Context: an optimization exercise on an open-source flow, tuned for small area. The choices shown serve that exercise and are no tape-out recipe.
Function was checked by simulation only, so behaviour that the tests miss may differ from the original.
Not every run is shown, and edits may drop behaviour that the tests do not exercise.

===== flow/design.v =====
`timescale 1ns / 1ps
module bintochar(bin, char);
    input [4:0] bin;
	 output reg[6:0] char;
	 always @(bin)
	 begin
		case(bin) 
		5'b00000: char =7'b0000001; 
		5'b00001: char =7'b1001111; 
		5'b00010: char =7'b0010010; 
		5'b00011: char =7'b0000110; 
		5'b00100: char =7'b1001100; 
		5'b00101: char =7'b0100100; 
		5'b00110: char =7'b0100000; 
		5'b00111: char =7'b0001111; 
		5'b01000: char =7'b0000000; 
		5'b01001: char =7'b0000100; 
		5'b01010: char =7'b0001000; 
		5'b01011: char =7'b1100000; 
		5'b01100: char =7'b0110001; 
		5'b01101: char =7'b1000010; 
		5'b01110: char =7'b0110000; 
		5'b01111: char =7'b0111000; 
		5'b10000: char =7'b1110001; 
		5'b10001: char =7'b0011000; 
		5'b10010: char =7'b1101010; 
		5'b10011: char =7'b1000001; 
		5'b10100: char =7'b1111110; 
		5'b10101: char =7'b1110111; 
		5'b10110: char =7'b1111111; 
		default: char =7'b1111111; 
		endcase
	end
endmodule
`timescale 1ns / 1ps
module SSD_Driver(
   input             clk,
	input             rst,
	input             en,  
	input      [19:0] in,
	output reg [3:0]  AN_out,
	output reg [6:0]  CN_out
);
	reg  [1:0] count;
	wire [6:0] wire_disp0_out;
	wire [6:0] wire_disp1_out;
	wire [6:0] wire_disp2_out;
	wire [6:0] wire_disp3_out;
	bintochar disp0(in[4:0], wire_disp0_out);
	bintochar disp1(in[9:5], wire_disp1_out);
	bintochar disp2(in[14:10], wire_disp2_out);
	bintochar disp3(in[19:15], wire_disp3_out);
	always @ (posedge clk or posedge rst) begin
		if (rst) begin
			count <= 2'b00;
			AN_out <= 4'b1111;
			CN_out <= 7'b1111111;
		end
		else if (en) begin
		count <= count + 1;
		case (count)
			2'b00: begin
				AN_out <= 4'b1110;
				CN_out <= wire_disp0_out;
			end
			2'b01: begin
				AN_out <= 4'b1101;
				CN_out <= wire_disp1_out;
			end
			2'b10: begin
				AN_out <= 4'b1011;
				CN_out <= wire_disp2_out;
			end
			2'b11: begin
				AN_out <= 4'b0111;
				CN_out <= wire_disp3_out;
			end
		endcase
		end
	end
endmodule
`timescale 1ns / 1ps
module Clk_Divider(
input clk_in,
	input rst,
	output reg divided_clk,
	output tick  
    );
parameter toggle_value = 5'd31;
reg[4:0] cnt;
assign tick = (cnt==toggle_value) & ~divided_clk;
always@(posedge clk_in or posedge rst)
begin
	if (rst==1) begin
		cnt <= 0;
		divided_clk <= 0;
	end
	else begin
		if (cnt==toggle_value) begin
			cnt <= 0;
			divided_clk <= ~divided_clk;
		end
		else begin
			cnt <= cnt +1;
			divided_clk <= divided_clk;		
		end
	end
end
endmodule
`timescale 1ns / 1ps
module fast_clock(
input clk_in,
	input rst,
	output reg divided_clk,
	output tick  
    );
parameter toggle_value = 1'b1;
reg[0:0] cnt;
assign tick = (cnt==toggle_value) & ~divided_clk;
always@(posedge clk_in or posedge rst)
begin
	if (rst==1) begin
		cnt <= 0;
		divided_clk <= 0;
	end
	else begin
		if (cnt==toggle_value) begin
			cnt <= 0;
			divided_clk <= ~divided_clk;
		end
		else begin
			cnt <= cnt +1;
			divided_clk <= divided_clk;		
		end
	end
end
endmodule
`timescale 1ns / 1ps
module Debouncer(
	input 		clk,
	input 		rst,
	input 		en,  
	input 		noisy_in,  
	output reg 	clean_out  
);
reg noisy_in_reg;
reg clean_out_tmp1;  
reg clean_out_tmp2;  
always @(posedge clk or posedge rst)
begin
	if (rst==1'b1) begin
		noisy_in_reg <= 0;
		clean_out_tmp1 <= 0;
		clean_out_tmp2 <= 0;
		clean_out <= 0;
	end
	else if (en) begin
		noisy_in_reg <= noisy_in;
		clean_out_tmp1 <= noisy_in_reg;
		clean_out_tmp2 <= clean_out_tmp1;
		clean_out <= ~clean_out_tmp2 & clean_out_tmp1;  
	end
end
endmodule
module ASM (
	output reg [2:0]  led,
	output reg [19:0] ssd,
	input clk,
	input en,  
	input rst,
	input clr,
	input enter,
	input change,
	input [3:0] switch
); 
	reg [15:0] passwd;
	reg [15:0] in_passwd;
	reg [2:0]  current_state;
	reg [2:0]  next_state;
	reg [2:0]  counter_enter;
	reg [2:0]  backdoor_ct;
	reg [8:0]  timer;
	reg lockedflag;
	parameter idle                = 3'b000;
	parameter locked              = 3'b001;
	parameter enter_pass          = 3'b010;
	parameter unlocked            = 3'b011;
	parameter change_pass         = 3'b100;
	parameter await_in            = 3'b101;
	parameter backdoor            = 3'b110;
	parameter lockout             = 3'b111;
	parameter zero = 5'b00000; 
	parameter one = 5'b00001; 
	parameter two = 5'b00010; 
	parameter three = 5'b00011; 
	parameter four = 5'b00100; 
	parameter five = 5'b00101; 
	parameter six = 5'b00110; 
	parameter seven = 5'b00111; 
	parameter eight = 5'b01000; 
	parameter nine = 5'b01001; 
	parameter A = 5'b01010;  
	parameter B = 5'b01011;  
	parameter C = 5'b01100;  
	parameter D = 5'b01101;  
	parameter E = 5'b01110;   
	parameter F =  5'b01111;  
	parameter L = 5'b10000;  
	parameter P = 5'b10001;  
	parameter N = 5'b10010;  
	parameter V = 5'b10011;  
	parameter dash = 5'b10100;  
	parameter underscore = 5'b10101;  
	parameter blank = 5'b10110;  
always @ (posedge clk or posedge rst)
begin
	if (rst == 1)
		current_state <= idle;
	else if (en)
		current_state <= next_state;
end
always @ (*) begin
	if (current_state == idle ) begin
		if (backdoor_ct == 3'b110)
			next_state = backdoor;
		else if (enter == 1 && switch != 4'b1111)  
			next_state = await_in;  
		else
			next_state = current_state;
	end
	else if ( current_state == locked ) begin
		if (backdoor_ct == 3'b110)
			next_state = backdoor;
		if (enter == 1 && switch != 4'b1111)  
			next_state = await_in;
		else
			next_state = current_state;
	end
	else if ( current_state == await_in ) begin
		if (enter == 1) begin
			if (lockedflag == 1)
				next_state = enter_pass;  
			else
				next_state = change_pass;  
		end
		else if (rst == 1)
				next_state = idle;
		else if (timer == 9'b100101100 && !rst)
			next_state = lockout;
		else
			next_state = current_state;
	end
	else if ( current_state == enter_pass )
   begin
		if (counter_enter == 3'b100) 
		begin
			if (passwd == in_passwd) 
			begin
				if (lockedflag == 1)
					next_state = unlocked;
				else
					next_state = locked;
			end
		else 
		begin
				if (lockedflag == 1)
				begin
					next_state = locked;
				end
				else
				begin
					next_state = unlocked;
				end
			end
		 end
		else if (timer == 9'b100101100 && !rst)
		begin
			next_state = lockout;
		end
		else if (rst == 1)
		begin
			next_state = idle;
		end
		else
			next_state = current_state;
	end
	else if ( current_state == unlocked ) begin
		if (enter == 1)
			next_state = enter_pass;
		else if (change == 1)
			next_state = await_in;
		else if (timer == 9'b100101100 && !rst)
			next_state = lockout;
		else if (rst == 1)
			next_state = idle;
		else
			next_state = current_state;
	end
	else if ( current_state == change_pass )  begin
		if (counter_enter == 3'b101)
			next_state = unlocked;	
		else if (timer == 9'b100101100 && !rst)
			next_state = lockout;
		else if (rst == 1)
			next_state = idle;
		else
			next_state = current_state;
	end
	else if ( current_state == lockout ) begin
		if (timer == 9'b101101000)
			next_state = locked;
		else
			next_state = current_state;
	end
	else if ( current_state == backdoor ) begin
		if (timer == 9'b101000001)
			next_state = locked;
		else
			next_state = current_state;
	end
	else
		next_state = current_state;  
end
always @ (posedge clk or posedge rst) begin
	if (rst) begin
		in_passwd       <= 16'b0000000000000000;  
		passwd          <= 16'b0000000000000000;  
		counter_enter   <= 3'b000;
		backdoor_ct     <= 3'b000;
		timer           <= 9'b000000000;
		lockedflag      <= 1'b1;
	end
	else if (en) begin
		if ( current_state == idle ) begin
			if (switch == 4'b1111 && enter == 1)
				backdoor_ct <= backdoor_ct + 1'b1;
			else begin
				lockedflag <= 1'b1;
				timer <= 9'b000000000;
				counter_enter <= 3'b000;
				passwd <= 16'b0000000000000000;  
			end
		end
		else if ( current_state == unlocked ) begin
			counter_enter <= 3'b000;
			backdoor_ct <= 3'b000;
			timer <= timer + 1'b1;
			lockedflag <= 1'b0;
		end
		else if ( current_state == locked ) begin
			if (switch == 4'b1111 && enter == 1)
				backdoor_ct <= backdoor_ct + 1'b1;
			else begin
				lockedflag <= 1'b1;
				timer <= 9'b000000000;
				counter_enter <= 3'b000;  
			end
		end
		else if ( current_state == backdoor ) begin
			timer <= timer + 1'b1;
			passwd <= 16'b0011010001010110;
			backdoor_ct <= 0;
		end
		else if ( current_state == await_in ) begin
			if (enter == 1)
				timer <= 9'b000000000;  
			else begin
				timer <= timer + 1'b1;
				counter_enter <= 3'b000;
			end
		end
		else if ( current_state == lockout )
			timer <= timer + 1'b1;
		else if ( current_state == enter_pass ) begin
			if (enter == 1 && counter_enter == 3'b000) begin  
				timer <= 9'b000000000;
				counter_enter <= counter_enter + 1'b1;
				in_passwd[15:12] <= switch[3:0];
			end
			if (enter == 1 && counter_enter == 3'b001) begin  
				timer <= 9'b000000000;
				counter_enter <= counter_enter + 1'b1;
				in_passwd[11:8] <= switch[3:0];
			end
			if (enter == 1 && counter_enter == 3'b010) begin  
				timer <= 9'b000000000;
				counter_enter <= counter_enter + 1'b1;
				in_passwd[7:4] <= switch[3:0];
			end
			if (enter == 1 && counter_enter == 3'b011) begin  
				timer <= 9'b000000000;
				counter_enter <= counter_enter + 1'b1;
				in_passwd[3:0] <= switch[3:0];
			end
			else if (clr == 1) begin  
				counter_enter <= 3'b000;
				timer <= 9'b000000000;
				in_passwd <= 16'b0000000000000000;  
			end
			else  
				timer <= timer + 1'b1;
		end
		else if ( current_state == change_pass ) begin
			if (enter == 1 && counter_enter == 3'b000) begin  
				timer <= 9'b000000000;
				counter_enter <= counter_enter + 1'b1;
				in_passwd[15:12] <= switch[3:0];
			end
			if (enter == 1 && counter_enter == 3'b001) begin  
				timer <= 9'b000000000;
				counter_enter <= counter_enter + 1'b1;
				in_passwd[11:8] <= switch[3:0];
			end
			if (enter == 1 && counter_enter == 3'b010) begin  
				timer <= 9'b000000000;
				counter_enter <= counter_enter + 1'b1;
				in_passwd[7:4] <= switch[3:0];
			end
			if (enter == 1 && counter_enter == 3'b011) begin  
				timer <= 9'b000000000;
				counter_enter <= counter_enter + 1'b1;
				in_passwd[3:0] <= switch[3:0];
			end
			if (enter == 1 && counter_enter == 3'b100) begin  
				counter_enter <= counter_enter + 1'b1;
				passwd[15:0] <= in_passwd;
			end
			else if (clr == 1) begin  
				counter_enter <= 3'b000;
				timer <= 9'b000000000;
				in_passwd <= 16'b0000000000000000;  
			end
			else  
				timer <= timer + 1'b1;
		end
	end  
end  
always @ (posedge clk or posedge rst) begin
	if (rst) begin
		ssd <= {C, L, five, D};
		led <= 3'b000;
	end
	else if (!en) begin
	end
	else if (current_state == idle) begin
		ssd <= {C, L, five, D};	 
	end
	else if (current_state == locked)  begin
		ssd <= {C, L, five, D};	 
	end
	else if (current_state == unlocked) begin
		ssd <= {zero, P, E, N};  
		led[2:0] <= unlocked;
	end
	else if (current_state == await_in) begin
		ssd <= {underscore, underscore, underscore, underscore};
		led[2:0] <= await_in;
	end
	else if (current_state == enter_pass && counter_enter == 3'b000) begin
		ssd <= { 1'b0, switch, underscore, underscore, underscore};
		led[2:0] <= enter_pass;
	end 
	else if (current_state == enter_pass && counter_enter == 3'b001) begin
		ssd <= { dash, 1'b0, switch, underscore, underscore};
		led[2:0] <= enter_pass;
	end 
	else if (current_state == enter_pass && counter_enter == 3'b010) begin
		ssd <= {dash, dash, 1'b0, switch, underscore};
		led[2:0] <= enter_pass;
	end 
	else if (current_state == enter_pass && counter_enter == 3'b011) begin
		ssd <= {dash, dash, dash, 1'b0, switch};
		led[2:0] <= enter_pass;
	end 
	else if (current_state == change_pass && counter_enter == 3'b000) begin
		ssd <= { 1'b0, switch, underscore, underscore, underscore};
		led[2:0] <= change_pass;
	end 
	else if (current_state == change_pass && counter_enter == 3'b001) begin
		ssd <= {1'b0, in_passwd[15:12], switch, underscore, underscore};
		led[2:0] <= change_pass;
	end 
	else if (current_state == change_pass && counter_enter == 3'b010) begin
		ssd <= {1'b0, in_passwd[15:12], 1'b0, in_passwd[11:8], 1'b0, switch, underscore};
		led[2:0] <= change_pass;
	end 
	else if (current_state == change_pass && counter_enter == 3'b011) begin
		ssd <= { 1'b0, in_passwd[15:12], 1'b0, in_passwd[11:8], 1'b0, in_passwd[7:4], 1'b0, switch};
		led[2:0] <= change_pass;
	end
	else if (current_state == backdoor) begin
		if (timer == 9'b000000000) begin
			led[2:0] <= backdoor;
			ssd <= {blank, blank, blank, blank};
		end
		else if (timer == 9'b000010100) begin
			led[2:0] <= backdoor;
			ssd <= {blank, blank, blank, one};
		end
		else if (timer == 9'b000101000)
		begin
			led[2:0] <= backdoor;
			ssd <= {blank, blank, one, blank};
		end
		else if (timer == 9'b000111100)
		begin
			led[2:0] <= backdoor;
			ssd <= {blank, one, blank, L};
		end
		else if (timer == 9'b001010000)
		begin
			led[2:0] <= backdoor;
			ssd <= {one, blank, L, zero};
		end
		else if (timer == 9'b001100100)
		begin
			led[2:0] <= backdoor;
			ssd <= {blank, L, zero, V};
		end
		else if (timer == 9'b001111000)
		begin
			led[2:0] <= backdoor;
			ssd <= {L, zero, V, E};
		end
		else if (timer == 9'b010001100)
		begin
			led[2:0] <= backdoor;
			ssd <= {zero, V, E, blank};
		end
		else if (timer == 9'b010100000)
		begin
			led[2:0] <= backdoor;
			ssd <= {V,E,blank,E};
		end
		else if (timer == 9'b010110100)
		begin
			led[2:0] <= backdoor;
			ssd <= {E,blank,E,C};
		end
		else if (timer == 9'b011001000)
		begin
			led[2:0] <= backdoor;
			ssd <= {blank,E,C,three};
		end
		else if (timer == 9'b011011100)
		begin
			led[2:0] <= backdoor;
			ssd <= {E,C,three,one};
		end
		else if (timer == 9'b011110000)
		begin
			led[2:0] <= backdoor;
			ssd <= {C,three,one,one};
		end
		else if (timer == 9'b100000100)
		begin
			led[2:0] <= backdoor;
			ssd <= {three,one,one,blank};
		end
		else if (timer == 9'b100011000)
		begin
			led[2:0] <= backdoor;
			ssd <= {one,one,blank,blank};
		end
		else if (timer == 9'b100101100)
		begin
			led[2:0] <= backdoor;
			ssd <= {one,blank,blank,blank};
		end
		else if (timer == 9'b101000000)
		begin
			led[2:0] <= backdoor;
			ssd <= {blank,blank,blank,blank};
		end
		end
		else if(current_state == lockout)
		begin
		if (timer == 9'b100101110 || timer == 9'b101000000 || timer == 9'b101010100)
		begin
			led[2:0] <= lockout;
			ssd <= {blank,zero,V,seven};
		end
		else if(timer == 9'b100110110 || timer == 9'b101001010 || timer == 9'b101011110)
		begin
			led[2:0] <= lockout;
			ssd <= {blank,blank,blank,blank};
		end
	end
end
endmodule
`timescale 1ns / 1ps
module main(
	output [2:0] led,
	output [3:0] AN_out,
	output [6:0] CN_out,
	input clk, rst, clear, enter, change,
	input [3:0] switch
);
	wire [19:0] wire_ssd;
	wire deb_clear, deb_enter, deb_change, fast_as_fuk_boi, slow_clk;
	wire slow_tick, fast_tick;
	Clk_Divider slow_clk_driver(clk, rst, slow_clk, slow_tick);
	fast_clock fast_clk_driver(clk, rst, fast_as_fuk_boi, fast_tick);
	SSD_Driver ssd_driver(clk, rst, fast_tick, wire_ssd, AN_out, CN_out);
	Debouncer debounce_clr(clk, rst, slow_tick, clear, deb_clear);
	Debouncer debounce_ent(clk, rst, slow_tick, enter, deb_enter);
	Debouncer debounce_cng(clk, rst, slow_tick, change, deb_change);
	ASM asm(led, wire_ssd, clk, slow_tick, rst, deb_clear, deb_enter, deb_change, switch);
endmodule

===== flow/run.sh =====
#!/bin/bash
# synth_recipe.tcl (not shown) runs the flow's synth.tcl, then flattens the netlist and writes it again
# the make line also repeats each setting of config.mk as NAME=value (left out here)
make -C /OpenROAD-flow-scripts/flow DESIGN_CONFIG=/design/flow/config.mk WORK_HOME=/design/flow/orfs CLKGATE_MAP_FILE= SYNTH_SCRIPT=/design/flow/synth_recipe.tcl finish

===== flow/config.mk =====
export PLATFORM = sky130hd
export DESIGN_NAME = main
export DESIGN_NICKNAME = main
export VERILOG_FILES = /design/flow/design.v
export SDC_FILE = /design/flow/constraint.sdc
export NUM_CORES = 4
export LEC_CHECK = 0
export CAP_MARGIN = 20
export CORE_MARGIN = 2
export CORE_UTILIZATION = 40
export PLACE_DENSITY = 0.6
export SLEW_MARGIN = 20

===== flow/constraint.sdc =====
create_clock -name core_clock -period 6.0 [get_ports {clk}]
set_input_delay 1.2000 -clock core_clock [delete_from_list [all_inputs] [get_ports {clk}]]
set_output_delay 1.2000 -clock core_clock [all_outputs]
set_load 0.01 [all_outputs]

Run 1, supply network:
Pins as bars on the die edge.
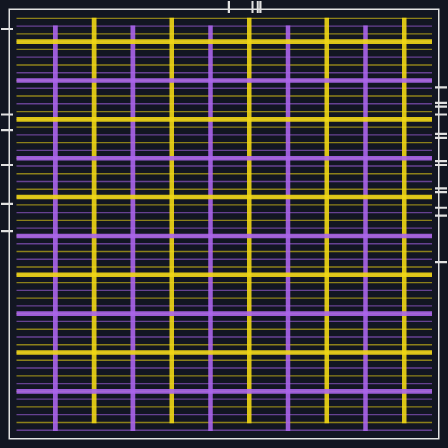
legend:
  yellow:
    net: VDD
  purple:
    net: VSS
rows: 53
met1 rails: 54

Run 1, placed cells, one color a class:
Fill, decap, tap and diode cells in gray.
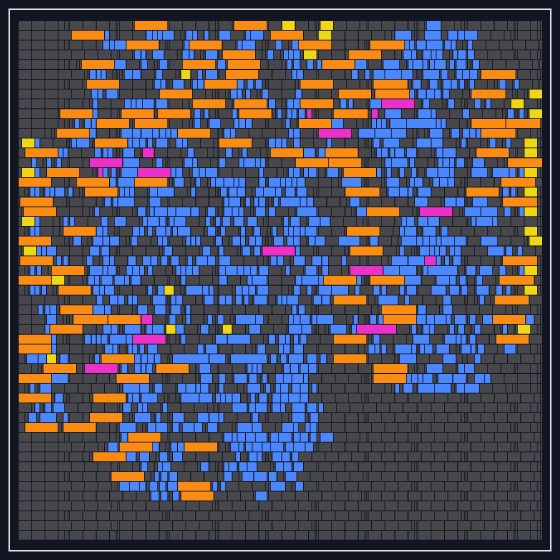
legend:
  orange:
    class: flops
    cells: 107
    share_of_their_area: 31%
  blue:
    class: combinational and other logic
    cells: 885
    share_of_their_area: 63%
  yellow:
    class: other buffers and delay cells
    cells: 27
    share_of_their_area: 3.0%
  magenta:
    class: clock drivers and dummy loads
    cells: 16
    share_of_their_area: 3.4%

Run 1, routed clock nets over the placement:
Scale bar: 50 um.
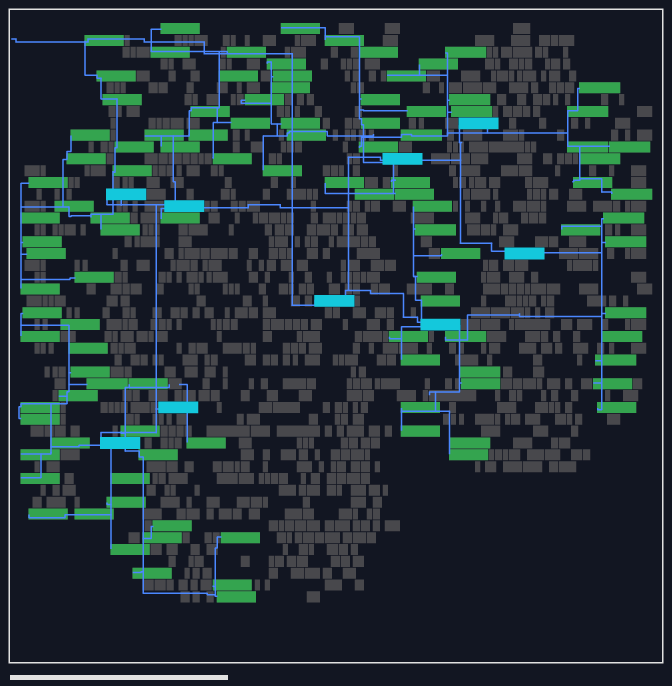
legend:
  green:
    item: flip-flops
    count: 107
  cyan:
    item: clock drivers
    count: 9
  blue:
    item: clock wires
    length: 1,450 um
routed clock nets: 10
flops lie: all over the die

Run 1, routed metal, one color a layer:
Scale bar: 50 um.
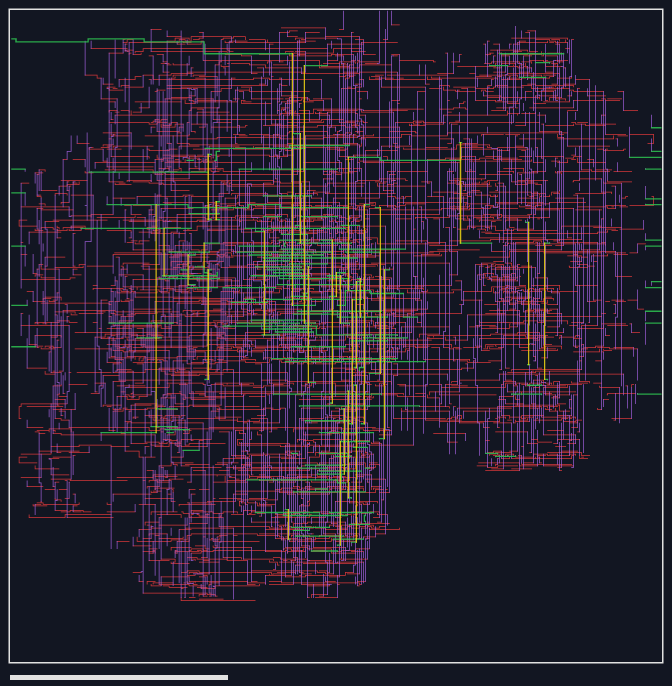
legend:
  red:
    layer: metal 1
    wire_length: 10,600 um
  yellow:
    layer: metal 4
    wire_length: 774 um
  purple:
    layer: metal 2
    wire_length: 11,000 um
  green:
    layer: metal 3
    wire_length: 1,370 um
Vias: 7,836
final WL: 23.79 mm
routed length per placed instance: 18.16 um
Tot GR Track Use: 0.2155

==> results.ini, run 1 <==
[clock_tree]
cts_setup_buffers=0
path_clk_slew_ns=0.07

[synth]
async_flop_share=1.000
yosys_warnings=6
ys_types=93
yosysTopAreaCell=dfrtp_1

[setup_path]
r2r_slack_ns=2.33
crit_top_cell=o21ai_0
path_max_fanout=32
crit_required_ns=6.19
crit_slowest_cell=clkdlybuf4s50_1
r2r_start=asm.current_state[1]
cp.buffers_inverters=1

[placement]
dpl_worst_slack_ns=1.796
dpl.hpwl_mm=17.09

[sta]
max_freq_mhz=261.4
fin_setup_tns_ns=0

[global_routing]
grt_pass1_vias=7183

[layout]
top_register=asm.ssd
diodes=0
fill_cells=2131
multiInputGateArea_um2=5344

[status]
status=finished clean

[hold_path]
hold_path_end=slow_clk_driver.cnt[0]

[floorplan]
initial_core_util=0.4057

-- run 1: kinds of logic (layout without fill, tap and decap cells) --
kind of cell	count (synthesis)	after routing	share of synthesized area
buffers and inverters	110	77	0.05357
DFF	107	107	0.3179
xor gates and xnor gates	24	24	0.02472
and+or+nand+nor	406	406	0.2328
muxes	24	24	0.03238
adders and majority gates	43	43	0.06328
AOI/OAI and AO/OA	354	354	0.2754
-- run 1: worst register-to-register path, cell delays in order, from the launching register on --
cell,delay (ns)
dfrtp_1,0.80
nor2b_1,0.75
nand2_1,0.50
nand2_1,0.47
nand3_1,0.46
nor2_1,0.39
nand2_1,0.09
a21oi_1,0.15
-- run 1: area by class of cell --
class	count	share of cell area
Multi-Input combinational cell	851	0.5890
Clock buffer	11	0.02565
Timing Repair Buffer	27	0.02841
Clock inverter	5	0.006758
Inverter	34	0.01434
Sequential cell	107	0.2979
Tap cell	275	0.03793
-- run 1: metal layers --
metal	vias to the layer above	share of wire	global-route usage
met5	-	0	0
met4	0	0.032	0.07500
met3	67	0.058	0.02683
met2	301	0.46	0.3438
met1	3684	0.45	0.3020
li1	3784	-	-
-- run 1: cells in the final DEF (no fill, tap or decap), types with 21 or more instances in the layout --
master	instances
nand3_1	22
nor2_1	87
a21oi_1	72
dfrtp_1	87
ha_1	43
clkdlybuf4s50_1	22
a31oi_1	21
o21ai_0	109
nand2_1	169
inv_1	32
-- run 1: through the flow --
| stage | cell area [um2] | util |
|---|---|---|
| detailed placement | 8778 | 0.4189 |
| global placement | 8778 | 0.4189 |
| finish | 9072 | 0.4329 |
| CTS | 9072 | 0.4329 |
| global route | 9072 | 0.4329 |
| floorplan | 8502 | - |
-- run 1: worst max-delay path by stage --
stage	startpoint	end	cells past startpoint
6_report	switch[2]	asm.passwd[12]	6
5_1_grt	switch[2]	asm.passwd[1]	6
4_1_cts	switch[2]	asm.passwd[13]	6
3_5_place_dp	switch[2]	asm.passwd[13]	6
3_3_place_gp	switch[2]	asm.passwd[11]	6
2_1_floorplan	rst	asm.current_state[0]	6
--- run 2 (changed files replaced; the others as in run 1) ---
removed: flow/run.sh
==> flow/design.v <==
module main(
	output [2:0] led,
	output [3:0] AN_out,
	output [6:0] CN_out,
	input clk, rst, clear, enter, change,
	input [3:0] switch
);
	reg [5:0] d;
	reg st;                        
	wire slow = (d == 6'd29);
	wire fast = (d[1:0] == 2'b11);
	always @(posedge clk or posedge rst)
		if (rst) begin d <= 6'd62; st <= 1'b0; end
		else begin d <= d + 1'b1; if (fast) st <= 1'b1; end
	reg e0, e1, e2, E;
	reg [1:0] q0, q1, q2, qp;      
	always @(posedge clk or posedge rst)
		if (rst) begin e0 <= 0; e1 <= 0; e2 <= 0; E <= 0; end
		else if (slow) begin e0 <= enter; e1 <= e0; e2 <= e1; E <= e1 & ~e2; end
	always @(posedge clk)
		if (slow) begin q0 <= {change, clear}; q1 <= q0; q2 <= q1; qp <= q1 & ~q2; end
	wire C = qp[0], G = qp[1];
	localparam [2:0] S_I = 3'd0, S_L = 3'd1, S_EP = 3'd2, S_U = 3'd3,
	                 S_CP = 3'd4, S_A = 3'd5, S_BD = 3'd6, S_LO = 3'd7;
	localparam [3:0] M_CL0 = 4'b0000, M_CL2 = 4'b0001, M_CL6 = 4'b0010, M_CL7 = 4'b0011,
	                 M_OPEN = 4'b1100, M_US = 4'b1101, M_LO = 4'b1110, M_BD = 4'b1111;
	reg [2:0] state;
	reg lf;
	reg [2:0] cnt;
	reg [4:0] th;
	reg tb;
	reg [3:0] tu;
	reg [3:0] mode;
	reg [15:0] passwd;
	reg [15:0] inp;
	wire swf = (switch == 4'hF);
	wire match = (passwd == inp);
	wire x511 = (th == 5'd25) && tb && (tu == 4'd1);
	wire t300 = (th == 5'd14) && tb && (tu == 4'd9);
	wire t360 = (th == 5'd17) && tb && (tu == 4'd9);
	wire t321 = (th == 5'd16) && !tb && (tu == 4'd0);
	wire t302 = (th == 5'd15) && !tb && (tu == 4'd1);
	wire t6   = (th == 5'd0) && !tb && (tu == 4'd5);
	reg [4:0] nth; reg ntb; reg [3:0] ntu;   
	always @(*) begin
		nth = th; ntb = tb; ntu = tu + 1'b1;
		if (x511) begin nth = 5'd0; ntb = 1'b0; ntu = 4'd0; end
		else if (tu == 4'd9) begin
			ntu = 4'd0; ntb = ~tb;
			if (tb) nth = th + 1'b1;
		end
	end
	reg [2:0] ledv;
	always @(*)
		case (mode[3:2])
			2'b00: ledv = {mode[1], mode[1] | mode[0], mode[1] & mode[0]};
			2'b01: ledv = 3'd2;
			2'b10: ledv = 3'd4;
			default: case (mode[1:0]) 2'b00: ledv = 3'd3; 2'b01: ledv = 3'd5; 2'b10: ledv = 3'd7; default: ledv = 3'd6; endcase
		endcase
	assign led = ledv;
	wire [3:0] cl_mode = (mode[3:2] == 2'b00) ? mode :
	                     (mode[3:2] == 2'b01) ? M_CL2 :
	                     mode[0] ? M_CL6 : M_CL7;
	always @(posedge clk or posedge rst)
		if (rst) begin
			state <= S_I; lf <= 1'b1; cnt <= 3'd0;
			th <= 5'd25; tb <= 1'b1; tu <= 4'd1;
			mode <= M_CL0;
		end else if (slow) begin
			case (state)
			S_I: begin
				mode <= cl_mode;
				if (t6) begin state <= S_BD; {th, tb, tu} <= {5'd25, 1'b1, 4'd1}; end
				else if (E && !swf) begin state <= S_A; {th, tb, tu} <= {5'd25, 1'b1, 4'd1}; end
				else if (E) {th, tb, tu} <= {nth, ntb, ntu};
			end
			S_L: begin
				mode <= cl_mode;
				lf <= 1'b1; cnt <= 3'd0; {th, tb, tu} <= {5'd25, 1'b1, 4'd1};
				if (E && !swf) state <= S_A;
			end
			S_A: begin
				mode <= M_US;
				if (E) begin state <= lf ? S_EP : S_CP; {th, tb, tu} <= {5'd25, 1'b1, 4'd1}; end
				else begin {th, tb, tu} <= {nth, ntb, ntu}; if (t300) state <= S_LO; end
			end
			S_EP: begin
				if (cnt == 3'd4) state <= (match == lf) ? S_U : S_L;
				else if (t300) state <= S_LO;
				if (cnt[2] == 1'b0) mode <= {2'b01, cnt[1:0]};
				if (E && cnt == 3'd3) begin cnt <= 3'd4; {th, tb, tu} <= {5'd25, 1'b1, 4'd1}; end
				else if (C) begin cnt <= 3'd0; {th, tb, tu} <= {5'd25, 1'b1, 4'd1}; end
				else begin {th, tb, tu} <= {nth, ntb, ntu}; if (E && !cnt[2]) cnt <= cnt + 1'b1; end
			end
			S_U: begin
				mode <= M_OPEN;
				cnt <= 3'd0; lf <= 1'b0; {th, tb, tu} <= {nth, ntb, ntu};
				if (E) state <= S_EP;
				else if (G) state <= S_A;
				else if (t300) state <= S_LO;
			end
			S_CP: begin
				if (cnt == 3'd5) state <= S_U;
				else if (t300) state <= S_LO;
				if (cnt[2] == 1'b0) mode <= {2'b10, cnt[1:0]};
				if (E && cnt == 3'd4) cnt <= 3'd5;
				else if (C) begin cnt <= 3'd0; {th, tb, tu} <= {5'd25, 1'b1, 4'd1}; end
				else begin {th, tb, tu} <= {nth, ntb, ntu}; if (E && !cnt[2]) cnt <= cnt + 1'b1; end
			end
			S_LO: begin
				{th, tb, tu} <= {nth, ntb, ntu};
				if (t360) state <= S_L;
				if (t302) mode <= M_LO;
			end
			S_BD: begin
				{th, tb, tu} <= {nth, ntb, ntu};
				mode <= M_BD;
				if (t321) state <= S_L;
			end
			endcase
		end
	always @(posedge clk)
		if (slow) begin
			if (state == S_I) passwd <= 16'h0000;
			else if (state == S_BD) passwd <= 16'h3456;
			else if (state == S_CP && E && cnt == 3'd4) passwd <= inp;
		end
	wire wr = slow && (state == S_EP || state == S_CP) && !cnt[2];
	always @(posedge clk) begin
		if (wr && cnt[1:0] == 2'd0) inp[15:12] <= switch;
		if (wr && cnt[1:0] == 2'd1) inp[11:8] <= switch;
		if (wr && cnt[1:0] == 2'd2) inp[7:4] <= switch;
		if (wr && cnt[1:0] == 2'd3) inp[3:0] <= switch;
	end
	localparam [4:0] G_L = 5'h10, G_P = 5'h11, G_N = 5'h12, G_V = 5'h13,
	                 G_DASH = 5'h14, G_US = 5'h15, G_BL = 5'h16;
	function [4:0] bdtext(input [4:0] i);
		case (i)
		5'd4, 5'd14, 5'd15: bdtext = 5'd1;
		5'd6: bdtext = G_L;
		5'd7: bdtext = 5'd0;
		5'd8: bdtext = G_V;
		5'd9, 5'd11: bdtext = 5'd14;
		5'd12: bdtext = 5'd12;
		5'd13: bdtext = 5'd3;
		default: bdtext = G_BL;
		endcase
	endfunction
	wire [1:0] j = ~(d[3:2] + 1'b1);    
	reg [3:0] dig;
	always @(*)
		case (j)
			2'd0: dig = inp[15:12];
			2'd1: dig = inp[11:8];
			2'd2: dig = inp[7:4];
			default: dig = inp[3:0];
		endcase
	wire [1:0] k = mode[1:0];
	reg [4:0] glyph;
	always @(*)
		case (mode[3:2])
		2'b00:  
			case (j) 2'd0: glyph = 5'd12; 2'd1: glyph = G_L; 2'd2: glyph = 5'd5; default: glyph = 5'd13; endcase
		2'b01:  
			if (j < k) glyph = G_DASH;
			else if (j == k) glyph = {1'b0, dig};
			else glyph = G_US;
		2'b10:  
			if (j > k) glyph = G_US;
			else if (k == 2'd1 && j == 2'd0) glyph = {2'b00, inp[15:13]};
			else if (k == 2'd1 && j == 2'd1) glyph = {inp[12], inp[11:8]};
			else glyph = {1'b0, dig};
		default:
			case (mode[1:0])
			2'b00: case (j) 2'd0: glyph = 5'd0; 2'd1: glyph = G_P; 2'd2: glyph = 5'd14; default: glyph = G_N; endcase
			2'b01: glyph = G_US;
			2'b10:  
				if (tb || th == 5'd18) glyph = G_BL;
				else case (j) 2'd0: glyph = G_BL; 2'd1: glyph = 5'd0; 2'd2: glyph = G_V; default: glyph = 5'd7; endcase
			default: glyph = bdtext({1'b0, th[3:0]} + {3'b0, j});
			endcase
		endcase
	reg [4:0] ch;
	always @(posedge clk or posedge rst)
		if (rst) ch <= G_BL;
		else if (fast) ch <= glyph;
	assign AN_out = st ? ~(4'b0001 << d[3:2]) : 4'b1111;
	reg [6:0] seg;
	always @(*)
		if (!ch[4]) case (ch[3:0])
			4'h0: seg = 7'b0000001;
			4'h1: seg = 7'b1001111;
			4'h2: seg = 7'b0010010;
			4'h3: seg = 7'b0000110;
			4'h4: seg = 7'b1001100;
			4'h5: seg = 7'b0100100;
			4'h6: seg = 7'b0100000;
			4'h7: seg = 7'b0001111;
			4'h8: seg = 7'b0000000;
			4'h9: seg = 7'b0000100;
			4'hA: seg = 7'b0001000;
			4'hB: seg = 7'b1100000;
			4'hC: seg = 7'b0110001;
			4'hD: seg = 7'b1000010;
			4'hE: seg = 7'b0110000;
			default: seg = 7'b0111000;
		endcase
		else if (ch[3]) seg = 7'b1111111;
		else case (ch[2:0])
			3'd0: seg = 7'b1110001;
			3'd1: seg = 7'b0011000;
			3'd2: seg = 7'b1101010;
			3'd3: seg = 7'b1000001;
			3'd4: seg = 7'b1111110;
			3'd5: seg = 7'b1110111;
			default: seg = 7'b1111111;
		endcase
	assign CN_out = seg;
endmodule
==> flow/flow/run.sh <==
#!/bin/bash
# Own layout flow: the standard flow (standard.sh) with these changes:
# - synthesis: no half/full-adder cell extraction (ADDER_MAP_FILE empty) and a
#   stronger area-oriented ABC script (flow/abc_area.script, used through a
#   copy of the ORFS scripts folder); registers and their names are unchanged;
# - ports are buffered with the smallest buffer cell;
# - clock tree: small buffers and no dummy loads.
set -euo pipefail
W=$(pwd)
rm -rf "$W/xscripts"
cp -r "$FLOW_HOME/scripts" "$W/xscripts"
cp "$W/flow/abc_area.script" "$W/xscripts/abc_area.script"
CTS="-sink_clustering_enable -repair_clock_nets -dont_use_dummy_load -buf_list sky130_fd_sc_hd__clkbuf_4 -sink_clustering_size 8 -sink_clustering_max_diameter 40"
bash "$W/standard.sh" SCRIPTS_DIR="$W/xscripts" ADDER_MAP_FILE= ABC_AREA=1 \
	BUFFER_PORTS_ARGS="-buffer_cell sky130_fd_sc_hd__buf_1" \
	CTS_ARGS="$CTS" finish > "$W/make_flow.log" 2>&1
==> flow/flow/abc_area.script <==
strash
&get -n
&fraig -x
&put
dc2
strash
&get -n
&deepsyn -T 60
&put
strash
&get -n
&dch -f
&nf -R 1000
&put
mfs2
strash
&get -n
&dch -f
&nf -R 1000
&put
==> flow/standard.sh <==
#!/bin/bash
# synth_recipe.tcl (not shown) runs the flow's synth.tcl, then flattens the netlist and writes it again
# the make line also repeats each setting of config.mk as NAME=value (left out here)
make -C /OpenROAD-flow-scripts/flow DESIGN_CONFIG=/design/flow/config.mk WORK_HOME=/design/flow/orfs CLKGATE_MAP_FILE= SYNTH_SCRIPT=/design/flow/synth_recipe.tcl "${@:-finish}"
==> flow/config.mk <==
export PLATFORM = sky130hd
export DESIGN_NAME = main
export DESIGN_NICKNAME = main
export VERILOG_FILES = /design/flow/design.v
export SDC_FILE = /design/flow/constraint.sdc
export NUM_CORES = 4
export LEC_CHECK = 0
export ABC_AREA = 1
export CAP_MARGIN = 20
export CORE_MARGIN = 2
export CORE_UTILIZATION = 60
export PLACE_DENSITY = 0.75
export SLEW_MARGIN = 20
Run 2, placed cells, one color a class:
Fill, decap, tap and diode cells in gray.
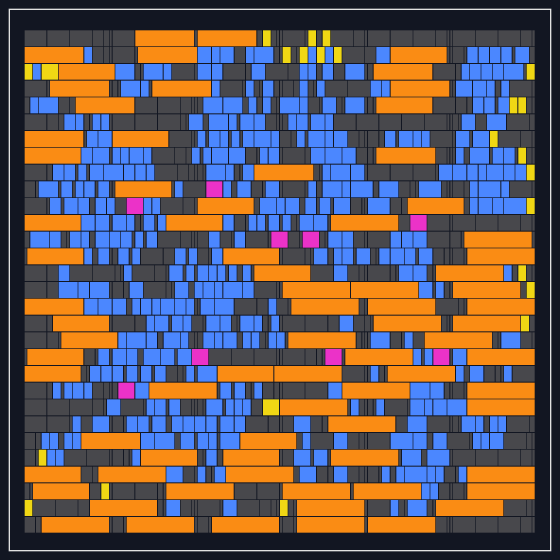
legend:
  magenta:
    class: clock drivers
    cells: 9
    share_of_their_area: 1.6%
  blue:
    class: combinational and other logic
    cells: 378
    share_of_their_area: 47%
  yellow:
    class: other buffers and delay cells
    cells: 24
    share_of_their_area: 2.2%
  orange:
    class: flops
    cells: 77
    share_of_their_area: 49%
core footprint: 6756 um2
Final Instance Area: 4453 um2
Rows: 30

Run 2, routed clock nets over the placement:
Scale bar: 20 um.
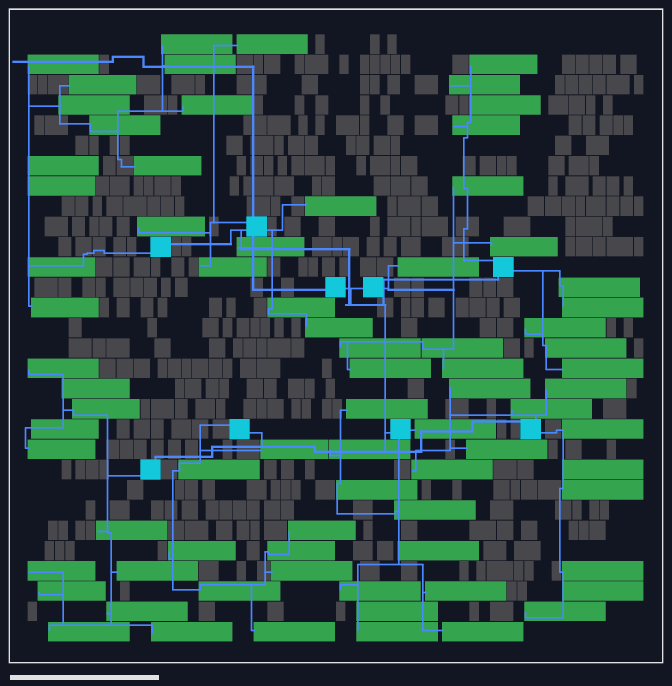
legend:
  green:
    item: flip-flops
    count: 77
  blue:
    item: clock wires
    length: 868 um
  cyan:
    item: clock drivers
    count: 9
flops lie: all over the die
routed clock nets: 10
final clock skew: 0.02891 ns

==> results.ini, run 2 <==
[sta]
max_freq_mhz=289.2  ; was 261.4 MHz
min_period_over_period=0.5764  ; was 0.6376
tightest_slew_ns=0.7047  ; was 0.9656 ns

[setup_path]
r2r_slack_ns=2.93  ; was 2.33 ns
path_max_fanout=11  ; was 32
setup.worst_path.end=CN_out[1]  ; was asm.passwd[12]
crit_start=ch[1]  ; was switch[2]
crit_required_ns=4.80  ; was 6.19 ns
r2r_start=d[3]  ; was asm.current_state[1]

[synth]
synth_top_family_by_area=compound AO/OA/AOI/OAI gates  ; unchanged
yosys_warnings=1  ; was 6
synth_compound_area_frac=0.2193  ; was 0.2753
synth.avg_cell_area_um2=9.204  ; was 7.961 um2
synth_simple_gate_area_frac=0.2178  ; was 0.2328
synth_mux_area_frac=0  ; was 0.03238
synth_fa_ha_area_frac=0  ; was 0.06328
yosysTopAreaCell=edfxtp_1  ; was dfrtp_1
async_flop_share=0.4805  ; was 1.000
syn-num-nets=464  ; was 1,120
synth-xor-area-share=0.02301  ; was 0.02472

[status]
status=finished clean  ; unchanged

[clock_tree]
path_clk_slew_ns=0.12  ; was 0.07 ns
cts_setup_buffers=0  ; unchanged

[global_routing]
grt_pass1_vias=3448  ; was 7,183
track_usage=0.2762  ; was 0.2155
use_met3=0.06598  ; was 0.02683
use_met1=0.3750  ; was 0.3020
grt.busiest_layer=met2  ; unchanged

[layout]
final_cell_mix=62 x nor2_1, 45 x nand2_1, 41 x o21ai_0  ; was 169 x nand2_1, 109 x o21ai_0, 87 x nor2_1, 87 x dfrtp_1, 72 x a21oi_1
final_common_cell=nor2_1  ; was nand2_1
diodes=0  ; unchanged
utilization=0.6591  ; was 0.4329
fill_cells=559  ; was 2,131

[floorplan]
initial_core_util=0.6198  ; was 0.4057

[route]
num_vias=3778  ; was 7,836
routedWlPerCell_um=17.38  ; was 18.16 um
wl_mm=9.870  ; was 23.79 mm

[placement]
dpl.hpwl_mm=7.112  ; was 17.09 mm

[run 2: kinds of logic after synthesis]
group | after synthesis
flops | 77
simple gates | 192
compound gates | 144
xor+xnor | 11
buf+inv | 31
[run 2: through the flow]
step           cell area, um2  hold WS, ns  setup WS [ns]
6_report                 4453       0.4394          2.542
5_1_grt                  4453       0.4581          2.337
4_1_cts                  4453       0.4369          2.519
3_5_place_dp             4385       0.4074          2.961
3_3_place_gp             4385       0.4041          3.060
2_1_floorplan            4188       0.4003          3.180
[run 2: layer usage]
layer / wire length (um) / up-vias
met3: 705 / 26
met1: 4267 / 1795
met5: 0 / -
li1: - / 1778
met4: 214 / 0
met2: 4681 / 179
[run 2: layout make-up]
type                       count  area, um2  area share
multi-input combinational    347       1927      0.4327
inverter                      31      116.4     0.02613
tap                           80      100.1     0.02248
clock buffer                   9      67.56     0.01517
timing repair buffer          24      97.59     0.02192
sequential                    77       2145      0.4816
[run 2: worst min path at each step]
| stage | from | endpoint | slack, ns | cells past startpoint |
|---|---|---|---|---|
| floorplan | q0[0] | q1[0] | 0.40 | 0 |
| global placement | q0[1] | q1[1] | 0.40 | 0 |
| detailed placement | q0[0] | q1[0] | 0.41 | 0 |
| CTS | q0[0] | q1[0] | 0.44 | 0 |
| global route | q0[0] | q1[0] | 0.46 | 0 |
| finish | q0[0] | q1[0] | 0.44 | 0 |
[run 2: worst max-delay path, stage by stage (launching register included)]
cell and delay (ns):
dfstp_2 0.62, nor2b_1 0.23, o21ai_0 0.10, o21ai_0 0.11, a21oi_1 0.10, a21o_1 0.21
a211o_1 0.30, nand2_1 0.06, buf_1 0.15
==> run 2 -> run 3 <==
--- a/flow/flow/run.sh
+++ b/flow/flow/run.sh
@@ -10,7 +10,7 @@
 rm -rf "$W/xscripts"
 cp -r "$FLOW_HOME/scripts" "$W/xscripts"
 cp "$W/flow/abc_area.script" "$W/xscripts/abc_area.script"
-CTS="-sink_clustering_enable -repair_clock_nets -dont_use_dummy_load -buf_list sky130_fd_sc_hd__clkbuf_4 -sink_clustering_size 8 -sink_clustering_max_diameter 40"
+CTS="-sink_clustering_enable -repair_clock_nets -dont_use_dummy_load -buf_list sky130_fd_sc_hd__clkbuf_8"
 bash "$W/standard.sh" SCRIPTS_DIR="$W/xscripts" ADDER_MAP_FILE= ABC_AREA=1 \
 	BUFFER_PORTS_ARGS="-buffer_cell sky130_fd_sc_hd__buf_1" \
 	CTS_ARGS="$CTS" finish > "$W/make_flow.log" 2>&1
Run 3, routed metal, one color a layer:
Scale bar: 20 um.
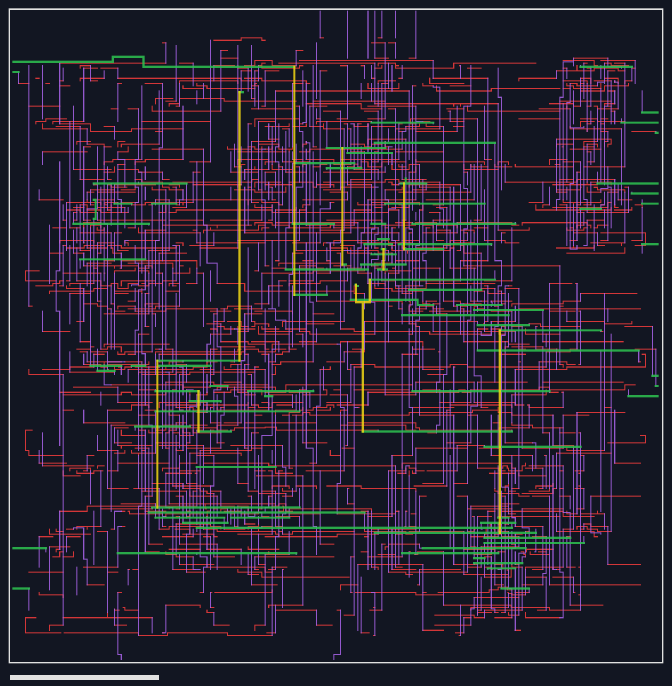
legend:
  purple:
    layer: metal 2
    wire_length: 4,670 um
  green:
    layer: metal 3
    wire_length: 745 um
  yellow:
    layer: metal 4
    wire_length: 171 um
  red:
    layer: metal 1
    wire_length: 4,230 um

Run 3, the routed nets:
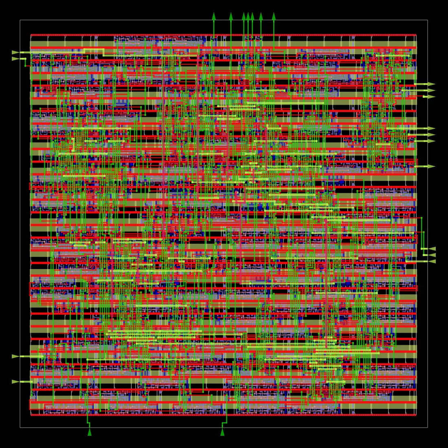
Tot GR Track Use: 0.2746
Met1 Wirelength: 4.227 mm

==> results.ini, run 3 <==
[sta]
fin_setup_tns_ns=0  ; unchanged
fin_ws_ns=2.613  ; was 2.542 ns
fin_skew_ns=0.01833  ; was 0.02891 ns
tightest_slew_ns=0.7090  ; was 0.7047 ns

[setup_path]
cp.buffers_inverters=1  ; unchanged
cp_top_family=compound AO/OA/AOI/OAI gates  ; unchanged
path_max_fanout=11  ; unchanged
crit_required_ns=4.80  ; about the same
crit_top_cell=o21ai_0  ; unchanged
cp_cell_sequence=nor2b_1 > o21ai_0 > o21ai_0 > a21oi_1 > a21o_1 > a211o_1 > nand2_1 > buf_1  ; unchanged

[layout]
final_cell_mix=62 x nor2_1, 45 x nand2_1, 41 x o21ai_0  ; unchanged
postLayoutCellArea_um2=4509  ; was 4453 um2

[clock_tree]
cts_setup_buffers=0  ; unchanged

[synth]
syn-num-nets=464  ; unchanged
yosysTopAreaCell=edfxtp_1  ; unchanged
yosys_warnings=1  ; unchanged
synth.avg_cell_area_um2=9.204  ; unchanged

[placement]
placed_area_um2=4385  ; unchanged
dpl_worst_slack_ns=2.961  ; unchanged

[floorplan]
std_cell_rows=30  ; unchanged
initial_core_util=0.6198  ; unchanged

[status]
status=finished clean  ; unchanged

[route]
wl_mm=9.814  ; was 9.870 mm
num_vias=3726  ; was 3,778

[run 3: cell count changes in the layout (fill, tap and decap cells not counted)]
cell and delta:
clkbuf_4 -9, clkbuf_8 +9
[run 3: cells by family (layout without fill, tap and decap cells)]
kind of cell | Yosys count | count (layout) | share of synthesized area
buf+inv | 31 | 64 | 0.02779
flops | 77 | 77 | 0.5121
xor+xnor | 11 | 11 | 0.02301
simple gates | 192 | 192 | 0.2178
compound gates | 144 | 144 | 0.2193
[run 3: cell type report]
| class | count | area [um2] |
|---|---|---|
| clock buffers | 9 | 123.9 |
| well taps | 80 | 100.1 |
| multi-input cells | 347 | 1927 |
| fillers | 554 | 2247 |
| inverters | 31 | 116.4 |
| flip-flops and latches | 77 | 2145 |
| repair buffers | 24 | 97.59 |
[run 3: path summary, 6_finish.rpt]
kind / start / to / slack, ns / depth (start not counted)
worst max-delay path: ch[1] / CN_out[1] / 2.61 / 8
worst min-delay path: q0[0] / q1[0] / 0.43 / 0
worst max register to register: d[3] / th[4] / 2.93 / 10
worst min register to register: q0[0] / q1[0] / 0.43 / 0
max in group asynchronous: rst / ch[2] / 4.70 / 3
min in group asynchronous: rst / d[0] / 0.92 / 3
[run 3: metal layers]
layer	track usage	vias up	part of all wire
li1	-	1772	-
met1	0.3662	1763	0.43
met2	0.4545	172	0.48
met3	0.06221	19	0.076
met4	0.07972	0	0.017
met5	0	-	0
[run 3: worst register-to-register path, delay by kind of cell (launching register included)]
kind | cells | cell delay [ns]
xor+xnor | 1 | 0.17
buf+inv | 1 | 0.45
flops | 1 | 0.70
simple gates | 8 | 1.69
[run 3: stage by stage]
step           hold slack [ns]  instances
6_report                0.4277        568
5_1_grt                 0.4472        568
4_1_cts                 0.4269        568
3_5_place_dp            0.4074        559
3_3_place_gp            0.4041        559
2_1_floorplan           0.4003        455
==> run 3 -> run 4 <==
==> flow/run.sh (new file) <==
#!/bin/bash
# synth_recipe.tcl (not shown) runs the flow's synth.tcl, then flattens the netlist and writes it again
# the make line also repeats each setting of config.mk as NAME=value (left out here)
make -C /OpenROAD-flow-scripts/flow DESIGN_CONFIG=/design/flow/config.mk WORK_HOME=/design/flow/orfs CLKGATE_MAP_FILE= SYNTH_SCRIPT=/design/flow/synth_recipe.tcl finish
--- a/flow/config.mk
+++ b/flow/config.mk
@@ -8,6 +8,6 @@
 export ABC_AREA = 1
 export CAP_MARGIN = 20
 export CORE_MARGIN = 2
-export CORE_UTILIZATION = 60
-export PLACE_DENSITY = 0.75
+export CORE_UTILIZATION = 40
+export PLACE_DENSITY = 0.6
 export SLEW_MARGIN = 20
removed: flow/flow/run.sh
removed: flow/flow/abc_area.script
removed: flow/standard.sh
Run 4, the routed nets:
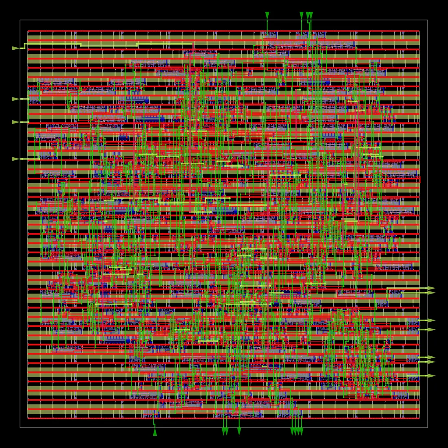
final WL: 12.40 mm
routed length per placed instance: 13.41 um
met2 wire length: 5.852 mm
Vias: 4,563

Run 4, supply network:
Pins as bars on the die edge.
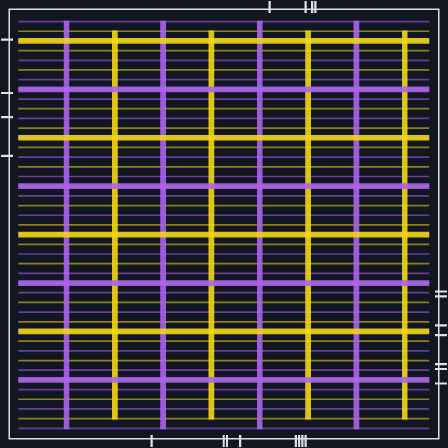
legend:
  purple:
    net: VSS
  yellow:
    net: VDD
met4 straps: 8
met1 rails: 43
signal pins: 23
Die H: 120.2 um
Die W: 120.2 um
core footprint: 13,190 um2

==> results.ini, run 4 <==
[synth]
ys_types=51  ; was 53
yosys_warnings=1  ; unchanged
syn-num-nets=761  ; was 464
synth.avg_cell_area_um2=7.523  ; was 9.204 um2

[setup_path]
path_max_fanout=6  ; was 11
cp_cell_sequence=inv_1 > ha_1 > inv_1 > nor2_1 > nor2_1 > inv_1 > nor2_1 > inv_1 > nand2_1 > nor3_1 > a21oi_1 > clkdlybuf4s50_1  ; was nor2b_1 > o21ai_0 > o21ai_0 > a21oi_1 > a21o_1 > a211o_1 > nand2_1 > buf_1
max_stage_delay_ns=0.54  ; was 0.61 ns
cp_top_family=buffers and inverters  ; was compound AO/OA/AOI/OAI gates
crit_top_cell=inv_1  ; was o21ai_0
crit_required_ns=4.80  ; about the same

[sta]
tightest_slew_ns=0.5373  ; was 0.7090 ns
fin_skew_ns=0.007183  ; was 0.01833 ns
fin_setup_tns_ns=0  ; unchanged
min_period_over_period=0.6018  ; was 0.5645
max_freq_mhz=276.9  ; was 295.2 MHz

[route]
ant_nets=0  ; unchanged

[layout]
final_common_cell=nand2_1  ; was nor2_1
final_cell_mix=173 x nand2_1, 124 x inv_1, 84 x nor2_1  ; was 62 x nor2_1, 45 x nand2_1, 41 x o21ai_0
multiInputGateArea_um2=2671  ; was 1927 um2
utilization=0.4603  ; was 0.6674
drive_gt1_frac=0.1015  ; was 0.05123
fill_cells=1345  ; was 554
seqCellArea_um2=2145  ; unchanged
diodes=0  ; unchanged

[clock_tree]
cts_setup_buffers=0  ; unchanged
htree_levels=3  ; unchanged
clockBufferDepth=2  ; unchanged
cts_resized=0  ; unchanged

[global_routing]
grt_pass1_vias=4172  ; was 3,457
track_usage=0.1784  ; was 0.2746

[floorplan]
initial_core_util=0.4095  ; was 0.6198
std_cell_rows=42  ; was 30

[status]
status=finished clean  ; unchanged

[placement]
dpl.hpwl_mm=9.448  ; was 7.112 mm

-- run 4: metal layers --
| layer | up-vias | track usage | part of all wire |
|---|---|---|---|
| met3 | 20 | 0.02689 | 0.027 |
| li1 | 2364 | - | - |
| met1 | 2097 | 0.2342 | 0.48 |
| met4 | 0 | 0.07500 | 0.023 |
| met2 | 82 | 0.2940 | 0.47 |
| met5 | - | 0 | 0 |
-- run 4: area by class of cell --
class | instances | share of cell area
Sequential cell | 77 | 0.3532
Clock buffer | 10 | 0.03771
Inverter | 136 | 0.08613
Timing Repair Buffer | 24 | 0.03874
Multi-Input combinational cell | 496 | 0.4399
Clock inverter | 6 | 0.008036
Tap cell | 176 | 0.03627
-- run 4: kinds of logic after synthesis --
| group | after synthesis | synth area share |
|---|---|---|
| AOI/OAI and AO/OA | 124 | 0.1323 |
| and+or+nand+nor | 329 | 0.2675 |
| buffers and inverters | 145 | 0.1084 |
| adders and majority gates | 34 | 0.08015 |
| xor gates and xnor gates | 9 | 0.01459 |
| DFF | 77 | 0.3970 |
-- run 4: final timing paths --
kind	startpoint	endpoint	slack (ns)	cells after the start
worst max-delay path	ch[0]	CN_out[3]	2.39	12
worst min-delay path	q0[0]	q1[0]	0.42	0
worst max register to register	d[2]	ch[2]	3.31	12
worst min register to register	q0[0]	q1[0]	0.42	0
max in group asynchronous	rst	ch[1]	4.37	3
min in group asynchronous	rst	cnt[0]	1.28	3
-- run 4: stage by stage --
step	hold WS, ns	worst slack (ns)	std cells	instance area (um2)
2_1_floorplan	0.4003	3.382	718	5401
3_3_place_gp	0.4031	2.823	909	5794
3_5_place_dp	0.4045	2.751	909	5794
4_1_cts	0.4207	2.366	925	6072
5_1_grt	0.4270	2.204	925	6072
6_report	0.4228	2.389	925	6072
-- run 4: worst reg2reg max path, cell delays in order (launching register included) --
cell     delay, ns
dfstp_2       0.62
inv_1         0.12
ha_1          0.29
inv_1         0.12
fa_1          0.52
inv_1         0.07
ha_1          0.17
o21ai_0       0.23
nor2_1        0.09
nor3_1        0.18
nand2_1       0.08
nand3_1       0.08
nand2_1       0.06
==> run 4 -> run 5 <==
==> flow/flow/run.sh (new file) <==
#!/bin/bash
# Own layout flow: the standard flow (standard.sh), with two synthesis
# changes that only touch combinational logic: no half/full-adder cell
# extraction (ADDER_MAP_FILE empty) and a stronger area-oriented ABC script
# (flow/abc_area.script, used through a copy of the ORFS scripts folder).
# Ports get the smallest buffer cell.
set -euo pipefail
W=$(pwd)
rm -rf "$W/xscripts"
cp -r "$FLOW_HOME/scripts" "$W/xscripts"
cp "$W/flow/abc_area.script" "$W/xscripts/abc_area.script"
bash "$W/standard.sh" SCRIPTS_DIR="$W/xscripts" ADDER_MAP_FILE= ABC_AREA=1 \
	BUFFER_PORTS_ARGS="-buffer_cell sky130_fd_sc_hd__buf_1" finish > "$W/make_flow.log" 2>&1
==> flow/flow/abc_area.script (new file) <==
strash
&get -n
&fraig -x
&put
dc2
strash
&get -n
&deepsyn -T 60
&put
strash
&get -n
&dch -f
&nf -R 1000
&put
mfs2
strash
&get -n
&dch -f
&nf -R 1000
&put
==> flow/standard.sh (new file) <==
#!/bin/bash
# synth_recipe.tcl (not shown) runs the flow's synth.tcl, then flattens the netlist and writes it again
# the make line also repeats each setting of config.mk as NAME=value (left out here)
make -C /OpenROAD-flow-scripts/flow DESIGN_CONFIG=/design/flow/config.mk WORK_HOME=/design/flow/orfs CLKGATE_MAP_FILE= SYNTH_SCRIPT=/design/flow/synth_recipe.tcl "${@:-finish}"
removed: flow/run.sh
Run 5, supply network:
Pins as bars on the die edge.
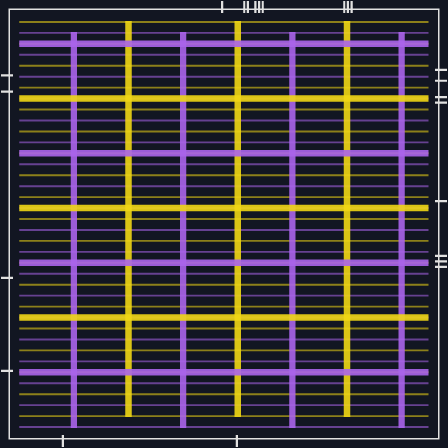
legend:
  purple:
    net: VSS
  yellow:
    net: VDD
met1 rails: 38
signal pins: 23
met5 straps: 7
met4 straps: 7
rows: 37

Run 5, routed clock nets over the placement:
Scale bar: 20 um.
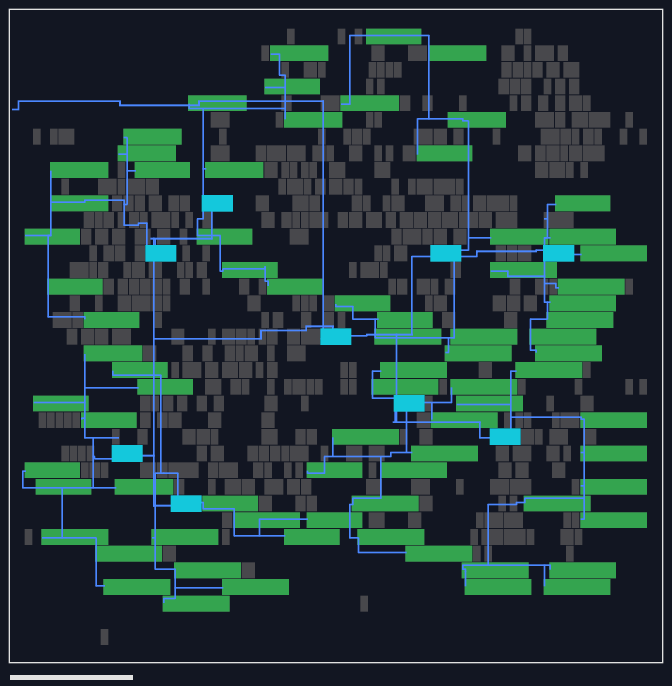
legend:
  blue:
    item: clock wires
    length: 999 um
  cyan:
    item: clock drivers
    count: 9
  green:
    item: flip-flops
    count: 77
routed clock nets: 10
Clock Latency Late Sink: 0.35 ns

==> results.ini, run 5 <==
[route]
route.met2.wl_mm=4.787  ; was 5.852 mm
top_layer=met4  ; unchanged
wl_met1_mm=4.893  ; was 5.929 mm
wl_mm=10.57  ; was 12.40 mm
route.met3.wl_um=653  ; was 331 um
routedWlPerCell_um=16.74  ; was 13.41 um
ant_nets=0  ; unchanged

[layout]
final_common_cell=nor2_1  ; was nand2_1
utilization=0.4524  ; was 0.4603
drive_gt1_frac=0.05859  ; was 0.1015

[sta]
fin_skew_ns=0.01146  ; was 0.007183 ns
fin_ws_ns=2.571  ; was 2.389 ns
max_freq_mhz=291.6  ; was 276.9 MHz
fin_setup_tns_ns=0  ; unchanged

[clock_tree]
clockBufferDepth=2  ; unchanged
path_clk_slew_ns=0.08  ; was 0.06 ns
htree_levels=3  ; unchanged
cts_setup_buffers=0  ; unchanged

[setup_path]
crit_top_cell=o21ai_0  ; was inv_1
max_stage_delay_ns=0.63  ; was 0.54 ns
crit_start=ch[1]  ; was ch[0]
r2r_start=d[3]  ; was d[2]

[hold_path]
worstHoldStart=q0[0]  ; unchanged

[synth]
syn-num-nets=464  ; was 761
yosys_warnings=1  ; unchanged
async_flop_share=0.4805  ; unchanged
synth.avg_cell_area_um2=9.204  ; was 7.523 um2

[status]
status=finished clean  ; unchanged

[global_routing]
track_usage=0.1955  ; was 0.1784
grt_pass1_vias=3457  ; was 4,172

[floorplan]
die_h_um=106.3  ; was 120.2 um
die_w_um=106.3  ; was 120.2 um

[placement]
dpl_worst_slack_ns=2.954  ; was 2.751 ns

==> run 5: worst max-delay path, delay by kind of cell, from the launching register on <==
family                 cells  cell delay, ns
buffers and inverters      1            0.15
flip-flops                 1            0.63
AND/OR/NAND/NOR            2            0.30
AO/OA/AOI/OAI              5            0.80
==> run 5: path summary, 6_finish.rpt <==
check                                 end  slack (ns)  cells past startpoint
max in group asynchronous            d[3]        4.72                      3
worst max register to register      th[4]        3.00                     10
worst min-delay path                q1[0]        0.42                      0
worst min register to register      q1[0]        0.42                      0
worst max-delay path            CN_out[1]        2.57                      8
min in group asynchronous         mode[0]        0.92                      3
==> run 5: final cells by class <==
class | count | area [um2]
clock inverters | 2 | 10.01
multi-input cells | 347 | 1927
clock buffers | 14 | 162.7
flip-flops and latches | 77 | 2145
well taps | 136 | 170.2
repair buffers | 24 | 97.59
inverters | 31 | 116.4
fillers | 979 | 5603
==> run 5: metal layers <==
metal | GRT usage | up-vias
li1 | - | 1777
met1 | 0.2773 | 1785
met2 | 0.2976 | 155
met3 | 0.03863 | 23
met4 | 0.06861 | 0
met5 | 0 | -
==> run 5: stage by stage <==
stage | instances | instance area, um2 | hold slack [ns]
6_report | 631 | 4628 | 0.4225
5_1_grt | 631 | 4628 | 0.4316
4_1_cts | 631 | 4628 | 0.4237
3_5_place_dp | 615 | 4456 | 0.4052
3_3_place_gp | 615 | 4456 | 0.4055
2_1_floorplan | 455 | 4188 | 0.4003
==> run 5: kinds of logic (layout without fill, tap and decap cells) <==
family                 after synthesis  after routing  synth area share
AO/OA/AOI/OAI                      144            144            0.2193
XOR/XNOR                            11             11           0.02301
buffers and inverters               31             71           0.02779
flip-flops                          77             77            0.5121
AND/OR/NAND/NOR                    192            192            0.2178
==> run 5 -> run 6 <==
--- a/flow/config.mk
+++ b/flow/config.mk
@@ -8,6 +8,9 @@
 export ABC_AREA = 1
 export CAP_MARGIN = 20
 export CORE_MARGIN = 2
-export CORE_UTILIZATION = 40
-export PLACE_DENSITY = 0.6
+export CORE_UTILIZATION = 60
+export CTS_BUF_LIST = sky130_fd_sc_hd__clkbuf_4
+export CTS_CLUSTER_DIAMETER = 60
+export CTS_CLUSTER_SIZE = 12
+export PLACE_DENSITY = 0.75
 export SLEW_MARGIN = 20
Run 6, routed clock nets over the placement:
Scale bar: 20 um.
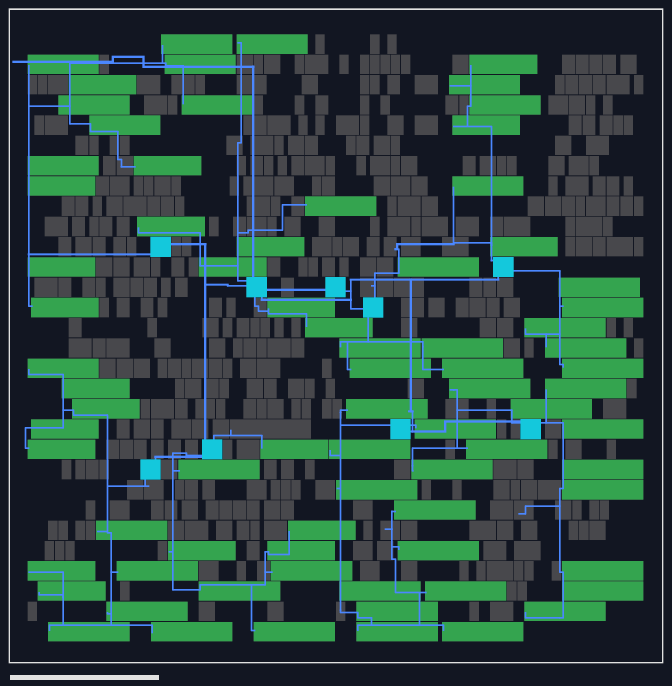
legend:
  cyan:
    item: clock drivers
    count: 9
  green:
    item: flip-flops
    count: 77
  blue:
    item: clock wires
    length: 847 um
flops lie: all over the die
final clock skew: 0.01768 ns

Run 6, placed cells, one color a class:
Fill, decap, tap and diode cells in gray.
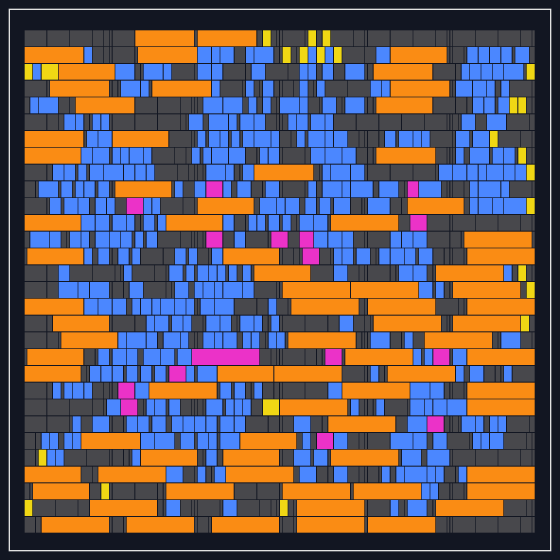
legend:
  orange:
    class: flops
    cells: 77
    share_of_their_area: 48%
  blue:
    class: combinational and other logic
    cells: 378
    share_of_their_area: 46%
  magenta:
    class: clock drivers and dummy loads
    cells: 16
    share_of_their_area: 3.1%
  yellow:
    class: other buffers and delay cells
    cells: 24
    share_of_their_area: 2.2%

==> results.ini, run 6 <==
[setup_path]
crit_start=ch[1]  ; unchanged
crit_required_ns=4.80  ; about the same
r2r_start=d[3]  ; unchanged
path_max_fanout=11  ; unchanged

[layout]
stdcell_count=575  ; was 631
fill_cells=553  ; was 979
postLayoutCellArea_um2=4524  ; was 4628 um2
seqCellArea_um2=2145  ; unchanged
multiInputGateArea_um2=1927  ; unchanged

[placement]
dpl_worst_slack_ns=2.961  ; was 2.954 ns
placed_area_um2=4385  ; was 4456 um2
dp_cells=559  ; was 615
dpl.hpwl_mm=7.112  ; was 7.617 mm

[synth]
yosys_warnings=1  ; unchanged
synth.avg_cell_area_um2=9.204  ; unchanged
syn-num-nets=464  ; unchanged
async_flop_share=0.4805  ; unchanged

[floorplan]
core_area_um2=6756  ; was 10,230 um2
std_cell_rows=30  ; was 37
die_h_um=87.55  ; was 106.3 um
initial_core_util=0.6198  ; was 0.4093

[route]
num_vias=3822  ; was 3,740
wl_mm=9.840  ; was 10.57 mm
routedWlPerCell_um=17.11  ; was 16.74 um

[global_routing]
grt_pass1_vias=3458  ; was 3,457

[sta]
min_period_over_period=0.5786  ; was 0.5715
tightest_slew_ns=0.7213  ; was 0.7995 ns
fin_setup_tns_ns=0  ; unchanged
max_freq_mhz=288.1  ; was 291.6 MHz

[clock_tree]
clockBufferDepth=2  ; unchanged
htree_levels=3  ; unchanged
path_clk_slew_ns=0.13  ; was 0.08 ns

[status]
status=finished clean  ; unchanged

## run 6: cell types whose count changed in the layout (fill, tap and decap cells not counted), sizes merged
cell and change:
clkinvlp +1, clkinv -1, clkbuf -2, bufinv +1
inv +1
## run 6: per-layer routing
layer  GRT usage  up-vias  wire (um)
li1            -     1785          -
met1      0.3775     1844       4306
met2      0.4511      174       4695
met3     0.05372       19        668
met4     0.07972        0        170
met5           0        -          0
## run 6: kinds of logic after synthesis
group | after synthesis | synth area share
XOR/XNOR | 11 | 0.02301
AO/OA/AOI/OAI | 144 | 0.2193
buffers and inverters | 31 | 0.02779
AND/OR/NAND/NOR | 192 | 0.2178
flip-flops | 77 | 0.5121
## run 6: metrics by stage
stage                 util  hold slack, ns
finish              0.6696          0.4409
global route        0.6696          0.4595
CTS                 0.6696          0.4387
detailed placement  0.6491          0.4074
global placement    0.6491          0.4041
floorplan                -          0.4003
## run 6: worst paths after layout
path | cells after the start | endpoint
setup / recovery | 8 | CN_out[1]
hold / removal | 0 | q1[0]
setup reg to reg | 10 | th[4]
hold reg to reg | 0 | q1[0]
max in group asynchronous | 3 | ch[4]
min in group asynchronous | 3 | e2
## run 6: layout make-up
class,instances,area share
Clock buffer,12,0.01991
Timing Repair Buffer,24,0.02157
Tap cell,80,0.02212
Multi-Input combinational cell,347,0.4259
Sequential cell,77,0.4740
Clock inverter,4,0.01079
Inverter,31,0.02572
## run 6: critical path: stages, from the launching register on
cell and delay [ns]:
dfstp_2 0.63, nor2b_1 0.23, o21ai_0 0.10, o21ai_0 0.11
a21oi_1 0.10, a21o_1 0.21, a211o_1 0.30, nand2_1 0.06
buf_1 0.15
==> run 6 -> run 7 <==
--- a/flow/design.v
+++ b/flow/design.v
@@ -6,12 +6,11 @@
 	input [3:0] switch
 );
 	reg [5:0] d;
-	reg st;                        
 	wire slow = (d == 6'd29);
 	wire fast = (d[1:0] == 2'b11);
 	always @(posedge clk or posedge rst)
-		if (rst) begin d <= 6'd62; st <= 1'b0; end
-		else begin d <= d + 1'b1; if (fast) st <= 1'b1; end
+		if (rst) d <= 6'd62;
+		else d <= d + 1'b1;
 	reg e0, e1, e2, E;
 	reg [1:0] q0, q1, q2, qp;      
 	always @(posedge clk or posedge rst)
@@ -35,17 +34,18 @@
 	reg [15:0] inp;
 	wire swf = (switch == 4'hF);
 	wire match = (passwd == inp);
-	wire x511 = (th == 5'd25) && tb && (tu == 4'd1);
-	wire t300 = (th == 5'd14) && tb && (tu == 4'd9);
-	wire t360 = (th == 5'd17) && tb && (tu == 4'd9);
-	wire t321 = (th == 5'd16) && !tb && (tu == 4'd0);
-	wire t302 = (th == 5'd15) && !tb && (tu == 4'd1);
-	wire t6   = (th == 5'd0) && !tb && (tu == 4'd5);
+	wire tu9  = tu[3] & tu[0];
+	wire x511 = th[4] & th[3] & th[0] & tb & tu[0];
+	wire t300 = (th == 5'd14) & tb & tu9;
+	wire t360 = th[4] & th[0] & tb & tu9;         
+	wire t321 = th[4] & ~th[3];                    
+	wire t302 = (th == 5'd15) & ~tb & (tu == 4'd1);  
+	wire t6   = tu[2] & tu[0];                     
 	reg [4:0] nth; reg ntb; reg [3:0] ntu;   
 	always @(*) begin
 		nth = th; ntb = tb; ntu = tu + 1'b1;
 		if (x511) begin nth = 5'd0; ntb = 1'b0; ntu = 4'd0; end
-		else if (tu == 4'd9) begin
+		else if (tu9) begin
 			ntu = 4'd0; ntb = ~tb;
 			if (tb) nth = th + 1'b1;
 		end
@@ -169,7 +169,7 @@
 		2'b10:  
 			if (j > k) glyph = G_US;
 			else if (k == 2'd1 && j == 2'd0) glyph = {2'b00, inp[15:13]};
-			else if (k == 2'd1 && j == 2'd1) glyph = {inp[12], inp[11:8]};
+			else if (k == 2'd1 && j == 2'd1) glyph = {inp[12], inp[11:9], inp[8] & ~&inp[12:9]};
 			else glyph = {1'b0, dig};
 		default:
 			case (mode[1:0])
@@ -183,8 +183,9 @@
 		endcase
 	reg [4:0] ch;
 	always @(posedge clk or posedge rst)
-		if (rst) ch <= G_BL;
+		if (rst) ch <= 5'b11111;    
 		else if (fast) ch <= glyph;
+	wire st = ~&ch;
 	assign AN_out = st ? ~(4'b0001 << d[3:2]) : 4'b1111;
 	reg [6:0] seg;
 	always @(*)
==> flow/flow/run.sh (replaced) <==
#!/bin/bash
# Own layout flow: the standard flow (standard.sh) with these changes:
# - synthesis: no half/full-adder cell extraction (ADDER_MAP_FILE empty) and a
#   stronger area-oriented ABC script (flow/abc_area.script, used through a
#   copy of the ORFS scripts folder); registers and their names are unchanged;
# - ports are buffered with the smallest buffer cell;
# - clock tree: small buffers and no dummy loads.
set -euo pipefail
W=$(pwd)
rm -rf "$W/xscripts"
cp -r "$FLOW_HOME/scripts" "$W/xscripts"
cp "$W/flow/abc_area.script" "$W/xscripts/abc_area.script"
CTS="-sink_clustering_enable -repair_clock_nets -dont_use_dummy_load -root_buf sky130_fd_sc_hd__clkbuf_8 -buf_list sky130_fd_sc_hd__clkbuf_4 -sink_clustering_size 8 -sink_clustering_max_diameter 40"
bash "$W/standard.sh" SCRIPTS_DIR="$W/xscripts" ADDER_MAP_FILE= ABC_AREA=1 \
	BUFFER_PORTS_ARGS="-buffer_cell sky130_fd_sc_hd__buf_1" \
	CTS_ARGS="$CTS" finish > "$W/make_flow.log" 2>&1
==> flow/flow/abc_area.script (replaced) <==
strash
&get -n
&fraig -x
&put
dc2
strash
&get -n
&deepsyn -T 120
&put
strash
&get -n
&dch -f
&nf -R 1000
&put
mfs2
strash
&get -n
&dch -f
&nf -R 1000
&put
mfs2
strash
&get -n
&dch -f
&nf -R 1000
&put
--- a/flow/config.mk
+++ b/flow/config.mk
@@ -9,8 +9,5 @@
 export CAP_MARGIN = 20
 export CORE_MARGIN = 2
 export CORE_UTILIZATION = 60
-export CTS_BUF_LIST = sky130_fd_sc_hd__clkbuf_4
-export CTS_CLUSTER_DIAMETER = 60
-export CTS_CLUSTER_SIZE = 12
 export PLACE_DENSITY = 0.75
 export SLEW_MARGIN = 20
Run 7, routed metal, one color a layer:
Scale bar: 20 um.
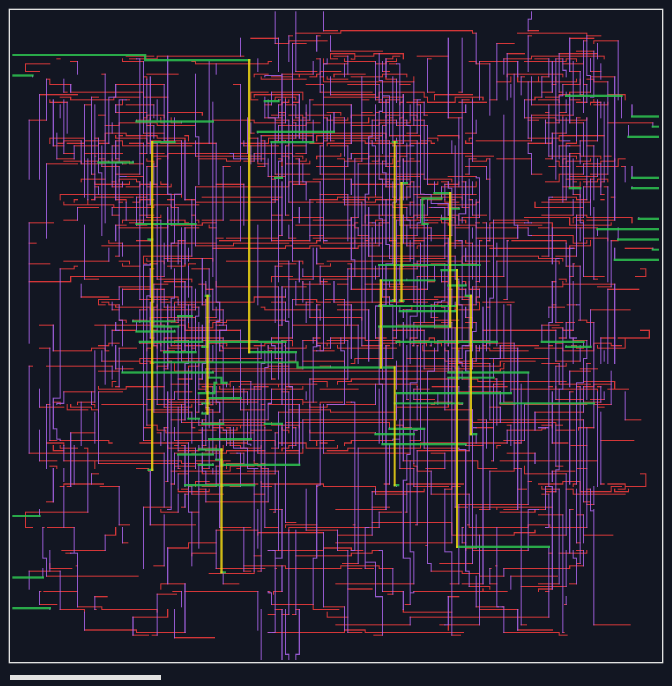
legend:
  yellow:
    layer: metal 4
    wire_length: 251 um
  purple:
    layer: metal 2
    wire_length: 4,570 um
  green:
    layer: metal 3
    wire_length: 458 um
  red:
    layer: metal 1
    wire_length: 4,200 um

Run 7, routed clock nets over the placement:
Scale bar: 20 um.
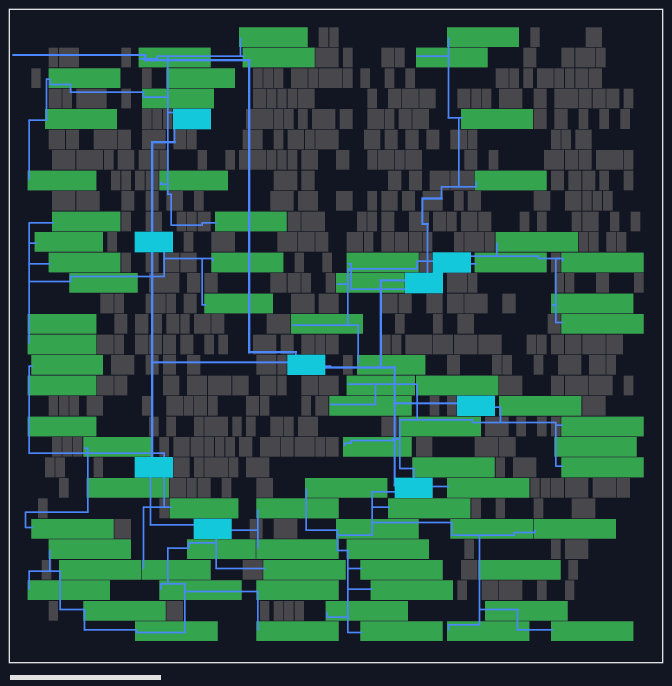
legend:
  green:
    item: flip-flops
    count: 76
  cyan:
    item: clock drivers
    count: 9
  blue:
    item: clock wires
    length: 852 um
routed clock nets: 10
flops lie: all over the die
final clock skew: 0.02880 ns

==> results.ini, run 7 <==
[clock_tree]
clockBufferDepth=2  ; unchanged
cts_setup_buffers=0  ; unchanged
cts_resized=0  ; unchanged
path_clk_slew_ns=0.07  ; was 0.13 ns

[placement]
dpl_worst_slack_ns=2.546  ; was 2.961 ns

[synth]
async_flop_share=0.4737  ; was 0.4805
yosys_warnings=1  ; unchanged
syn-num-nets=455  ; was 464
yosysTopAreaCell=edfxtp_1  ; unchanged

[layout]
fill_cells=587  ; was 553
final_common_cell=nor2_1  ; unchanged
final_cell_mix=79 x nor2_1, 56 x nand2_1, 40 x edfxtp_1  ; was 62 x nor2_1, 45 x nand2_1, 41 x o21ai_0
diodes=0  ; unchanged
drive_gt1_frac=0.05833  ; was 0.06465

[global_routing]
grt.busiest_layer=met2  ; unchanged
use_met1=0.3577  ; was 0.3775
use_met3=0.04476  ; was 0.05372
track_usage=0.2699  ; was 0.2754
grtUsageMet2=0.4371  ; was 0.4511

[floorplan]
std_cell_rows=30  ; unchanged
die_h_um=86.55  ; was 87.55 um
initial_core_util=0.6120  ; was 0.6198
core_area_um2=6681  ; was 6756 um2
die_w_um=86.55  ; was 87.55 um

[sta]
max_freq_mhz=288.3  ; was 288.1 MHz
min_period_over_period=0.5781  ; was 0.5786

[status]
status=finished clean  ; unchanged

[route]
num_vias=3555  ; was 3,822
wl_mm=9.483  ; was 9.840 mm

[setup_path]
path_max_fanout=17  ; was 11

## run 7: cell type report
class	count	area, um2	share of cell area
tap	80	100.1	0.02266
sequential	76	2122	0.4803
clock buffer	9	123.9	0.02804
multi-input combinational	349	1888	0.4274
timing repair buffer	25	105.1	0.02379
inverter	21	78.83	0.01784
## run 7: cells by family (layout without fill, tap and decap cells)
logic type                Yosys count  after routing  share of synthesized area
AOI/OAI and AO/OA                 118            118                     0.1864
xor gates and xnor gates           14             14                    0.02999
buffers and inverters              21             55                    0.01928
DFF                                76             76                     0.5190
muxes                               3              3                   0.007956
and+or+nand+nor                   214            214                     0.2375
## run 7: path summary, 6_finish.rpt
| path | to | start | slack, ns |
|---|---|---|---|
| worst min-delay path | q1[0] | q0[0] | 0.42 |
| max in group asynchronous | d[3] | rst | 4.71 |
| min in group asynchronous | cnt[0] | rst | 0.93 |
| worst min register to register | q1[0] | q0[0] | 0.42 |
| worst max register to register | inp[11] | d[2] | 2.53 |
| worst max-delay path | inp[11] | d[2] | 2.53 |
## run 7: through the flow
stage          utilization  area, um2  std cells  hold slack, ns
2_1_floorplan            -       4089        446          0.4003
5_1_grt             0.6612       4418        560          0.4384
4_1_cts             0.6612       4418        560          0.4253
3_3_place_gp        0.6427       4294        551          0.4044
3_5_place_dp        0.6427       4294        551          0.4079
6_report            0.6612       4418        560          0.4242
## run 7: layer usage
metal,wire length (um),vias up
met4,250,0
li1,-,1726
met3,458,25
met5,0,-
met1,4199,1670
met2,4574,134
## run 7: critical path, stage by stage (launching register included)
cell and delay, ns:
dfstp_2 0.69, and2_0 0.40, nand3_1 0.11, or3_1 0.51, clkinv_1 0.36, nand2_1 0.20
nor4b_1 0.82
==> run 7 -> run 8 <==
--- a/flow/flow/run.sh
+++ b/flow/flow/run.sh
@@ -10,7 +10,7 @@
 rm -rf "$W/xscripts"
 cp -r "$FLOW_HOME/scripts" "$W/xscripts"
 cp "$W/flow/abc_area.script" "$W/xscripts/abc_area.script"
-CTS="-sink_clustering_enable -repair_clock_nets -dont_use_dummy_load -root_buf sky130_fd_sc_hd__clkbuf_8 -buf_list sky130_fd_sc_hd__clkbuf_4 -sink_clustering_size 8 -sink_clustering_max_diameter 40"
+CTS="-sink_clustering_enable -repair_clock_nets -dont_use_dummy_load -buf_list sky130_fd_sc_hd__clkbuf_8 -sink_clustering_size 25 -sink_clustering_max_diameter 150"
 bash "$W/standard.sh" SCRIPTS_DIR="$W/xscripts" ADDER_MAP_FILE= ABC_AREA=1 \
 	BUFFER_PORTS_ARGS="-buffer_cell sky130_fd_sc_hd__buf_1" \
 	CTS_ARGS="$CTS" finish > "$W/make_flow.log" 2>&1
Run 8, routed clock nets over the placement:
Scale bar: 20 um.
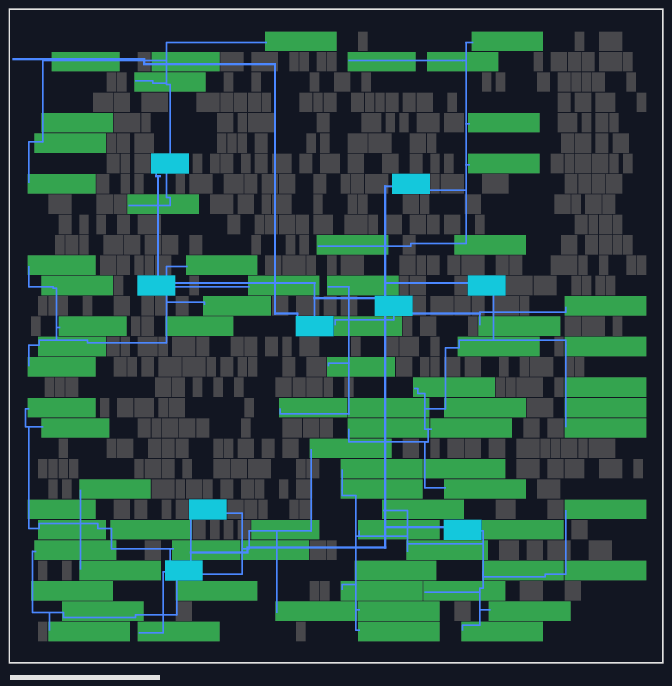
legend:
  cyan:
    item: clock drivers
    count: 9
  green:
    item: flip-flops
    count: 76
  blue:
    item: clock wires
    length: 867 um
flops lie: all over the die
final clock skew: 0.02827 ns

Run 8, supply network:
Pins as bars on the die edge.
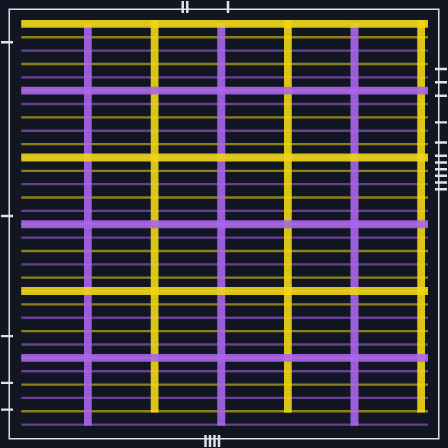
legend:
  purple:
    net: VSS
  yellow:
    net: VDD
signal pins: 23
met4 straps: 6
met5 straps: 6
met1 rails: 31

==> results.ini, run 8 <==
[status]
status=finished clean  ; unchanged

[synth]
synth_area_leaders=edfxtp_1 29%, dfrtp_1 12%, dfstp_2 10%  ; unchanged
yosys_warnings=1  ; unchanged
yosysTopAreaCell=edfxtp_1  ; unchanged
syn_inst=450  ; was 446
syn-num-nets=459  ; was 455
synth_edf_count=40  ; unchanged
ys_types=46  ; was 49
ys_ff_latch=76  ; unchanged
synth.most_common_cell=nand2_1  ; was nor2_1
async_flop_share=0.4737  ; unchanged
synth-main-ff-cell=edfxtp_1  ; unchanged
synth.avg_cell_area_um2=9.217  ; was 9.168 um2

[hold_path]
hold_depth=0  ; unchanged
hp-class=flip-flop to flip-flop  ; unchanged

[global_routing]
track_usage=0.2732  ; was 0.2699
grt_overflow=0  ; unchanged
grt_pass1_vias=3378  ; was 3,270
grt_max_degree=37  ; unchanged

[layout]
final_cell_mix=61 x nand2_1, 58 x nor2_1, 40 x edfxtp_1  ; was 79 x nor2_1, 56 x nand2_1, 40 x edfxtp_1
stdcell_count=564  ; was 560
final_common_cell=nand2_1  ; was nor2_1
drive_gt1_frac=0.05785  ; was 0.05833
diodes=0  ; unchanged

[clock_tree]
cts_setup_buffers=0  ; unchanged
clockBufferDepth=2  ; unchanged
htree_levels=3  ; unchanged
tritoncts=done  ; unchanged
clk_latency_ns=0.36  ; was 0.35 ns
cts_resized=0  ; unchanged
path_clk_slew_ns=0.07  ; about the same

[setup_path]
path_max_fanout=11  ; was 17
crit_required_ns=4.80  ; was 5.97 ns
critPathArrivalTime_ns=2.28  ; was 3.44 ns
ff2ff_path_depth=9  ; was 6

[sta]
fin_hold_ws_ns=0.4319  ; was 0.4242 ns
fin_setup_tns_ns=0  ; unchanged
max_freq_mhz=287.1  ; was 288.3 MHz
rsz0062_at_grt=no  ; unchanged
period_needed_ns=3.483  ; was 3.469 ns
min_period_over_period=0.5805  ; was 0.5781
tightest_slew_ns=1.052  ; was 0.9931 ns

[placement]
dp_cells=555  ; was 551
dpl.hpwl_mm=6.987  ; was 6.901 mm
globalplace.congestion=0.9076  ; was 0.8971

[route]
drc=0  ; unchanged
ant_nets=0  ; unchanged
wl_mm=9.665  ; was 9.483 mm
routedWlPerCell_um=17.14  ; was 16.93 um
num_vias=3573  ; was 3,555

[floorplan]
std_cell_rows=30  ; unchanged
dieArea_um2=7594  ; was 7491 um2
die_h_um=87.15  ; was 86.55 um
die_w_um=87.15  ; was 86.55 um
core_area_um2=6756  ; was 6681 um2
initial_core_util=0.6139  ; was 0.6120

run 8: cells by family after synthesis:
| family | Yosys count | synth area share |
|---|---|---|
| AOI/OAI and AO/OA | 122 | 0.1876 |
| xor gates and xnor gates | 17 | 0.03590 |
| buffers and inverters | 20 | 0.01810 |
| DFF | 76 | 0.5116 |
| muxes | 2 | 0.004827 |
| and+or+nand+nor | 213 | 0.2419 |
run 8: worst max-delay path, cell delays in order (launching register included):
cell	delay, ns
dfstp_2	0.61
nor2b_1	0.23
nor2_1	0.07
or3_1	0.43
a21o_1	0.20
nand3_1	0.08
nor2_1	0.06
xnor2_1	0.12
buf_1	0.16
run 8: routing by layer:
metal  GRT usage  wire length (um)
met5           0                 0
met4      0.1021               253
met3     0.04929               533
met2      0.4469              4649
met1      0.3657              4229
run 8: through the flow:
stage | instance area, um2 | setup WS (ns) | util
2_1_floorplan | 4148 | 2.941 | -
3_3_place_gp | 4353 | 2.839 | 0.6443
4_1_cts | 4477 | 2.486 | 0.6626
6_report | 4477 | 2.517 | 0.6626
3_5_place_dp | 4353 | 2.814 | 0.6443
5_1_grt | 4477 | 2.339 | 0.6626
run 8: path summary, 6_finish.rpt:
| check | slack, ns | from | end |
|---|---|---|---|
| max in group asynchronous | 4.72 | rst | ch[0] |
| hold / removal | 0.43 | q0[0] | q1[0] |
| setup / recovery | 2.52 | ch[2] | CN_out[5] |
| min in group asynchronous | 0.93 | rst | cnt[1] |
| hold reg to reg | 0.43 | q0[0] | q1[0] |
| setup reg to reg | 2.77 | d[3] | tb |
run 8: layout make-up:
cell class	instances	area [um2]
fill	585	2280
sequential	76	2122
multi-input combinational	354	1951
clock buffer	9	123.9
timing repair buffer	25	105.1
tap	80	100.1
inverter	20	75.07
==> run 8 -> run 9 <==
--- a/flow/flow/run.sh
+++ b/flow/flow/run.sh
@@ -10,7 +10,7 @@
 rm -rf "$W/xscripts"
 cp -r "$FLOW_HOME/scripts" "$W/xscripts"
 cp "$W/flow/abc_area.script" "$W/xscripts/abc_area.script"
-CTS="-sink_clustering_enable -repair_clock_nets -dont_use_dummy_load -buf_list sky130_fd_sc_hd__clkbuf_8 -sink_clustering_size 25 -sink_clustering_max_diameter 150"
+CTS="-sink_clustering_enable -repair_clock_nets -dont_use_dummy_load -buf_list sky130_fd_sc_hd__clkbuf_16 -sink_clustering_size 40 -sink_clustering_max_diameter 300"
 bash "$W/standard.sh" SCRIPTS_DIR="$W/xscripts" ADDER_MAP_FILE= ABC_AREA=1 \
 	BUFFER_PORTS_ARGS="-buffer_cell sky130_fd_sc_hd__buf_1" \
 	CTS_ARGS="$CTS" finish > "$W/make_flow.log" 2>&1
==> flow/flow/abc_area.script (replaced) <==
strash
&get -n
&fraig -x
&put
dc2
strash
&get -n
&dch -f
&nf -R 1000
&put
mfs2
strash
&get -n
&dch -f
&nf -R 1000
&put
Run 9, placed cells, one color a class:
Fill, decap, tap and diode cells in gray.
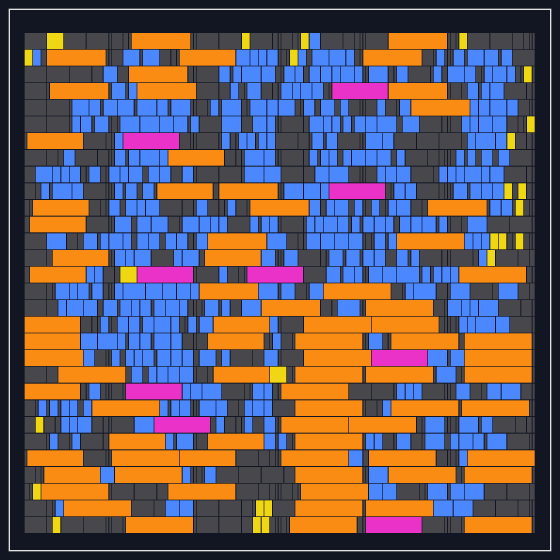
legend:
  magenta:
    class: clock drivers
    cells: 9
    share_of_their_area: 4.9%
  yellow:
    class: other buffers and delay cells
    cells: 25
    share_of_their_area: 2.3%
  blue:
    class: combinational and other logic
    cells: 390
    share_of_their_area: 46%
  orange:
    class: flops
    cells: 76
    share_of_their_area: 46%
Final Instance Area: 4684 um2
fraction of area in registers: 0.4530

Run 9, routed metal, one color a layer:
Scale bar: 20 um.
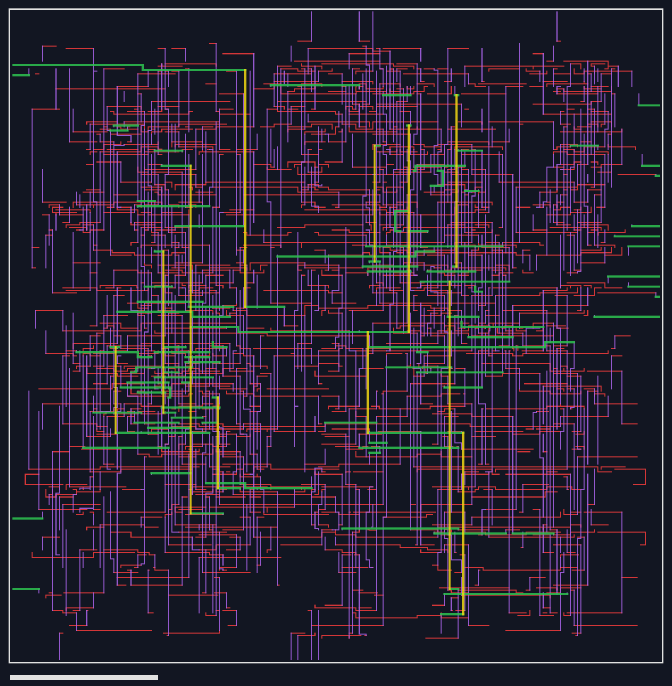
legend:
  purple:
    layer: metal 2
    wire_length: 4,990 um
  green:
    layer: metal 3
    wire_length: 626 um
  red:
    layer: metal 1
    wire_length: 4,180 um
  yellow:
    layer: metal 4
    wire_length: 271 um
Vias: 3,732
final WL: 10.07 mm
routed length per placed instance: 16.89 um
Tot GR Track Use: 0.2827

==> results.ini, run 9 <==
[clock_tree]
cts_setup_buffers=0  ; unchanged
path_clk_slew_ns=0.05  ; was 0.07 ns
clk_latency_ns=0.34  ; was 0.36 ns
tritoncts=done  ; unchanged
cts_resized=0  ; unchanged
clockBufferDepth=2  ; unchanged

[setup_path]
cp.buffers_inverters=0  ; was 1
crit_slowest_cell=nor2_1  ; was dfstp_2
path_max_fanout=17  ; was 11
crit_required_ns=6.25  ; was 4.80 ns
max_stage_delay_ns=0.81  ; was 0.61 ns
cp_cell_sequence=and2_0 > nand4_1 > nor2_1 > o211ai_1 > nor3_1 > nor3_1 > a21oi_1 > nand2_1 > nor3b_1  ; was nor2b_1 > nor2_1 > or3_1 > a21o_1 > nand3_1 > nor2_1 > xnor2_1 > buf_1

[floorplan]
die_w_um=88.01  ; was 87.15 um
die_h_um=88.01  ; was 87.15 um
core_area_um2=6794  ; was 6756 um2
initial_core_util=0.6232  ; was 0.6139
std_cell_rows=30  ; unchanged
dieArea_um2=7745  ; was 7594 um2

[sta]
fin_skew_ns=0.01503  ; was 0.02827 ns
period_needed_ns=4.151  ; was 3.483 ns
min_period_over_period=0.6918  ; was 0.5805
rsz0062_at_grt=no  ; unchanged
fin_ws_ns=1.849  ; was 2.517 ns
max_freq_mhz=240.9  ; was 287.1 MHz
fin_setup_tns_ns=0  ; unchanged

[synth]
synth.avg_cell_area_um2=9.086  ; was 9.217 um2
yosys_warnings=1  ; unchanged
syn_inst=466  ; was 450
async_flop_share=0.4737  ; unchanged
synth-main-ff-cell=edfxtp_1  ; unchanged
synth.most_common_cell=nor2_1  ; was nand2_1

[layout]
final_cell_mix=77 x nor2_1, 50 x nand2_1, 40 x edfxtp_1  ; was 61 x nand2_1, 58 x nor2_1, 40 x edfxtp_1
final_common_cell=nor2_1  ; was nand2_1
drive_gt1_frac=0.05600  ; was 0.05785
fill_cells=541  ; was 585
diodes=0  ; unchanged
multiInputGateArea_um2=2059  ; was 1951 um2
seqCellArea_um2=2122  ; unchanged

[global_routing]
grt_pass1_vias=3444  ; was 3,378
grt_max_degree=37  ; unchanged

[status]
status=finished clean  ; unchanged

[placement]
dpl.hpwl_mm=7.224  ; was 6.987 mm

[hold_path]
hp-class=flip-flop to flip-flop  ; unchanged

[route]
ant_nets=0  ; unchanged

## run 9: cell count changes in the layout (fill, tap and decap cells not counted), sizes merged, moves of 5 or more
cell | before | now
a21oi | 26 | 39
o21ai | 35 | 26
nor2 | 58 | 77
nor3 | 16 | 21
clkinv | 20 | 14
nand2b | 13 | 8
a211oi | 1 | 9
xnor2 | 7 | 12
xor2 | 10 | 15
nand2 | 61 | 50
o22ai | 13 | 3
## run 9: area by class of cell
| type | instances | area share |
|---|---|---|
| Tap cell | 96 | 0.02564 |
| Timing Repair Buffer | 25 | 0.02244 |
| Sequential cell | 76 | 0.4530 |
| Inverter | 14 | 0.01122 |
| Multi-Input combinational cell | 376 | 0.4396 |
| Clock buffer | 9 | 0.04808 |
## run 9: final timing paths
| check | from | endpoint | slack, ns | cells after the start |
|---|---|---|---|---|
| max | d[2] | tu[1] | 1.85 | 9 |
| min | q0[0] | q1[0] | 0.43 | 0 |
| max reg2reg | d[2] | tu[1] | 1.85 | 9 |
| min reg2reg | q0[0] | q1[0] | 0.43 | 0 |
| max in group asynchronous | rst | d[1] | 4.71 | 3 |
| min in group asynchronous | rst | tu[3] | 0.93 | 3 |
## run 9: logic make-up after synthesis
kind of cell | Yosys count | share of synthesized area
and+or+nand+nor | 228 | 0.2530
AOI/OAI and AO/OA | 121 | 0.1776
DFF | 76 | 0.5012
xor gates and xnor gates | 27 | 0.05585
buffers and inverters | 14 | 0.01241
## run 9: per-stage QoR
stage               hold WS (ns)    util  std cells  instance area, um2
floorplan                 0.4003       -        466                4234
global placement          0.4007  0.6564        587                4459
detailed placement        0.4118  0.6564        587                4459
CTS                       0.4365  0.6895        596                4684
global route              0.4494  0.6895        596                4684
finish                    0.4269  0.6895        596                4684
## run 9: per-layer routing
| metal | GRT usage | wire length [um] | vias up |
|---|---|---|---|
| li1 | - | - | 1789 |
| met1 | 0.3556 | 4180 | 1746 |
| met2 | 0.4814 | 4989 | 172 |
| met4 | 0.1329 | 270 | 0 |
| met5 | 0 | 0 | - |
| met3 | 0.04147 | 625 | 25 |
==> run 9 -> run 10 <==
--- a/flow/flow/run.sh
+++ b/flow/flow/run.sh
@@ -10,7 +10,7 @@
 rm -rf "$W/xscripts"
 cp -r "$FLOW_HOME/scripts" "$W/xscripts"
 cp "$W/flow/abc_area.script" "$W/xscripts/abc_area.script"
-CTS="-sink_clustering_enable -repair_clock_nets -dont_use_dummy_load -buf_list sky130_fd_sc_hd__clkbuf_16 -sink_clustering_size 40 -sink_clustering_max_diameter 300"
+CTS="-sink_clustering_enable -repair_clock_nets -dont_use_dummy_load -buf_list sky130_fd_sc_hd__clkbuf_16"
 bash "$W/standard.sh" SCRIPTS_DIR="$W/xscripts" ADDER_MAP_FILE= ABC_AREA=1 \
 	BUFFER_PORTS_ARGS="-buffer_cell sky130_fd_sc_hd__buf_1" \
 	CTS_ARGS="$CTS" finish > "$W/make_flow.log" 2>&1
Run 10, routed clock nets over the placement:
Scale bar: 20 um.
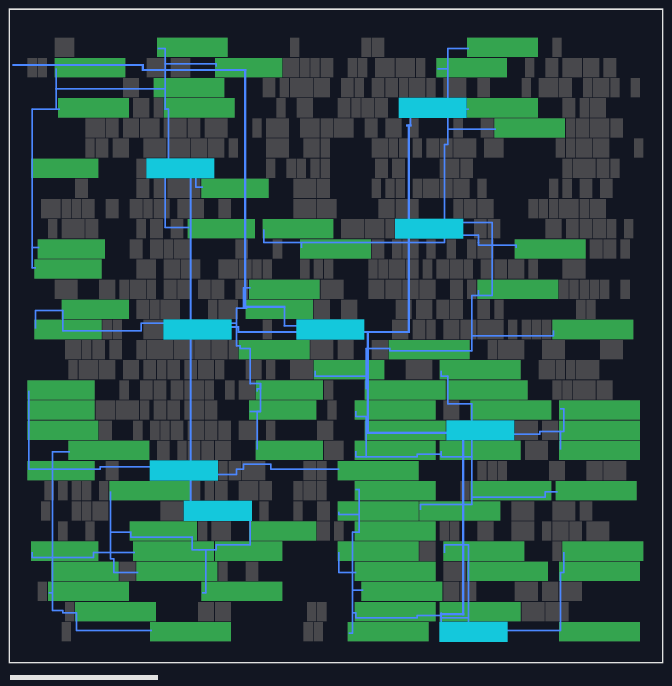
legend:
  cyan:
    item: clock drivers
    count: 9
  blue:
    item: clock wires
    length: 896 um
  green:
    item: flip-flops
    count: 76
flops lie: all over the die

Run 10, supply network:
Pins as bars on the die edge.
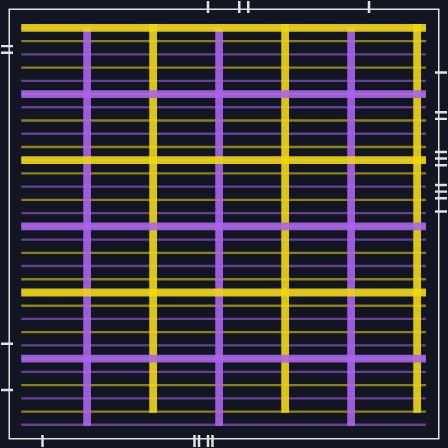
legend:
  purple:
    net: VSS
  yellow:
    net: VDD
signal pins: 23
met5 straps: 6
rows: 30
met1 rails: 31
met4 straps: 6
Die H: 88.01 um
core footprint: 6794 um2

==> results.ini, run 10 <==
[sta]
max_freq_mhz=240.9  ; unchanged
fin_setup_tns_ns=0  ; unchanged
min_period_over_period=0.6918  ; unchanged
rsz0062_at_grt=no  ; unchanged
period_needed_ns=4.151  ; unchanged

[synth]
ys_types=41  ; unchanged
synth_edf_count=40  ; unchanged
synth.most_common_cell=nor2_1  ; unchanged
ys_ff_latch=76  ; unchanged

[route]
num_vias=3732  ; unchanged
top_layer=met4  ; unchanged
route.met3.wl_um=625  ; unchanged

[global_routing]
grt_overflow=0  ; unchanged
grt_max_degree=37  ; unchanged
grt_pass1_vias=3444  ; unchanged

[layout]
final_common_cell=nor2_1  ; unchanged
postLayoutCellArea_um2=4684  ; unchanged

[hold_path]
hold_depth=0  ; unchanged
worstHoldStart=q0[0]  ; unchanged
hold_path_end=q1[0]  ; unchanged

[setup_path]
ff2ff_path_depth=9  ; unchanged

[status]
status=finished clean  ; unchanged

[clock_tree]
tritoncts=done  ; unchanged
clockBufferDepth=2  ; unchanged
cts_setup_buffers=0  ; unchanged
cts_resized=0  ; unchanged

[floorplan]
std_cell_rows=30  ; unchanged

-- run 10: cell counts after synthesis --
No cell type changed its count.
-- run 10: how the worst max path moves through the flow --
stage / startpoint / endpoint / depth (start not counted)
after floorplan: d[2] / tu[1] / 9
after global placement: d[2] / tu[1] / 9
after detailed placement: d[2] / tu[1] / 9
after CTS: d[2] / tu[1] / 9
after global routing: d[2] / tu[1] / 9
final: d[2] / tu[1] / 9
-- run 10: kinds of logic after synthesis --
| family | after synthesis | share of synthesized area |
|---|---|---|
| XOR/XNOR | 27 | 0.05585 |
| AND/OR/NAND/NOR | 228 | 0.2530 |
| buffers and inverters | 14 | 0.01241 |
| AO/OA/AOI/OAI | 121 | 0.1776 |
| flip-flops | 76 | 0.5012 |
-- run 10: area by class of cell --
type	instances	area [um2]	area share
timing repair buffer	25	105.1	0.02244
multi-input combinational	376	2059	0.4396
inverter	14	52.55	0.01122
sequential	76	2122	0.4530
clock buffer	9	225.2	0.04808
tap	96	120.1	0.02564
-- run 10: routing by layer --
| metal | vias up | track usage |
|---|---|---|
| li1 | 1789 | - |
| met1 | 1746 | 0.3556 |
| met2 | 172 | 0.4814 |
| met3 | 25 | 0.04147 |
| met4 | 0 | 0.1329 |
| met5 | - | 0 |
-- run 10: worst max-delay path: cells and delay by family, from the launching register on --
| family | cells | cell delay (ns) |
|---|---|---|
| AND/OR/NAND/NOR | 7 | 3.03 |
| flip-flops | 1 | 0.69 |
| AO/OA/AOI/OAI | 2 | 0.35 |
-- run 10: per-stage QoR --
stage | hold WS, ns
after global routing | 0.4494
final | 0.4269
after global placement | 0.4007
after floorplan | 0.4003
after CTS | 0.4365
after detailed placement | 0.4118
==> run 10 -> run 11 <==
--- a/flow/flow/run.sh
+++ b/flow/flow/run.sh
@@ -10,7 +10,7 @@
 rm -rf "$W/xscripts"
 cp -r "$FLOW_HOME/scripts" "$W/xscripts"
 cp "$W/flow/abc_area.script" "$W/xscripts/abc_area.script"
-CTS="-sink_clustering_enable -repair_clock_nets -dont_use_dummy_load -buf_list sky130_fd_sc_hd__clkbuf_16"
+CTS="-sink_clustering_enable -repair_clock_nets -dont_use_dummy_load -buf_list sky130_fd_sc_hd__clkbuf_8"
 bash "$W/standard.sh" SCRIPTS_DIR="$W/xscripts" ADDER_MAP_FILE= ABC_AREA=1 \
 	BUFFER_PORTS_ARGS="-buffer_cell sky130_fd_sc_hd__buf_1" \
 	CTS_ARGS="$CTS" finish > "$W/make_flow.log" 2>&1
Run 11, placed cells, one color a class:
Fill, decap, tap and diode cells in gray.
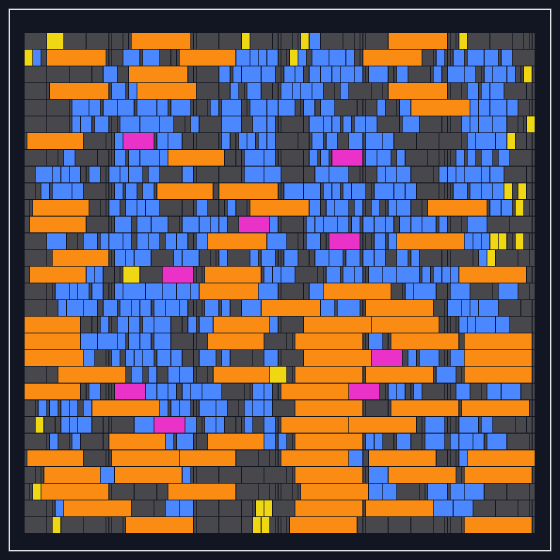
legend:
  blue:
    class: combinational and other logic
    cells: 390
    share_of_their_area: 47%
  magenta:
    class: clock drivers
    cells: 9
    share_of_their_area: 2.8%
  orange:
    class: flops
    cells: 76
    share_of_their_area: 48%
  yellow:
    class: other buffers and delay cells
    cells: 25
    share_of_their_area: 2.4%

Run 11, routed metal, one color a layer:
Scale bar: 20 um.
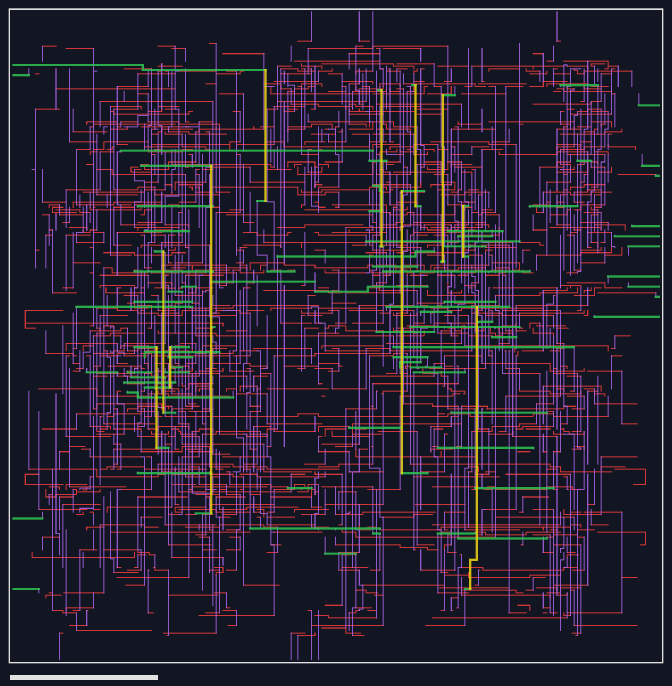
legend:
  purple:
    layer: metal 2
    wire_length: 4,790 um
  green:
    layer: metal 3
    wire_length: 597 um
  red:
    layer: metal 1
    wire_length: 4,290 um
  yellow:
    layer: metal 4
    wire_length: 249 um
Tot GR Track Use: 0.2755
Vias: 3,693
routed length per placed instance: 16.66 um

==> results.ini, run 11 <==
[clock_tree]
tritoncts=done  ; unchanged
htree_levels=3  ; unchanged

[synth]
yosys_warnings=1  ; unchanged
synth_mux_area_frac=0  ; unchanged
synth_fa_ha_area_frac=0  ; unchanged
syn-num-nets=475  ; unchanged
synth.avg_cell_area_um2=9.086  ; unchanged
syn_inst=466  ; unchanged
synth_edf_count=40  ; unchanged
ys_types=41  ; unchanged
synth-xor-area-share=0.05585  ; unchanged

[floorplan]
std_cell_rows=30  ; unchanged
dieArea_um2=7745  ; unchanged
initial_core_util=0.6232  ; unchanged
die_w_um=88.01  ; unchanged

[setup_path]
r2r_start=d[2]  ; unchanged
cp.buffers_inverters=0  ; unchanged
cp_cell_sequence=and2_0 > nand4_1 > nor2_1 > o211ai_1 > nor3_1 > nor3_1 > a21oi_1 > nand2_1 > nor3b_1  ; unchanged
crit_top_cell=nor3_1  ; unchanged

[sta]
tightest_slew_ns=0.8335  ; was 0.8633 ns
fin_hold_ws_ns=0.4385  ; was 0.4269 ns
period_needed_ns=4.158  ; was 4.151 ns
fin_skew_ns=0.02620  ; was 0.01503 ns
min_period_over_period=0.6930  ; was 0.6918

[global_routing]
grt.busiest_layer=met2  ; unchanged
grt_overflow=0  ; unchanged

[hold_path]
worstHoldStart=q0[0]  ; unchanged

[layout]
final_cell_mix=77 x nor2_1, 50 x nand2_1, 40 x edfxtp_1  ; unchanged
multiInputGateArea_um2=2059  ; unchanged

[status]
status=finished clean  ; unchanged

-- run 11: per-stage QoR --
step / setup WS, ns / cells / area (um2) / utilization
2_1_floorplan: 2.788 / 466 / 4234 / -
3_3_place_gp: 2.112 / 587 / 4459 / 0.6564
3_5_place_dp: 1.928 / 587 / 4459 / 0.6564
4_1_cts: 1.903 / 596 / 4583 / 0.6746
5_1_grt: 1.437 / 596 / 4583 / 0.6746
6_report: 1.842 / 596 / 4583 / 0.6746
-- run 11: kinds of logic after synthesis --
logic type	count (synthesis)
AO/OA/AOI/OAI	121
XOR/XNOR	27
buffers and inverters	14
flip-flops	76
AND/OR/NAND/NOR	228
-- run 11: metal layers --
metal | part of all wire | up-vias
li1 | - | 1787
met1 | 0.43 | 1718
met2 | 0.48 | 162
met3 | 0.060 | 26
met4 | 0.025 | 0
met5 | 0 | -
-- run 11: cell type report --
class,instances,share of cell area
well taps,96,0.02621
repair buffers,25,0.02293
clock buffers,9,0.02703
flip-flops and latches,76,0.4630
multi-input cells,376,0.4494
inverters,14,0.01147
-- run 11: final timing paths --
path	to	slack [ns]	depth (start not counted)
setup / recovery	tu[1]	1.84	9
hold reg to reg	q1[0]	0.44	0
setup reg to reg	tu[1]	1.84	9
min in group asynchronous	tu[3]	0.92	3
hold / removal	q1[0]	0.44	0
max in group asynchronous	d[1]	4.72	3
-- run 11: worst register-to-register path, cell delays in order (launching register included) --
cell and delay [ns]:
dfstp_2 0.69, and2_0 0.51, nand4_1 0.64, nor2_1 0.81, o211ai_1 0.17, nor3_1 0.56, nor3_1 0.23, a21oi_1 0.18
nand2_1 0.10, nor3b_1 0.20
==> run 11 -> run 12 <==
--- a/flow/config.mk
+++ b/flow/config.mk
@@ -6,8 +6,9 @@
 export NUM_CORES = 4
 export LEC_CHECK = 0
 export ABC_AREA = 1
-export CAP_MARGIN = 20
+export CAP_MARGIN = 0
 export CORE_MARGIN = 2
 export CORE_UTILIZATION = 60
+export GPL_TIMING_DRIVEN = 0
 export PLACE_DENSITY = 0.75
-export SLEW_MARGIN = 20
+export SLEW_MARGIN = 0
Run 12, the routed nets:
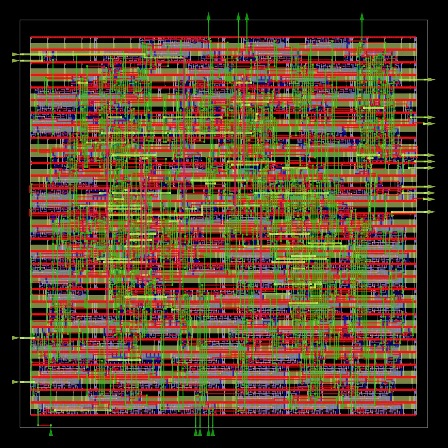
met2 wire length: 4.606 mm
routed length per placed instance: 15.97 um
uppermost layer routed: met4
Met3 Wirelength: 450 um
final WL: 9.472 mm

Run 12, placed cells, one color a class:
Fill, decap, tap and diode cells in gray.
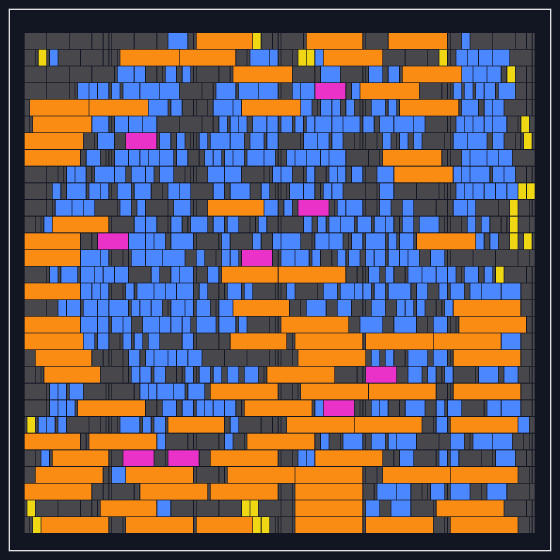
legend:
  orange:
    class: flops
    cells: 76
    share_of_their_area: 48%
  magenta:
    class: clock drivers
    cells: 9
    share_of_their_area: 2.8%
  blue:
    class: combinational and other logic
    cells: 390
    share_of_their_area: 48%
  yellow:
    class: other buffers and delay cells
    cells: 22
    share_of_their_area: 1.9%

==> results.ini, run 12 <==
[layout]
stdcell_count=593  ; was 596
fill_cells=587  ; was 564
utilization=0.6726  ; was 0.6746
seqCellArea_um2=2122  ; unchanged

[hold_path]
worstHoldStart=q0[1]  ; was q0[0]
hold_path_end=q1[1]  ; was q1[0]

[sta]
max_freq_mhz=225.7  ; was 240.5 MHz
rsz0062_at_grt=no  ; unchanged
period_needed_ns=4.432  ; was 4.158 ns
fin_skew_ns=0.01922  ; was 0.02620 ns

[synth]
syn_inst=466  ; unchanged
synth.avg_cell_area_um2=9.086  ; unchanged
yosysTopAreaCell=edfxtp_1  ; unchanged
async_flop_share=0.4737  ; unchanged

[global_routing]
grt_pass1_vias=3365  ; was 3,392
grt_max_degree=37  ; unchanged

[route]
drc=0  ; unchanged

[status]
status=finished clean  ; unchanged

[clock_tree]
tritoncts=done  ; unchanged

[setup_path]
critPathArrivalTime_ns=4.69  ; was 4.42 ns
crit_top_cell=nor3_1  ; unchanged
crit_required_ns=6.26  ; about the same

[floorplan]
std_cell_rows=30  ; unchanged

-- run 12: cell counts after synthesis --
No cell type changed its count.
-- run 12: cells by family (layout without fill, tap and decap cells) --
group                     Yosys count  after routing  share of synthesized area
AOI/OAI and AO/OA                 121            121                     0.1776
xor gates and xnor gates           27             27                    0.05585
buffers and inverters              14             45                    0.01241
DFF                                76             76                     0.5012
and+or+nand+nor                   228            228                     0.2530
-- run 12: layer usage --
metal,wire [um],global-route usage,vias up
li1,-,-,1772
met3,450,0.03864,22
met1,4175,0.3623,1707
met4,240,0.1007,0
met2,4606,0.4463,117
met5,0,0,-
-- run 12: area by class of cell --
class | instances | area share
clock buffer | 9 | 0.02711
inverter | 14 | 0.01150
multi-input combinational | 376 | 0.4526
sequential | 76 | 0.4644
tap | 96 | 0.02629
timing repair buffer | 22 | 0.01807
-- run 12: worst max-delay path by stage --
stage | from | end | slack [ns] | cells past startpoint
after floorplan | d[2] | tu[1] | 2.79 | 9
after global placement | d[2] | tu[1] | 1.63 | 9
after detailed placement | d[2] | tu[1] | 1.61 | 9
after CTS | d[2] | tu[1] | 1.63 | 9
after global routing | d[2] | tu[1] | 1.14 | 9
final | d[2] | tu[1] | 1.57 | 9
-- run 12: worst max-delay path, delay by kind of cell, from the launching register on --
family	cells	cell delay (ns)
DFF	1	0.73
AOI/OAI and AO/OA	2	0.36
and+or+nand+nor	7	3.26
-- run 12: through the flow --
| stage | setup WS (ns) | instance area (um2) |
|---|---|---|
| floorplan | 2.788 | 4234 |
| global placement | 1.635 | 4437 |
| detailed placement | 1.612 | 4437 |
| CTS | 1.632 | 4561 |
| global route | 1.138 | 4569 |
| finish | 1.568 | 4569 |
==> run 12 -> run 13 <==
==> flow/flow/abc_area.script (replaced) <==
strash
&get -n
&fraig -x
&put
dc2
strash
&get -n
&deepsyn -T 120
&put
strash
&get -n
&dch -f
&nf -R 1000
&put
mfs2
strash
&get -n
&dch -f
&nf -R 1000
&put
mfs2
strash
&get -n
&dch -f
&nf -R 1000
&put
Run 13, supply network:
Pins as bars on the die edge.
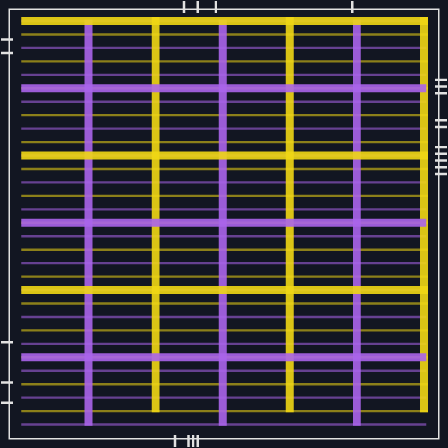
legend:
  purple:
    net: VSS
  yellow:
    net: VDD
met1 rails: 31
signal pins: 23
met4 straps: 6

Run 13, the routed nets:
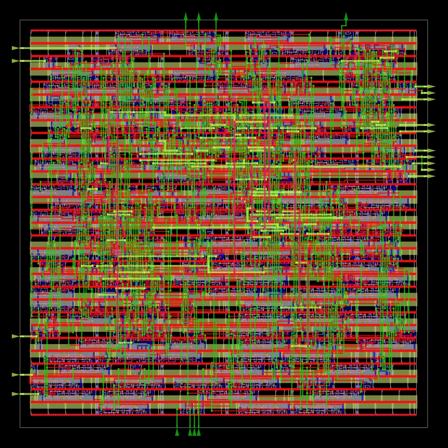
Met1 Wirelength: 4.041 mm
Vias: 3,563
met2 wire length: 4.359 mm
Tot GR Track Use: 0.2654

==> results.ini, run 13 <==
[placement]
dpl.hpwl_mm=6.557  ; was 6.941 mm

[setup_path]
crit_slowest_cell=nor4b_1  ; was nor2_1
path_max_fanout=17  ; unchanged
critPathArrivalTime_ns=3.66  ; was 4.69 ns
crit_required_ns=5.98  ; was 6.26 ns
cp_cell_sequence=and2_0 > nand3_1 > or3_1 > clkinv_1 > nand2_1 > nor4b_1  ; was and2_0 > nand4_1 > nor2_1 > o211ai_1 > nor3_1 > nor3_1 > a21oi_1 > nand2_1 > nor3b_1

[layout]
final_common_cell=nor2_1  ; unchanged
utilization=0.6596  ; was 0.6726

[synth]
async_flop_share=0.4737  ; unchanged
synth_mux_area_frac=0.007956  ; was 0
synth_compound_area_frac=0.1864  ; was 0.1776
synth_edf_count=40  ; unchanged
synth-xor-area-share=0.02999  ; was 0.05585
synth.most_common_cell=nor2_1  ; unchanged
syn-num-nets=455  ; was 475
synth.avg_cell_area_um2=9.168  ; was 9.086 um2
yosysTopAreaCell=edfxtp_1  ; unchanged

[floorplan]
core_area_um2=6681  ; was 6794 um2
die_w_um=86.55  ; was 88.01 um
std_cell_rows=30  ; unchanged
initial_core_util=0.6120  ; was 0.6232

[global_routing]
grt_pass1_vias=3238  ; was 3,365

[sta]
rsz0062_at_grt=no  ; unchanged
max_freq_mhz=271.5  ; was 225.7 MHz
period_needed_ns=3.683  ; was 4.432 ns

[route]
routedWlPerCell_um=16.39  ; was 15.97 um
ant_nets=0  ; unchanged
drc=0  ; unchanged

[clock_tree]
htree_levels=3  ; unchanged

[status]
status=finished clean  ; unchanged

[run 13: cell types whose count changed after synthesis, moves of 4 or more]
cell	change
xor2_1	-6
a211oi_1	-7
and2_0	-10
a22o_1	+4
nand2_1	+6
clkinv_1	+7
xnor2_1	-7
o22ai_1	+4
a21oi_1	-10
[run 13: worst paths after layout]
kind	startpoint	end	slack, ns	cells past startpoint
worst min register to register	q0[1]	q1[1]	0.42	0
max in group asynchronous	rst	mode[0]	4.58	2
worst max register to register	d[2]	inp[11]	2.32	6
min in group asynchronous	rst	tu[1]	0.96	2
worst max-delay path	d[2]	inp[11]	2.32	6
worst min-delay path	q0[1]	q1[1]	0.42	0
[run 13: cells by family (layout without fill, tap and decap cells)]
group | Yosys count | count (layout)
simple gates | 214 | 214
compound gates | 118 | 118
flops | 76 | 76
buf+inv | 21 | 53
xor+xnor | 14 | 14
mux | 3 | 3
[run 13: cell type report]
class                   count  area [um2]  share of cell area
well taps                  80       100.1             0.02271
repair buffers             23       90.09             0.02044
clock buffers               9       123.9             0.02811
flip-flops and latches     76        2122              0.4815
multi-input cells         349        1892              0.4293
inverters                  21       78.83             0.01789
[run 13: stage by stage]
| step | std cells | hold slack, ns | area [um2] |
|---|---|---|---|
| after global routing | 558 | 0.4277 | 4407 |
| after CTS | 558 | 0.4264 | 4403 |
| after global placement | 548 | 0.4029 | 4272 |
| after detailed placement | 549 | 0.4107 | 4279 |
| after floorplan | 446 | 0.4003 | 4089 |
| final | 558 | 0.4231 | 4407 |
[run 13: routing by layer]
layer | part of all wire | up-vias | GRT usage
li1 | - | 1723 | -
met3 | 0.057 | 24 | 0.04667
met4 | 0.024 | 0 | 0.09233
met1 | 0.44 | 1672 | 0.3731
met2 | 0.48 | 144 | 0.4196
met5 | 0 | - | 0
[run 13: critical path, delay by kind of cell, from the launching register on]
kind / cells / cell delay, ns
buffers and inverters: 1 / 0.41
flip-flops: 1 / 0.72
AND/OR/NAND/NOR: 5 / 2.18

[re-timing with driven ports]
No port has a modelled driver above. Below, the same layouts with a new extraction and two added sets of constraints. Step 1 (the two cells are an assumption about what drives the block):
set clk [get_ports {clk}]
set_driving_cell -lib_cell sky130_fd_sc_hd__clkbuf_16 $clk
set_driving_cell -lib_cell sky130_fd_sc_hd__buf_2 [delete_from_list [all_inputs] $clk]
Step 2, shift: input delay + t, output delay - t, t = (earliest + latest rising clock arrival at the registers) / 2. This alone moves slack from input paths to output paths. a / b / c = ideal / step 1 / step 2; a / b = the first two.
run	shift t [ns]	slack for setup (ns)	clock arrival spread, ns	worst register clock-pin slew, ns	worst data-port slew with drivers (ns)
run 1	0.408	2.175 / 2.192 / 1.783	0.012 / 0.013	0.08 / 0.08	0.03
run 2	0.424	2.542 / 2.514 / 2.927	0.029 / 0.029	0.12 / 0.12	0.03
run 3	0.359	2.613 / 2.583 / 2.929	0.019 / 0.019	0.08 / 0.08	0.03
run 4	0.384	2.389 / 2.349 / 2.733	0.007 / 0.008	0.06 / 0.06	0.03
run 5	0.379	2.571 / 2.539 / 2.918	0.012 / 0.012	0.08 / 0.08	0.03
run 6	0.429	2.529 / 2.501 / 2.930	0.018 / 0.018	0.13 / 0.13	0.03
run 7	0.368	2.531 / 2.531 / 2.531	0.028 / 0.029	0.09 / 0.09	0.03
run 8	0.371	2.517 / 2.487 / 2.768	0.028 / 0.028	0.09 / 0.09	0.03
run 9	0.364	1.849 / 1.849 / 1.849	0.016 / 0.016	0.06 / 0.06	0.03
run 10	0.364	1.849 / 1.849 / 1.849	0.016 / 0.016	0.06 / 0.06	0.03
run 11	0.367	1.842 / 1.842 / 1.842	0.027 / 0.027	0.08 / 0.08	0.03
run 12	0.373	1.568 / 1.568 / 1.568	0.019 / 0.020	0.08 / 0.08	0.03
run 13	0.378	2.317 / 2.317 / 2.317	0.030 / 0.030	0.09 / 0.09	0.03
After both steps every run listed still meets setup and hold. For run 1, which loses most, drivers alone change the setup slack by +0.017 ns; drivers and shift together by -0.392 ns.
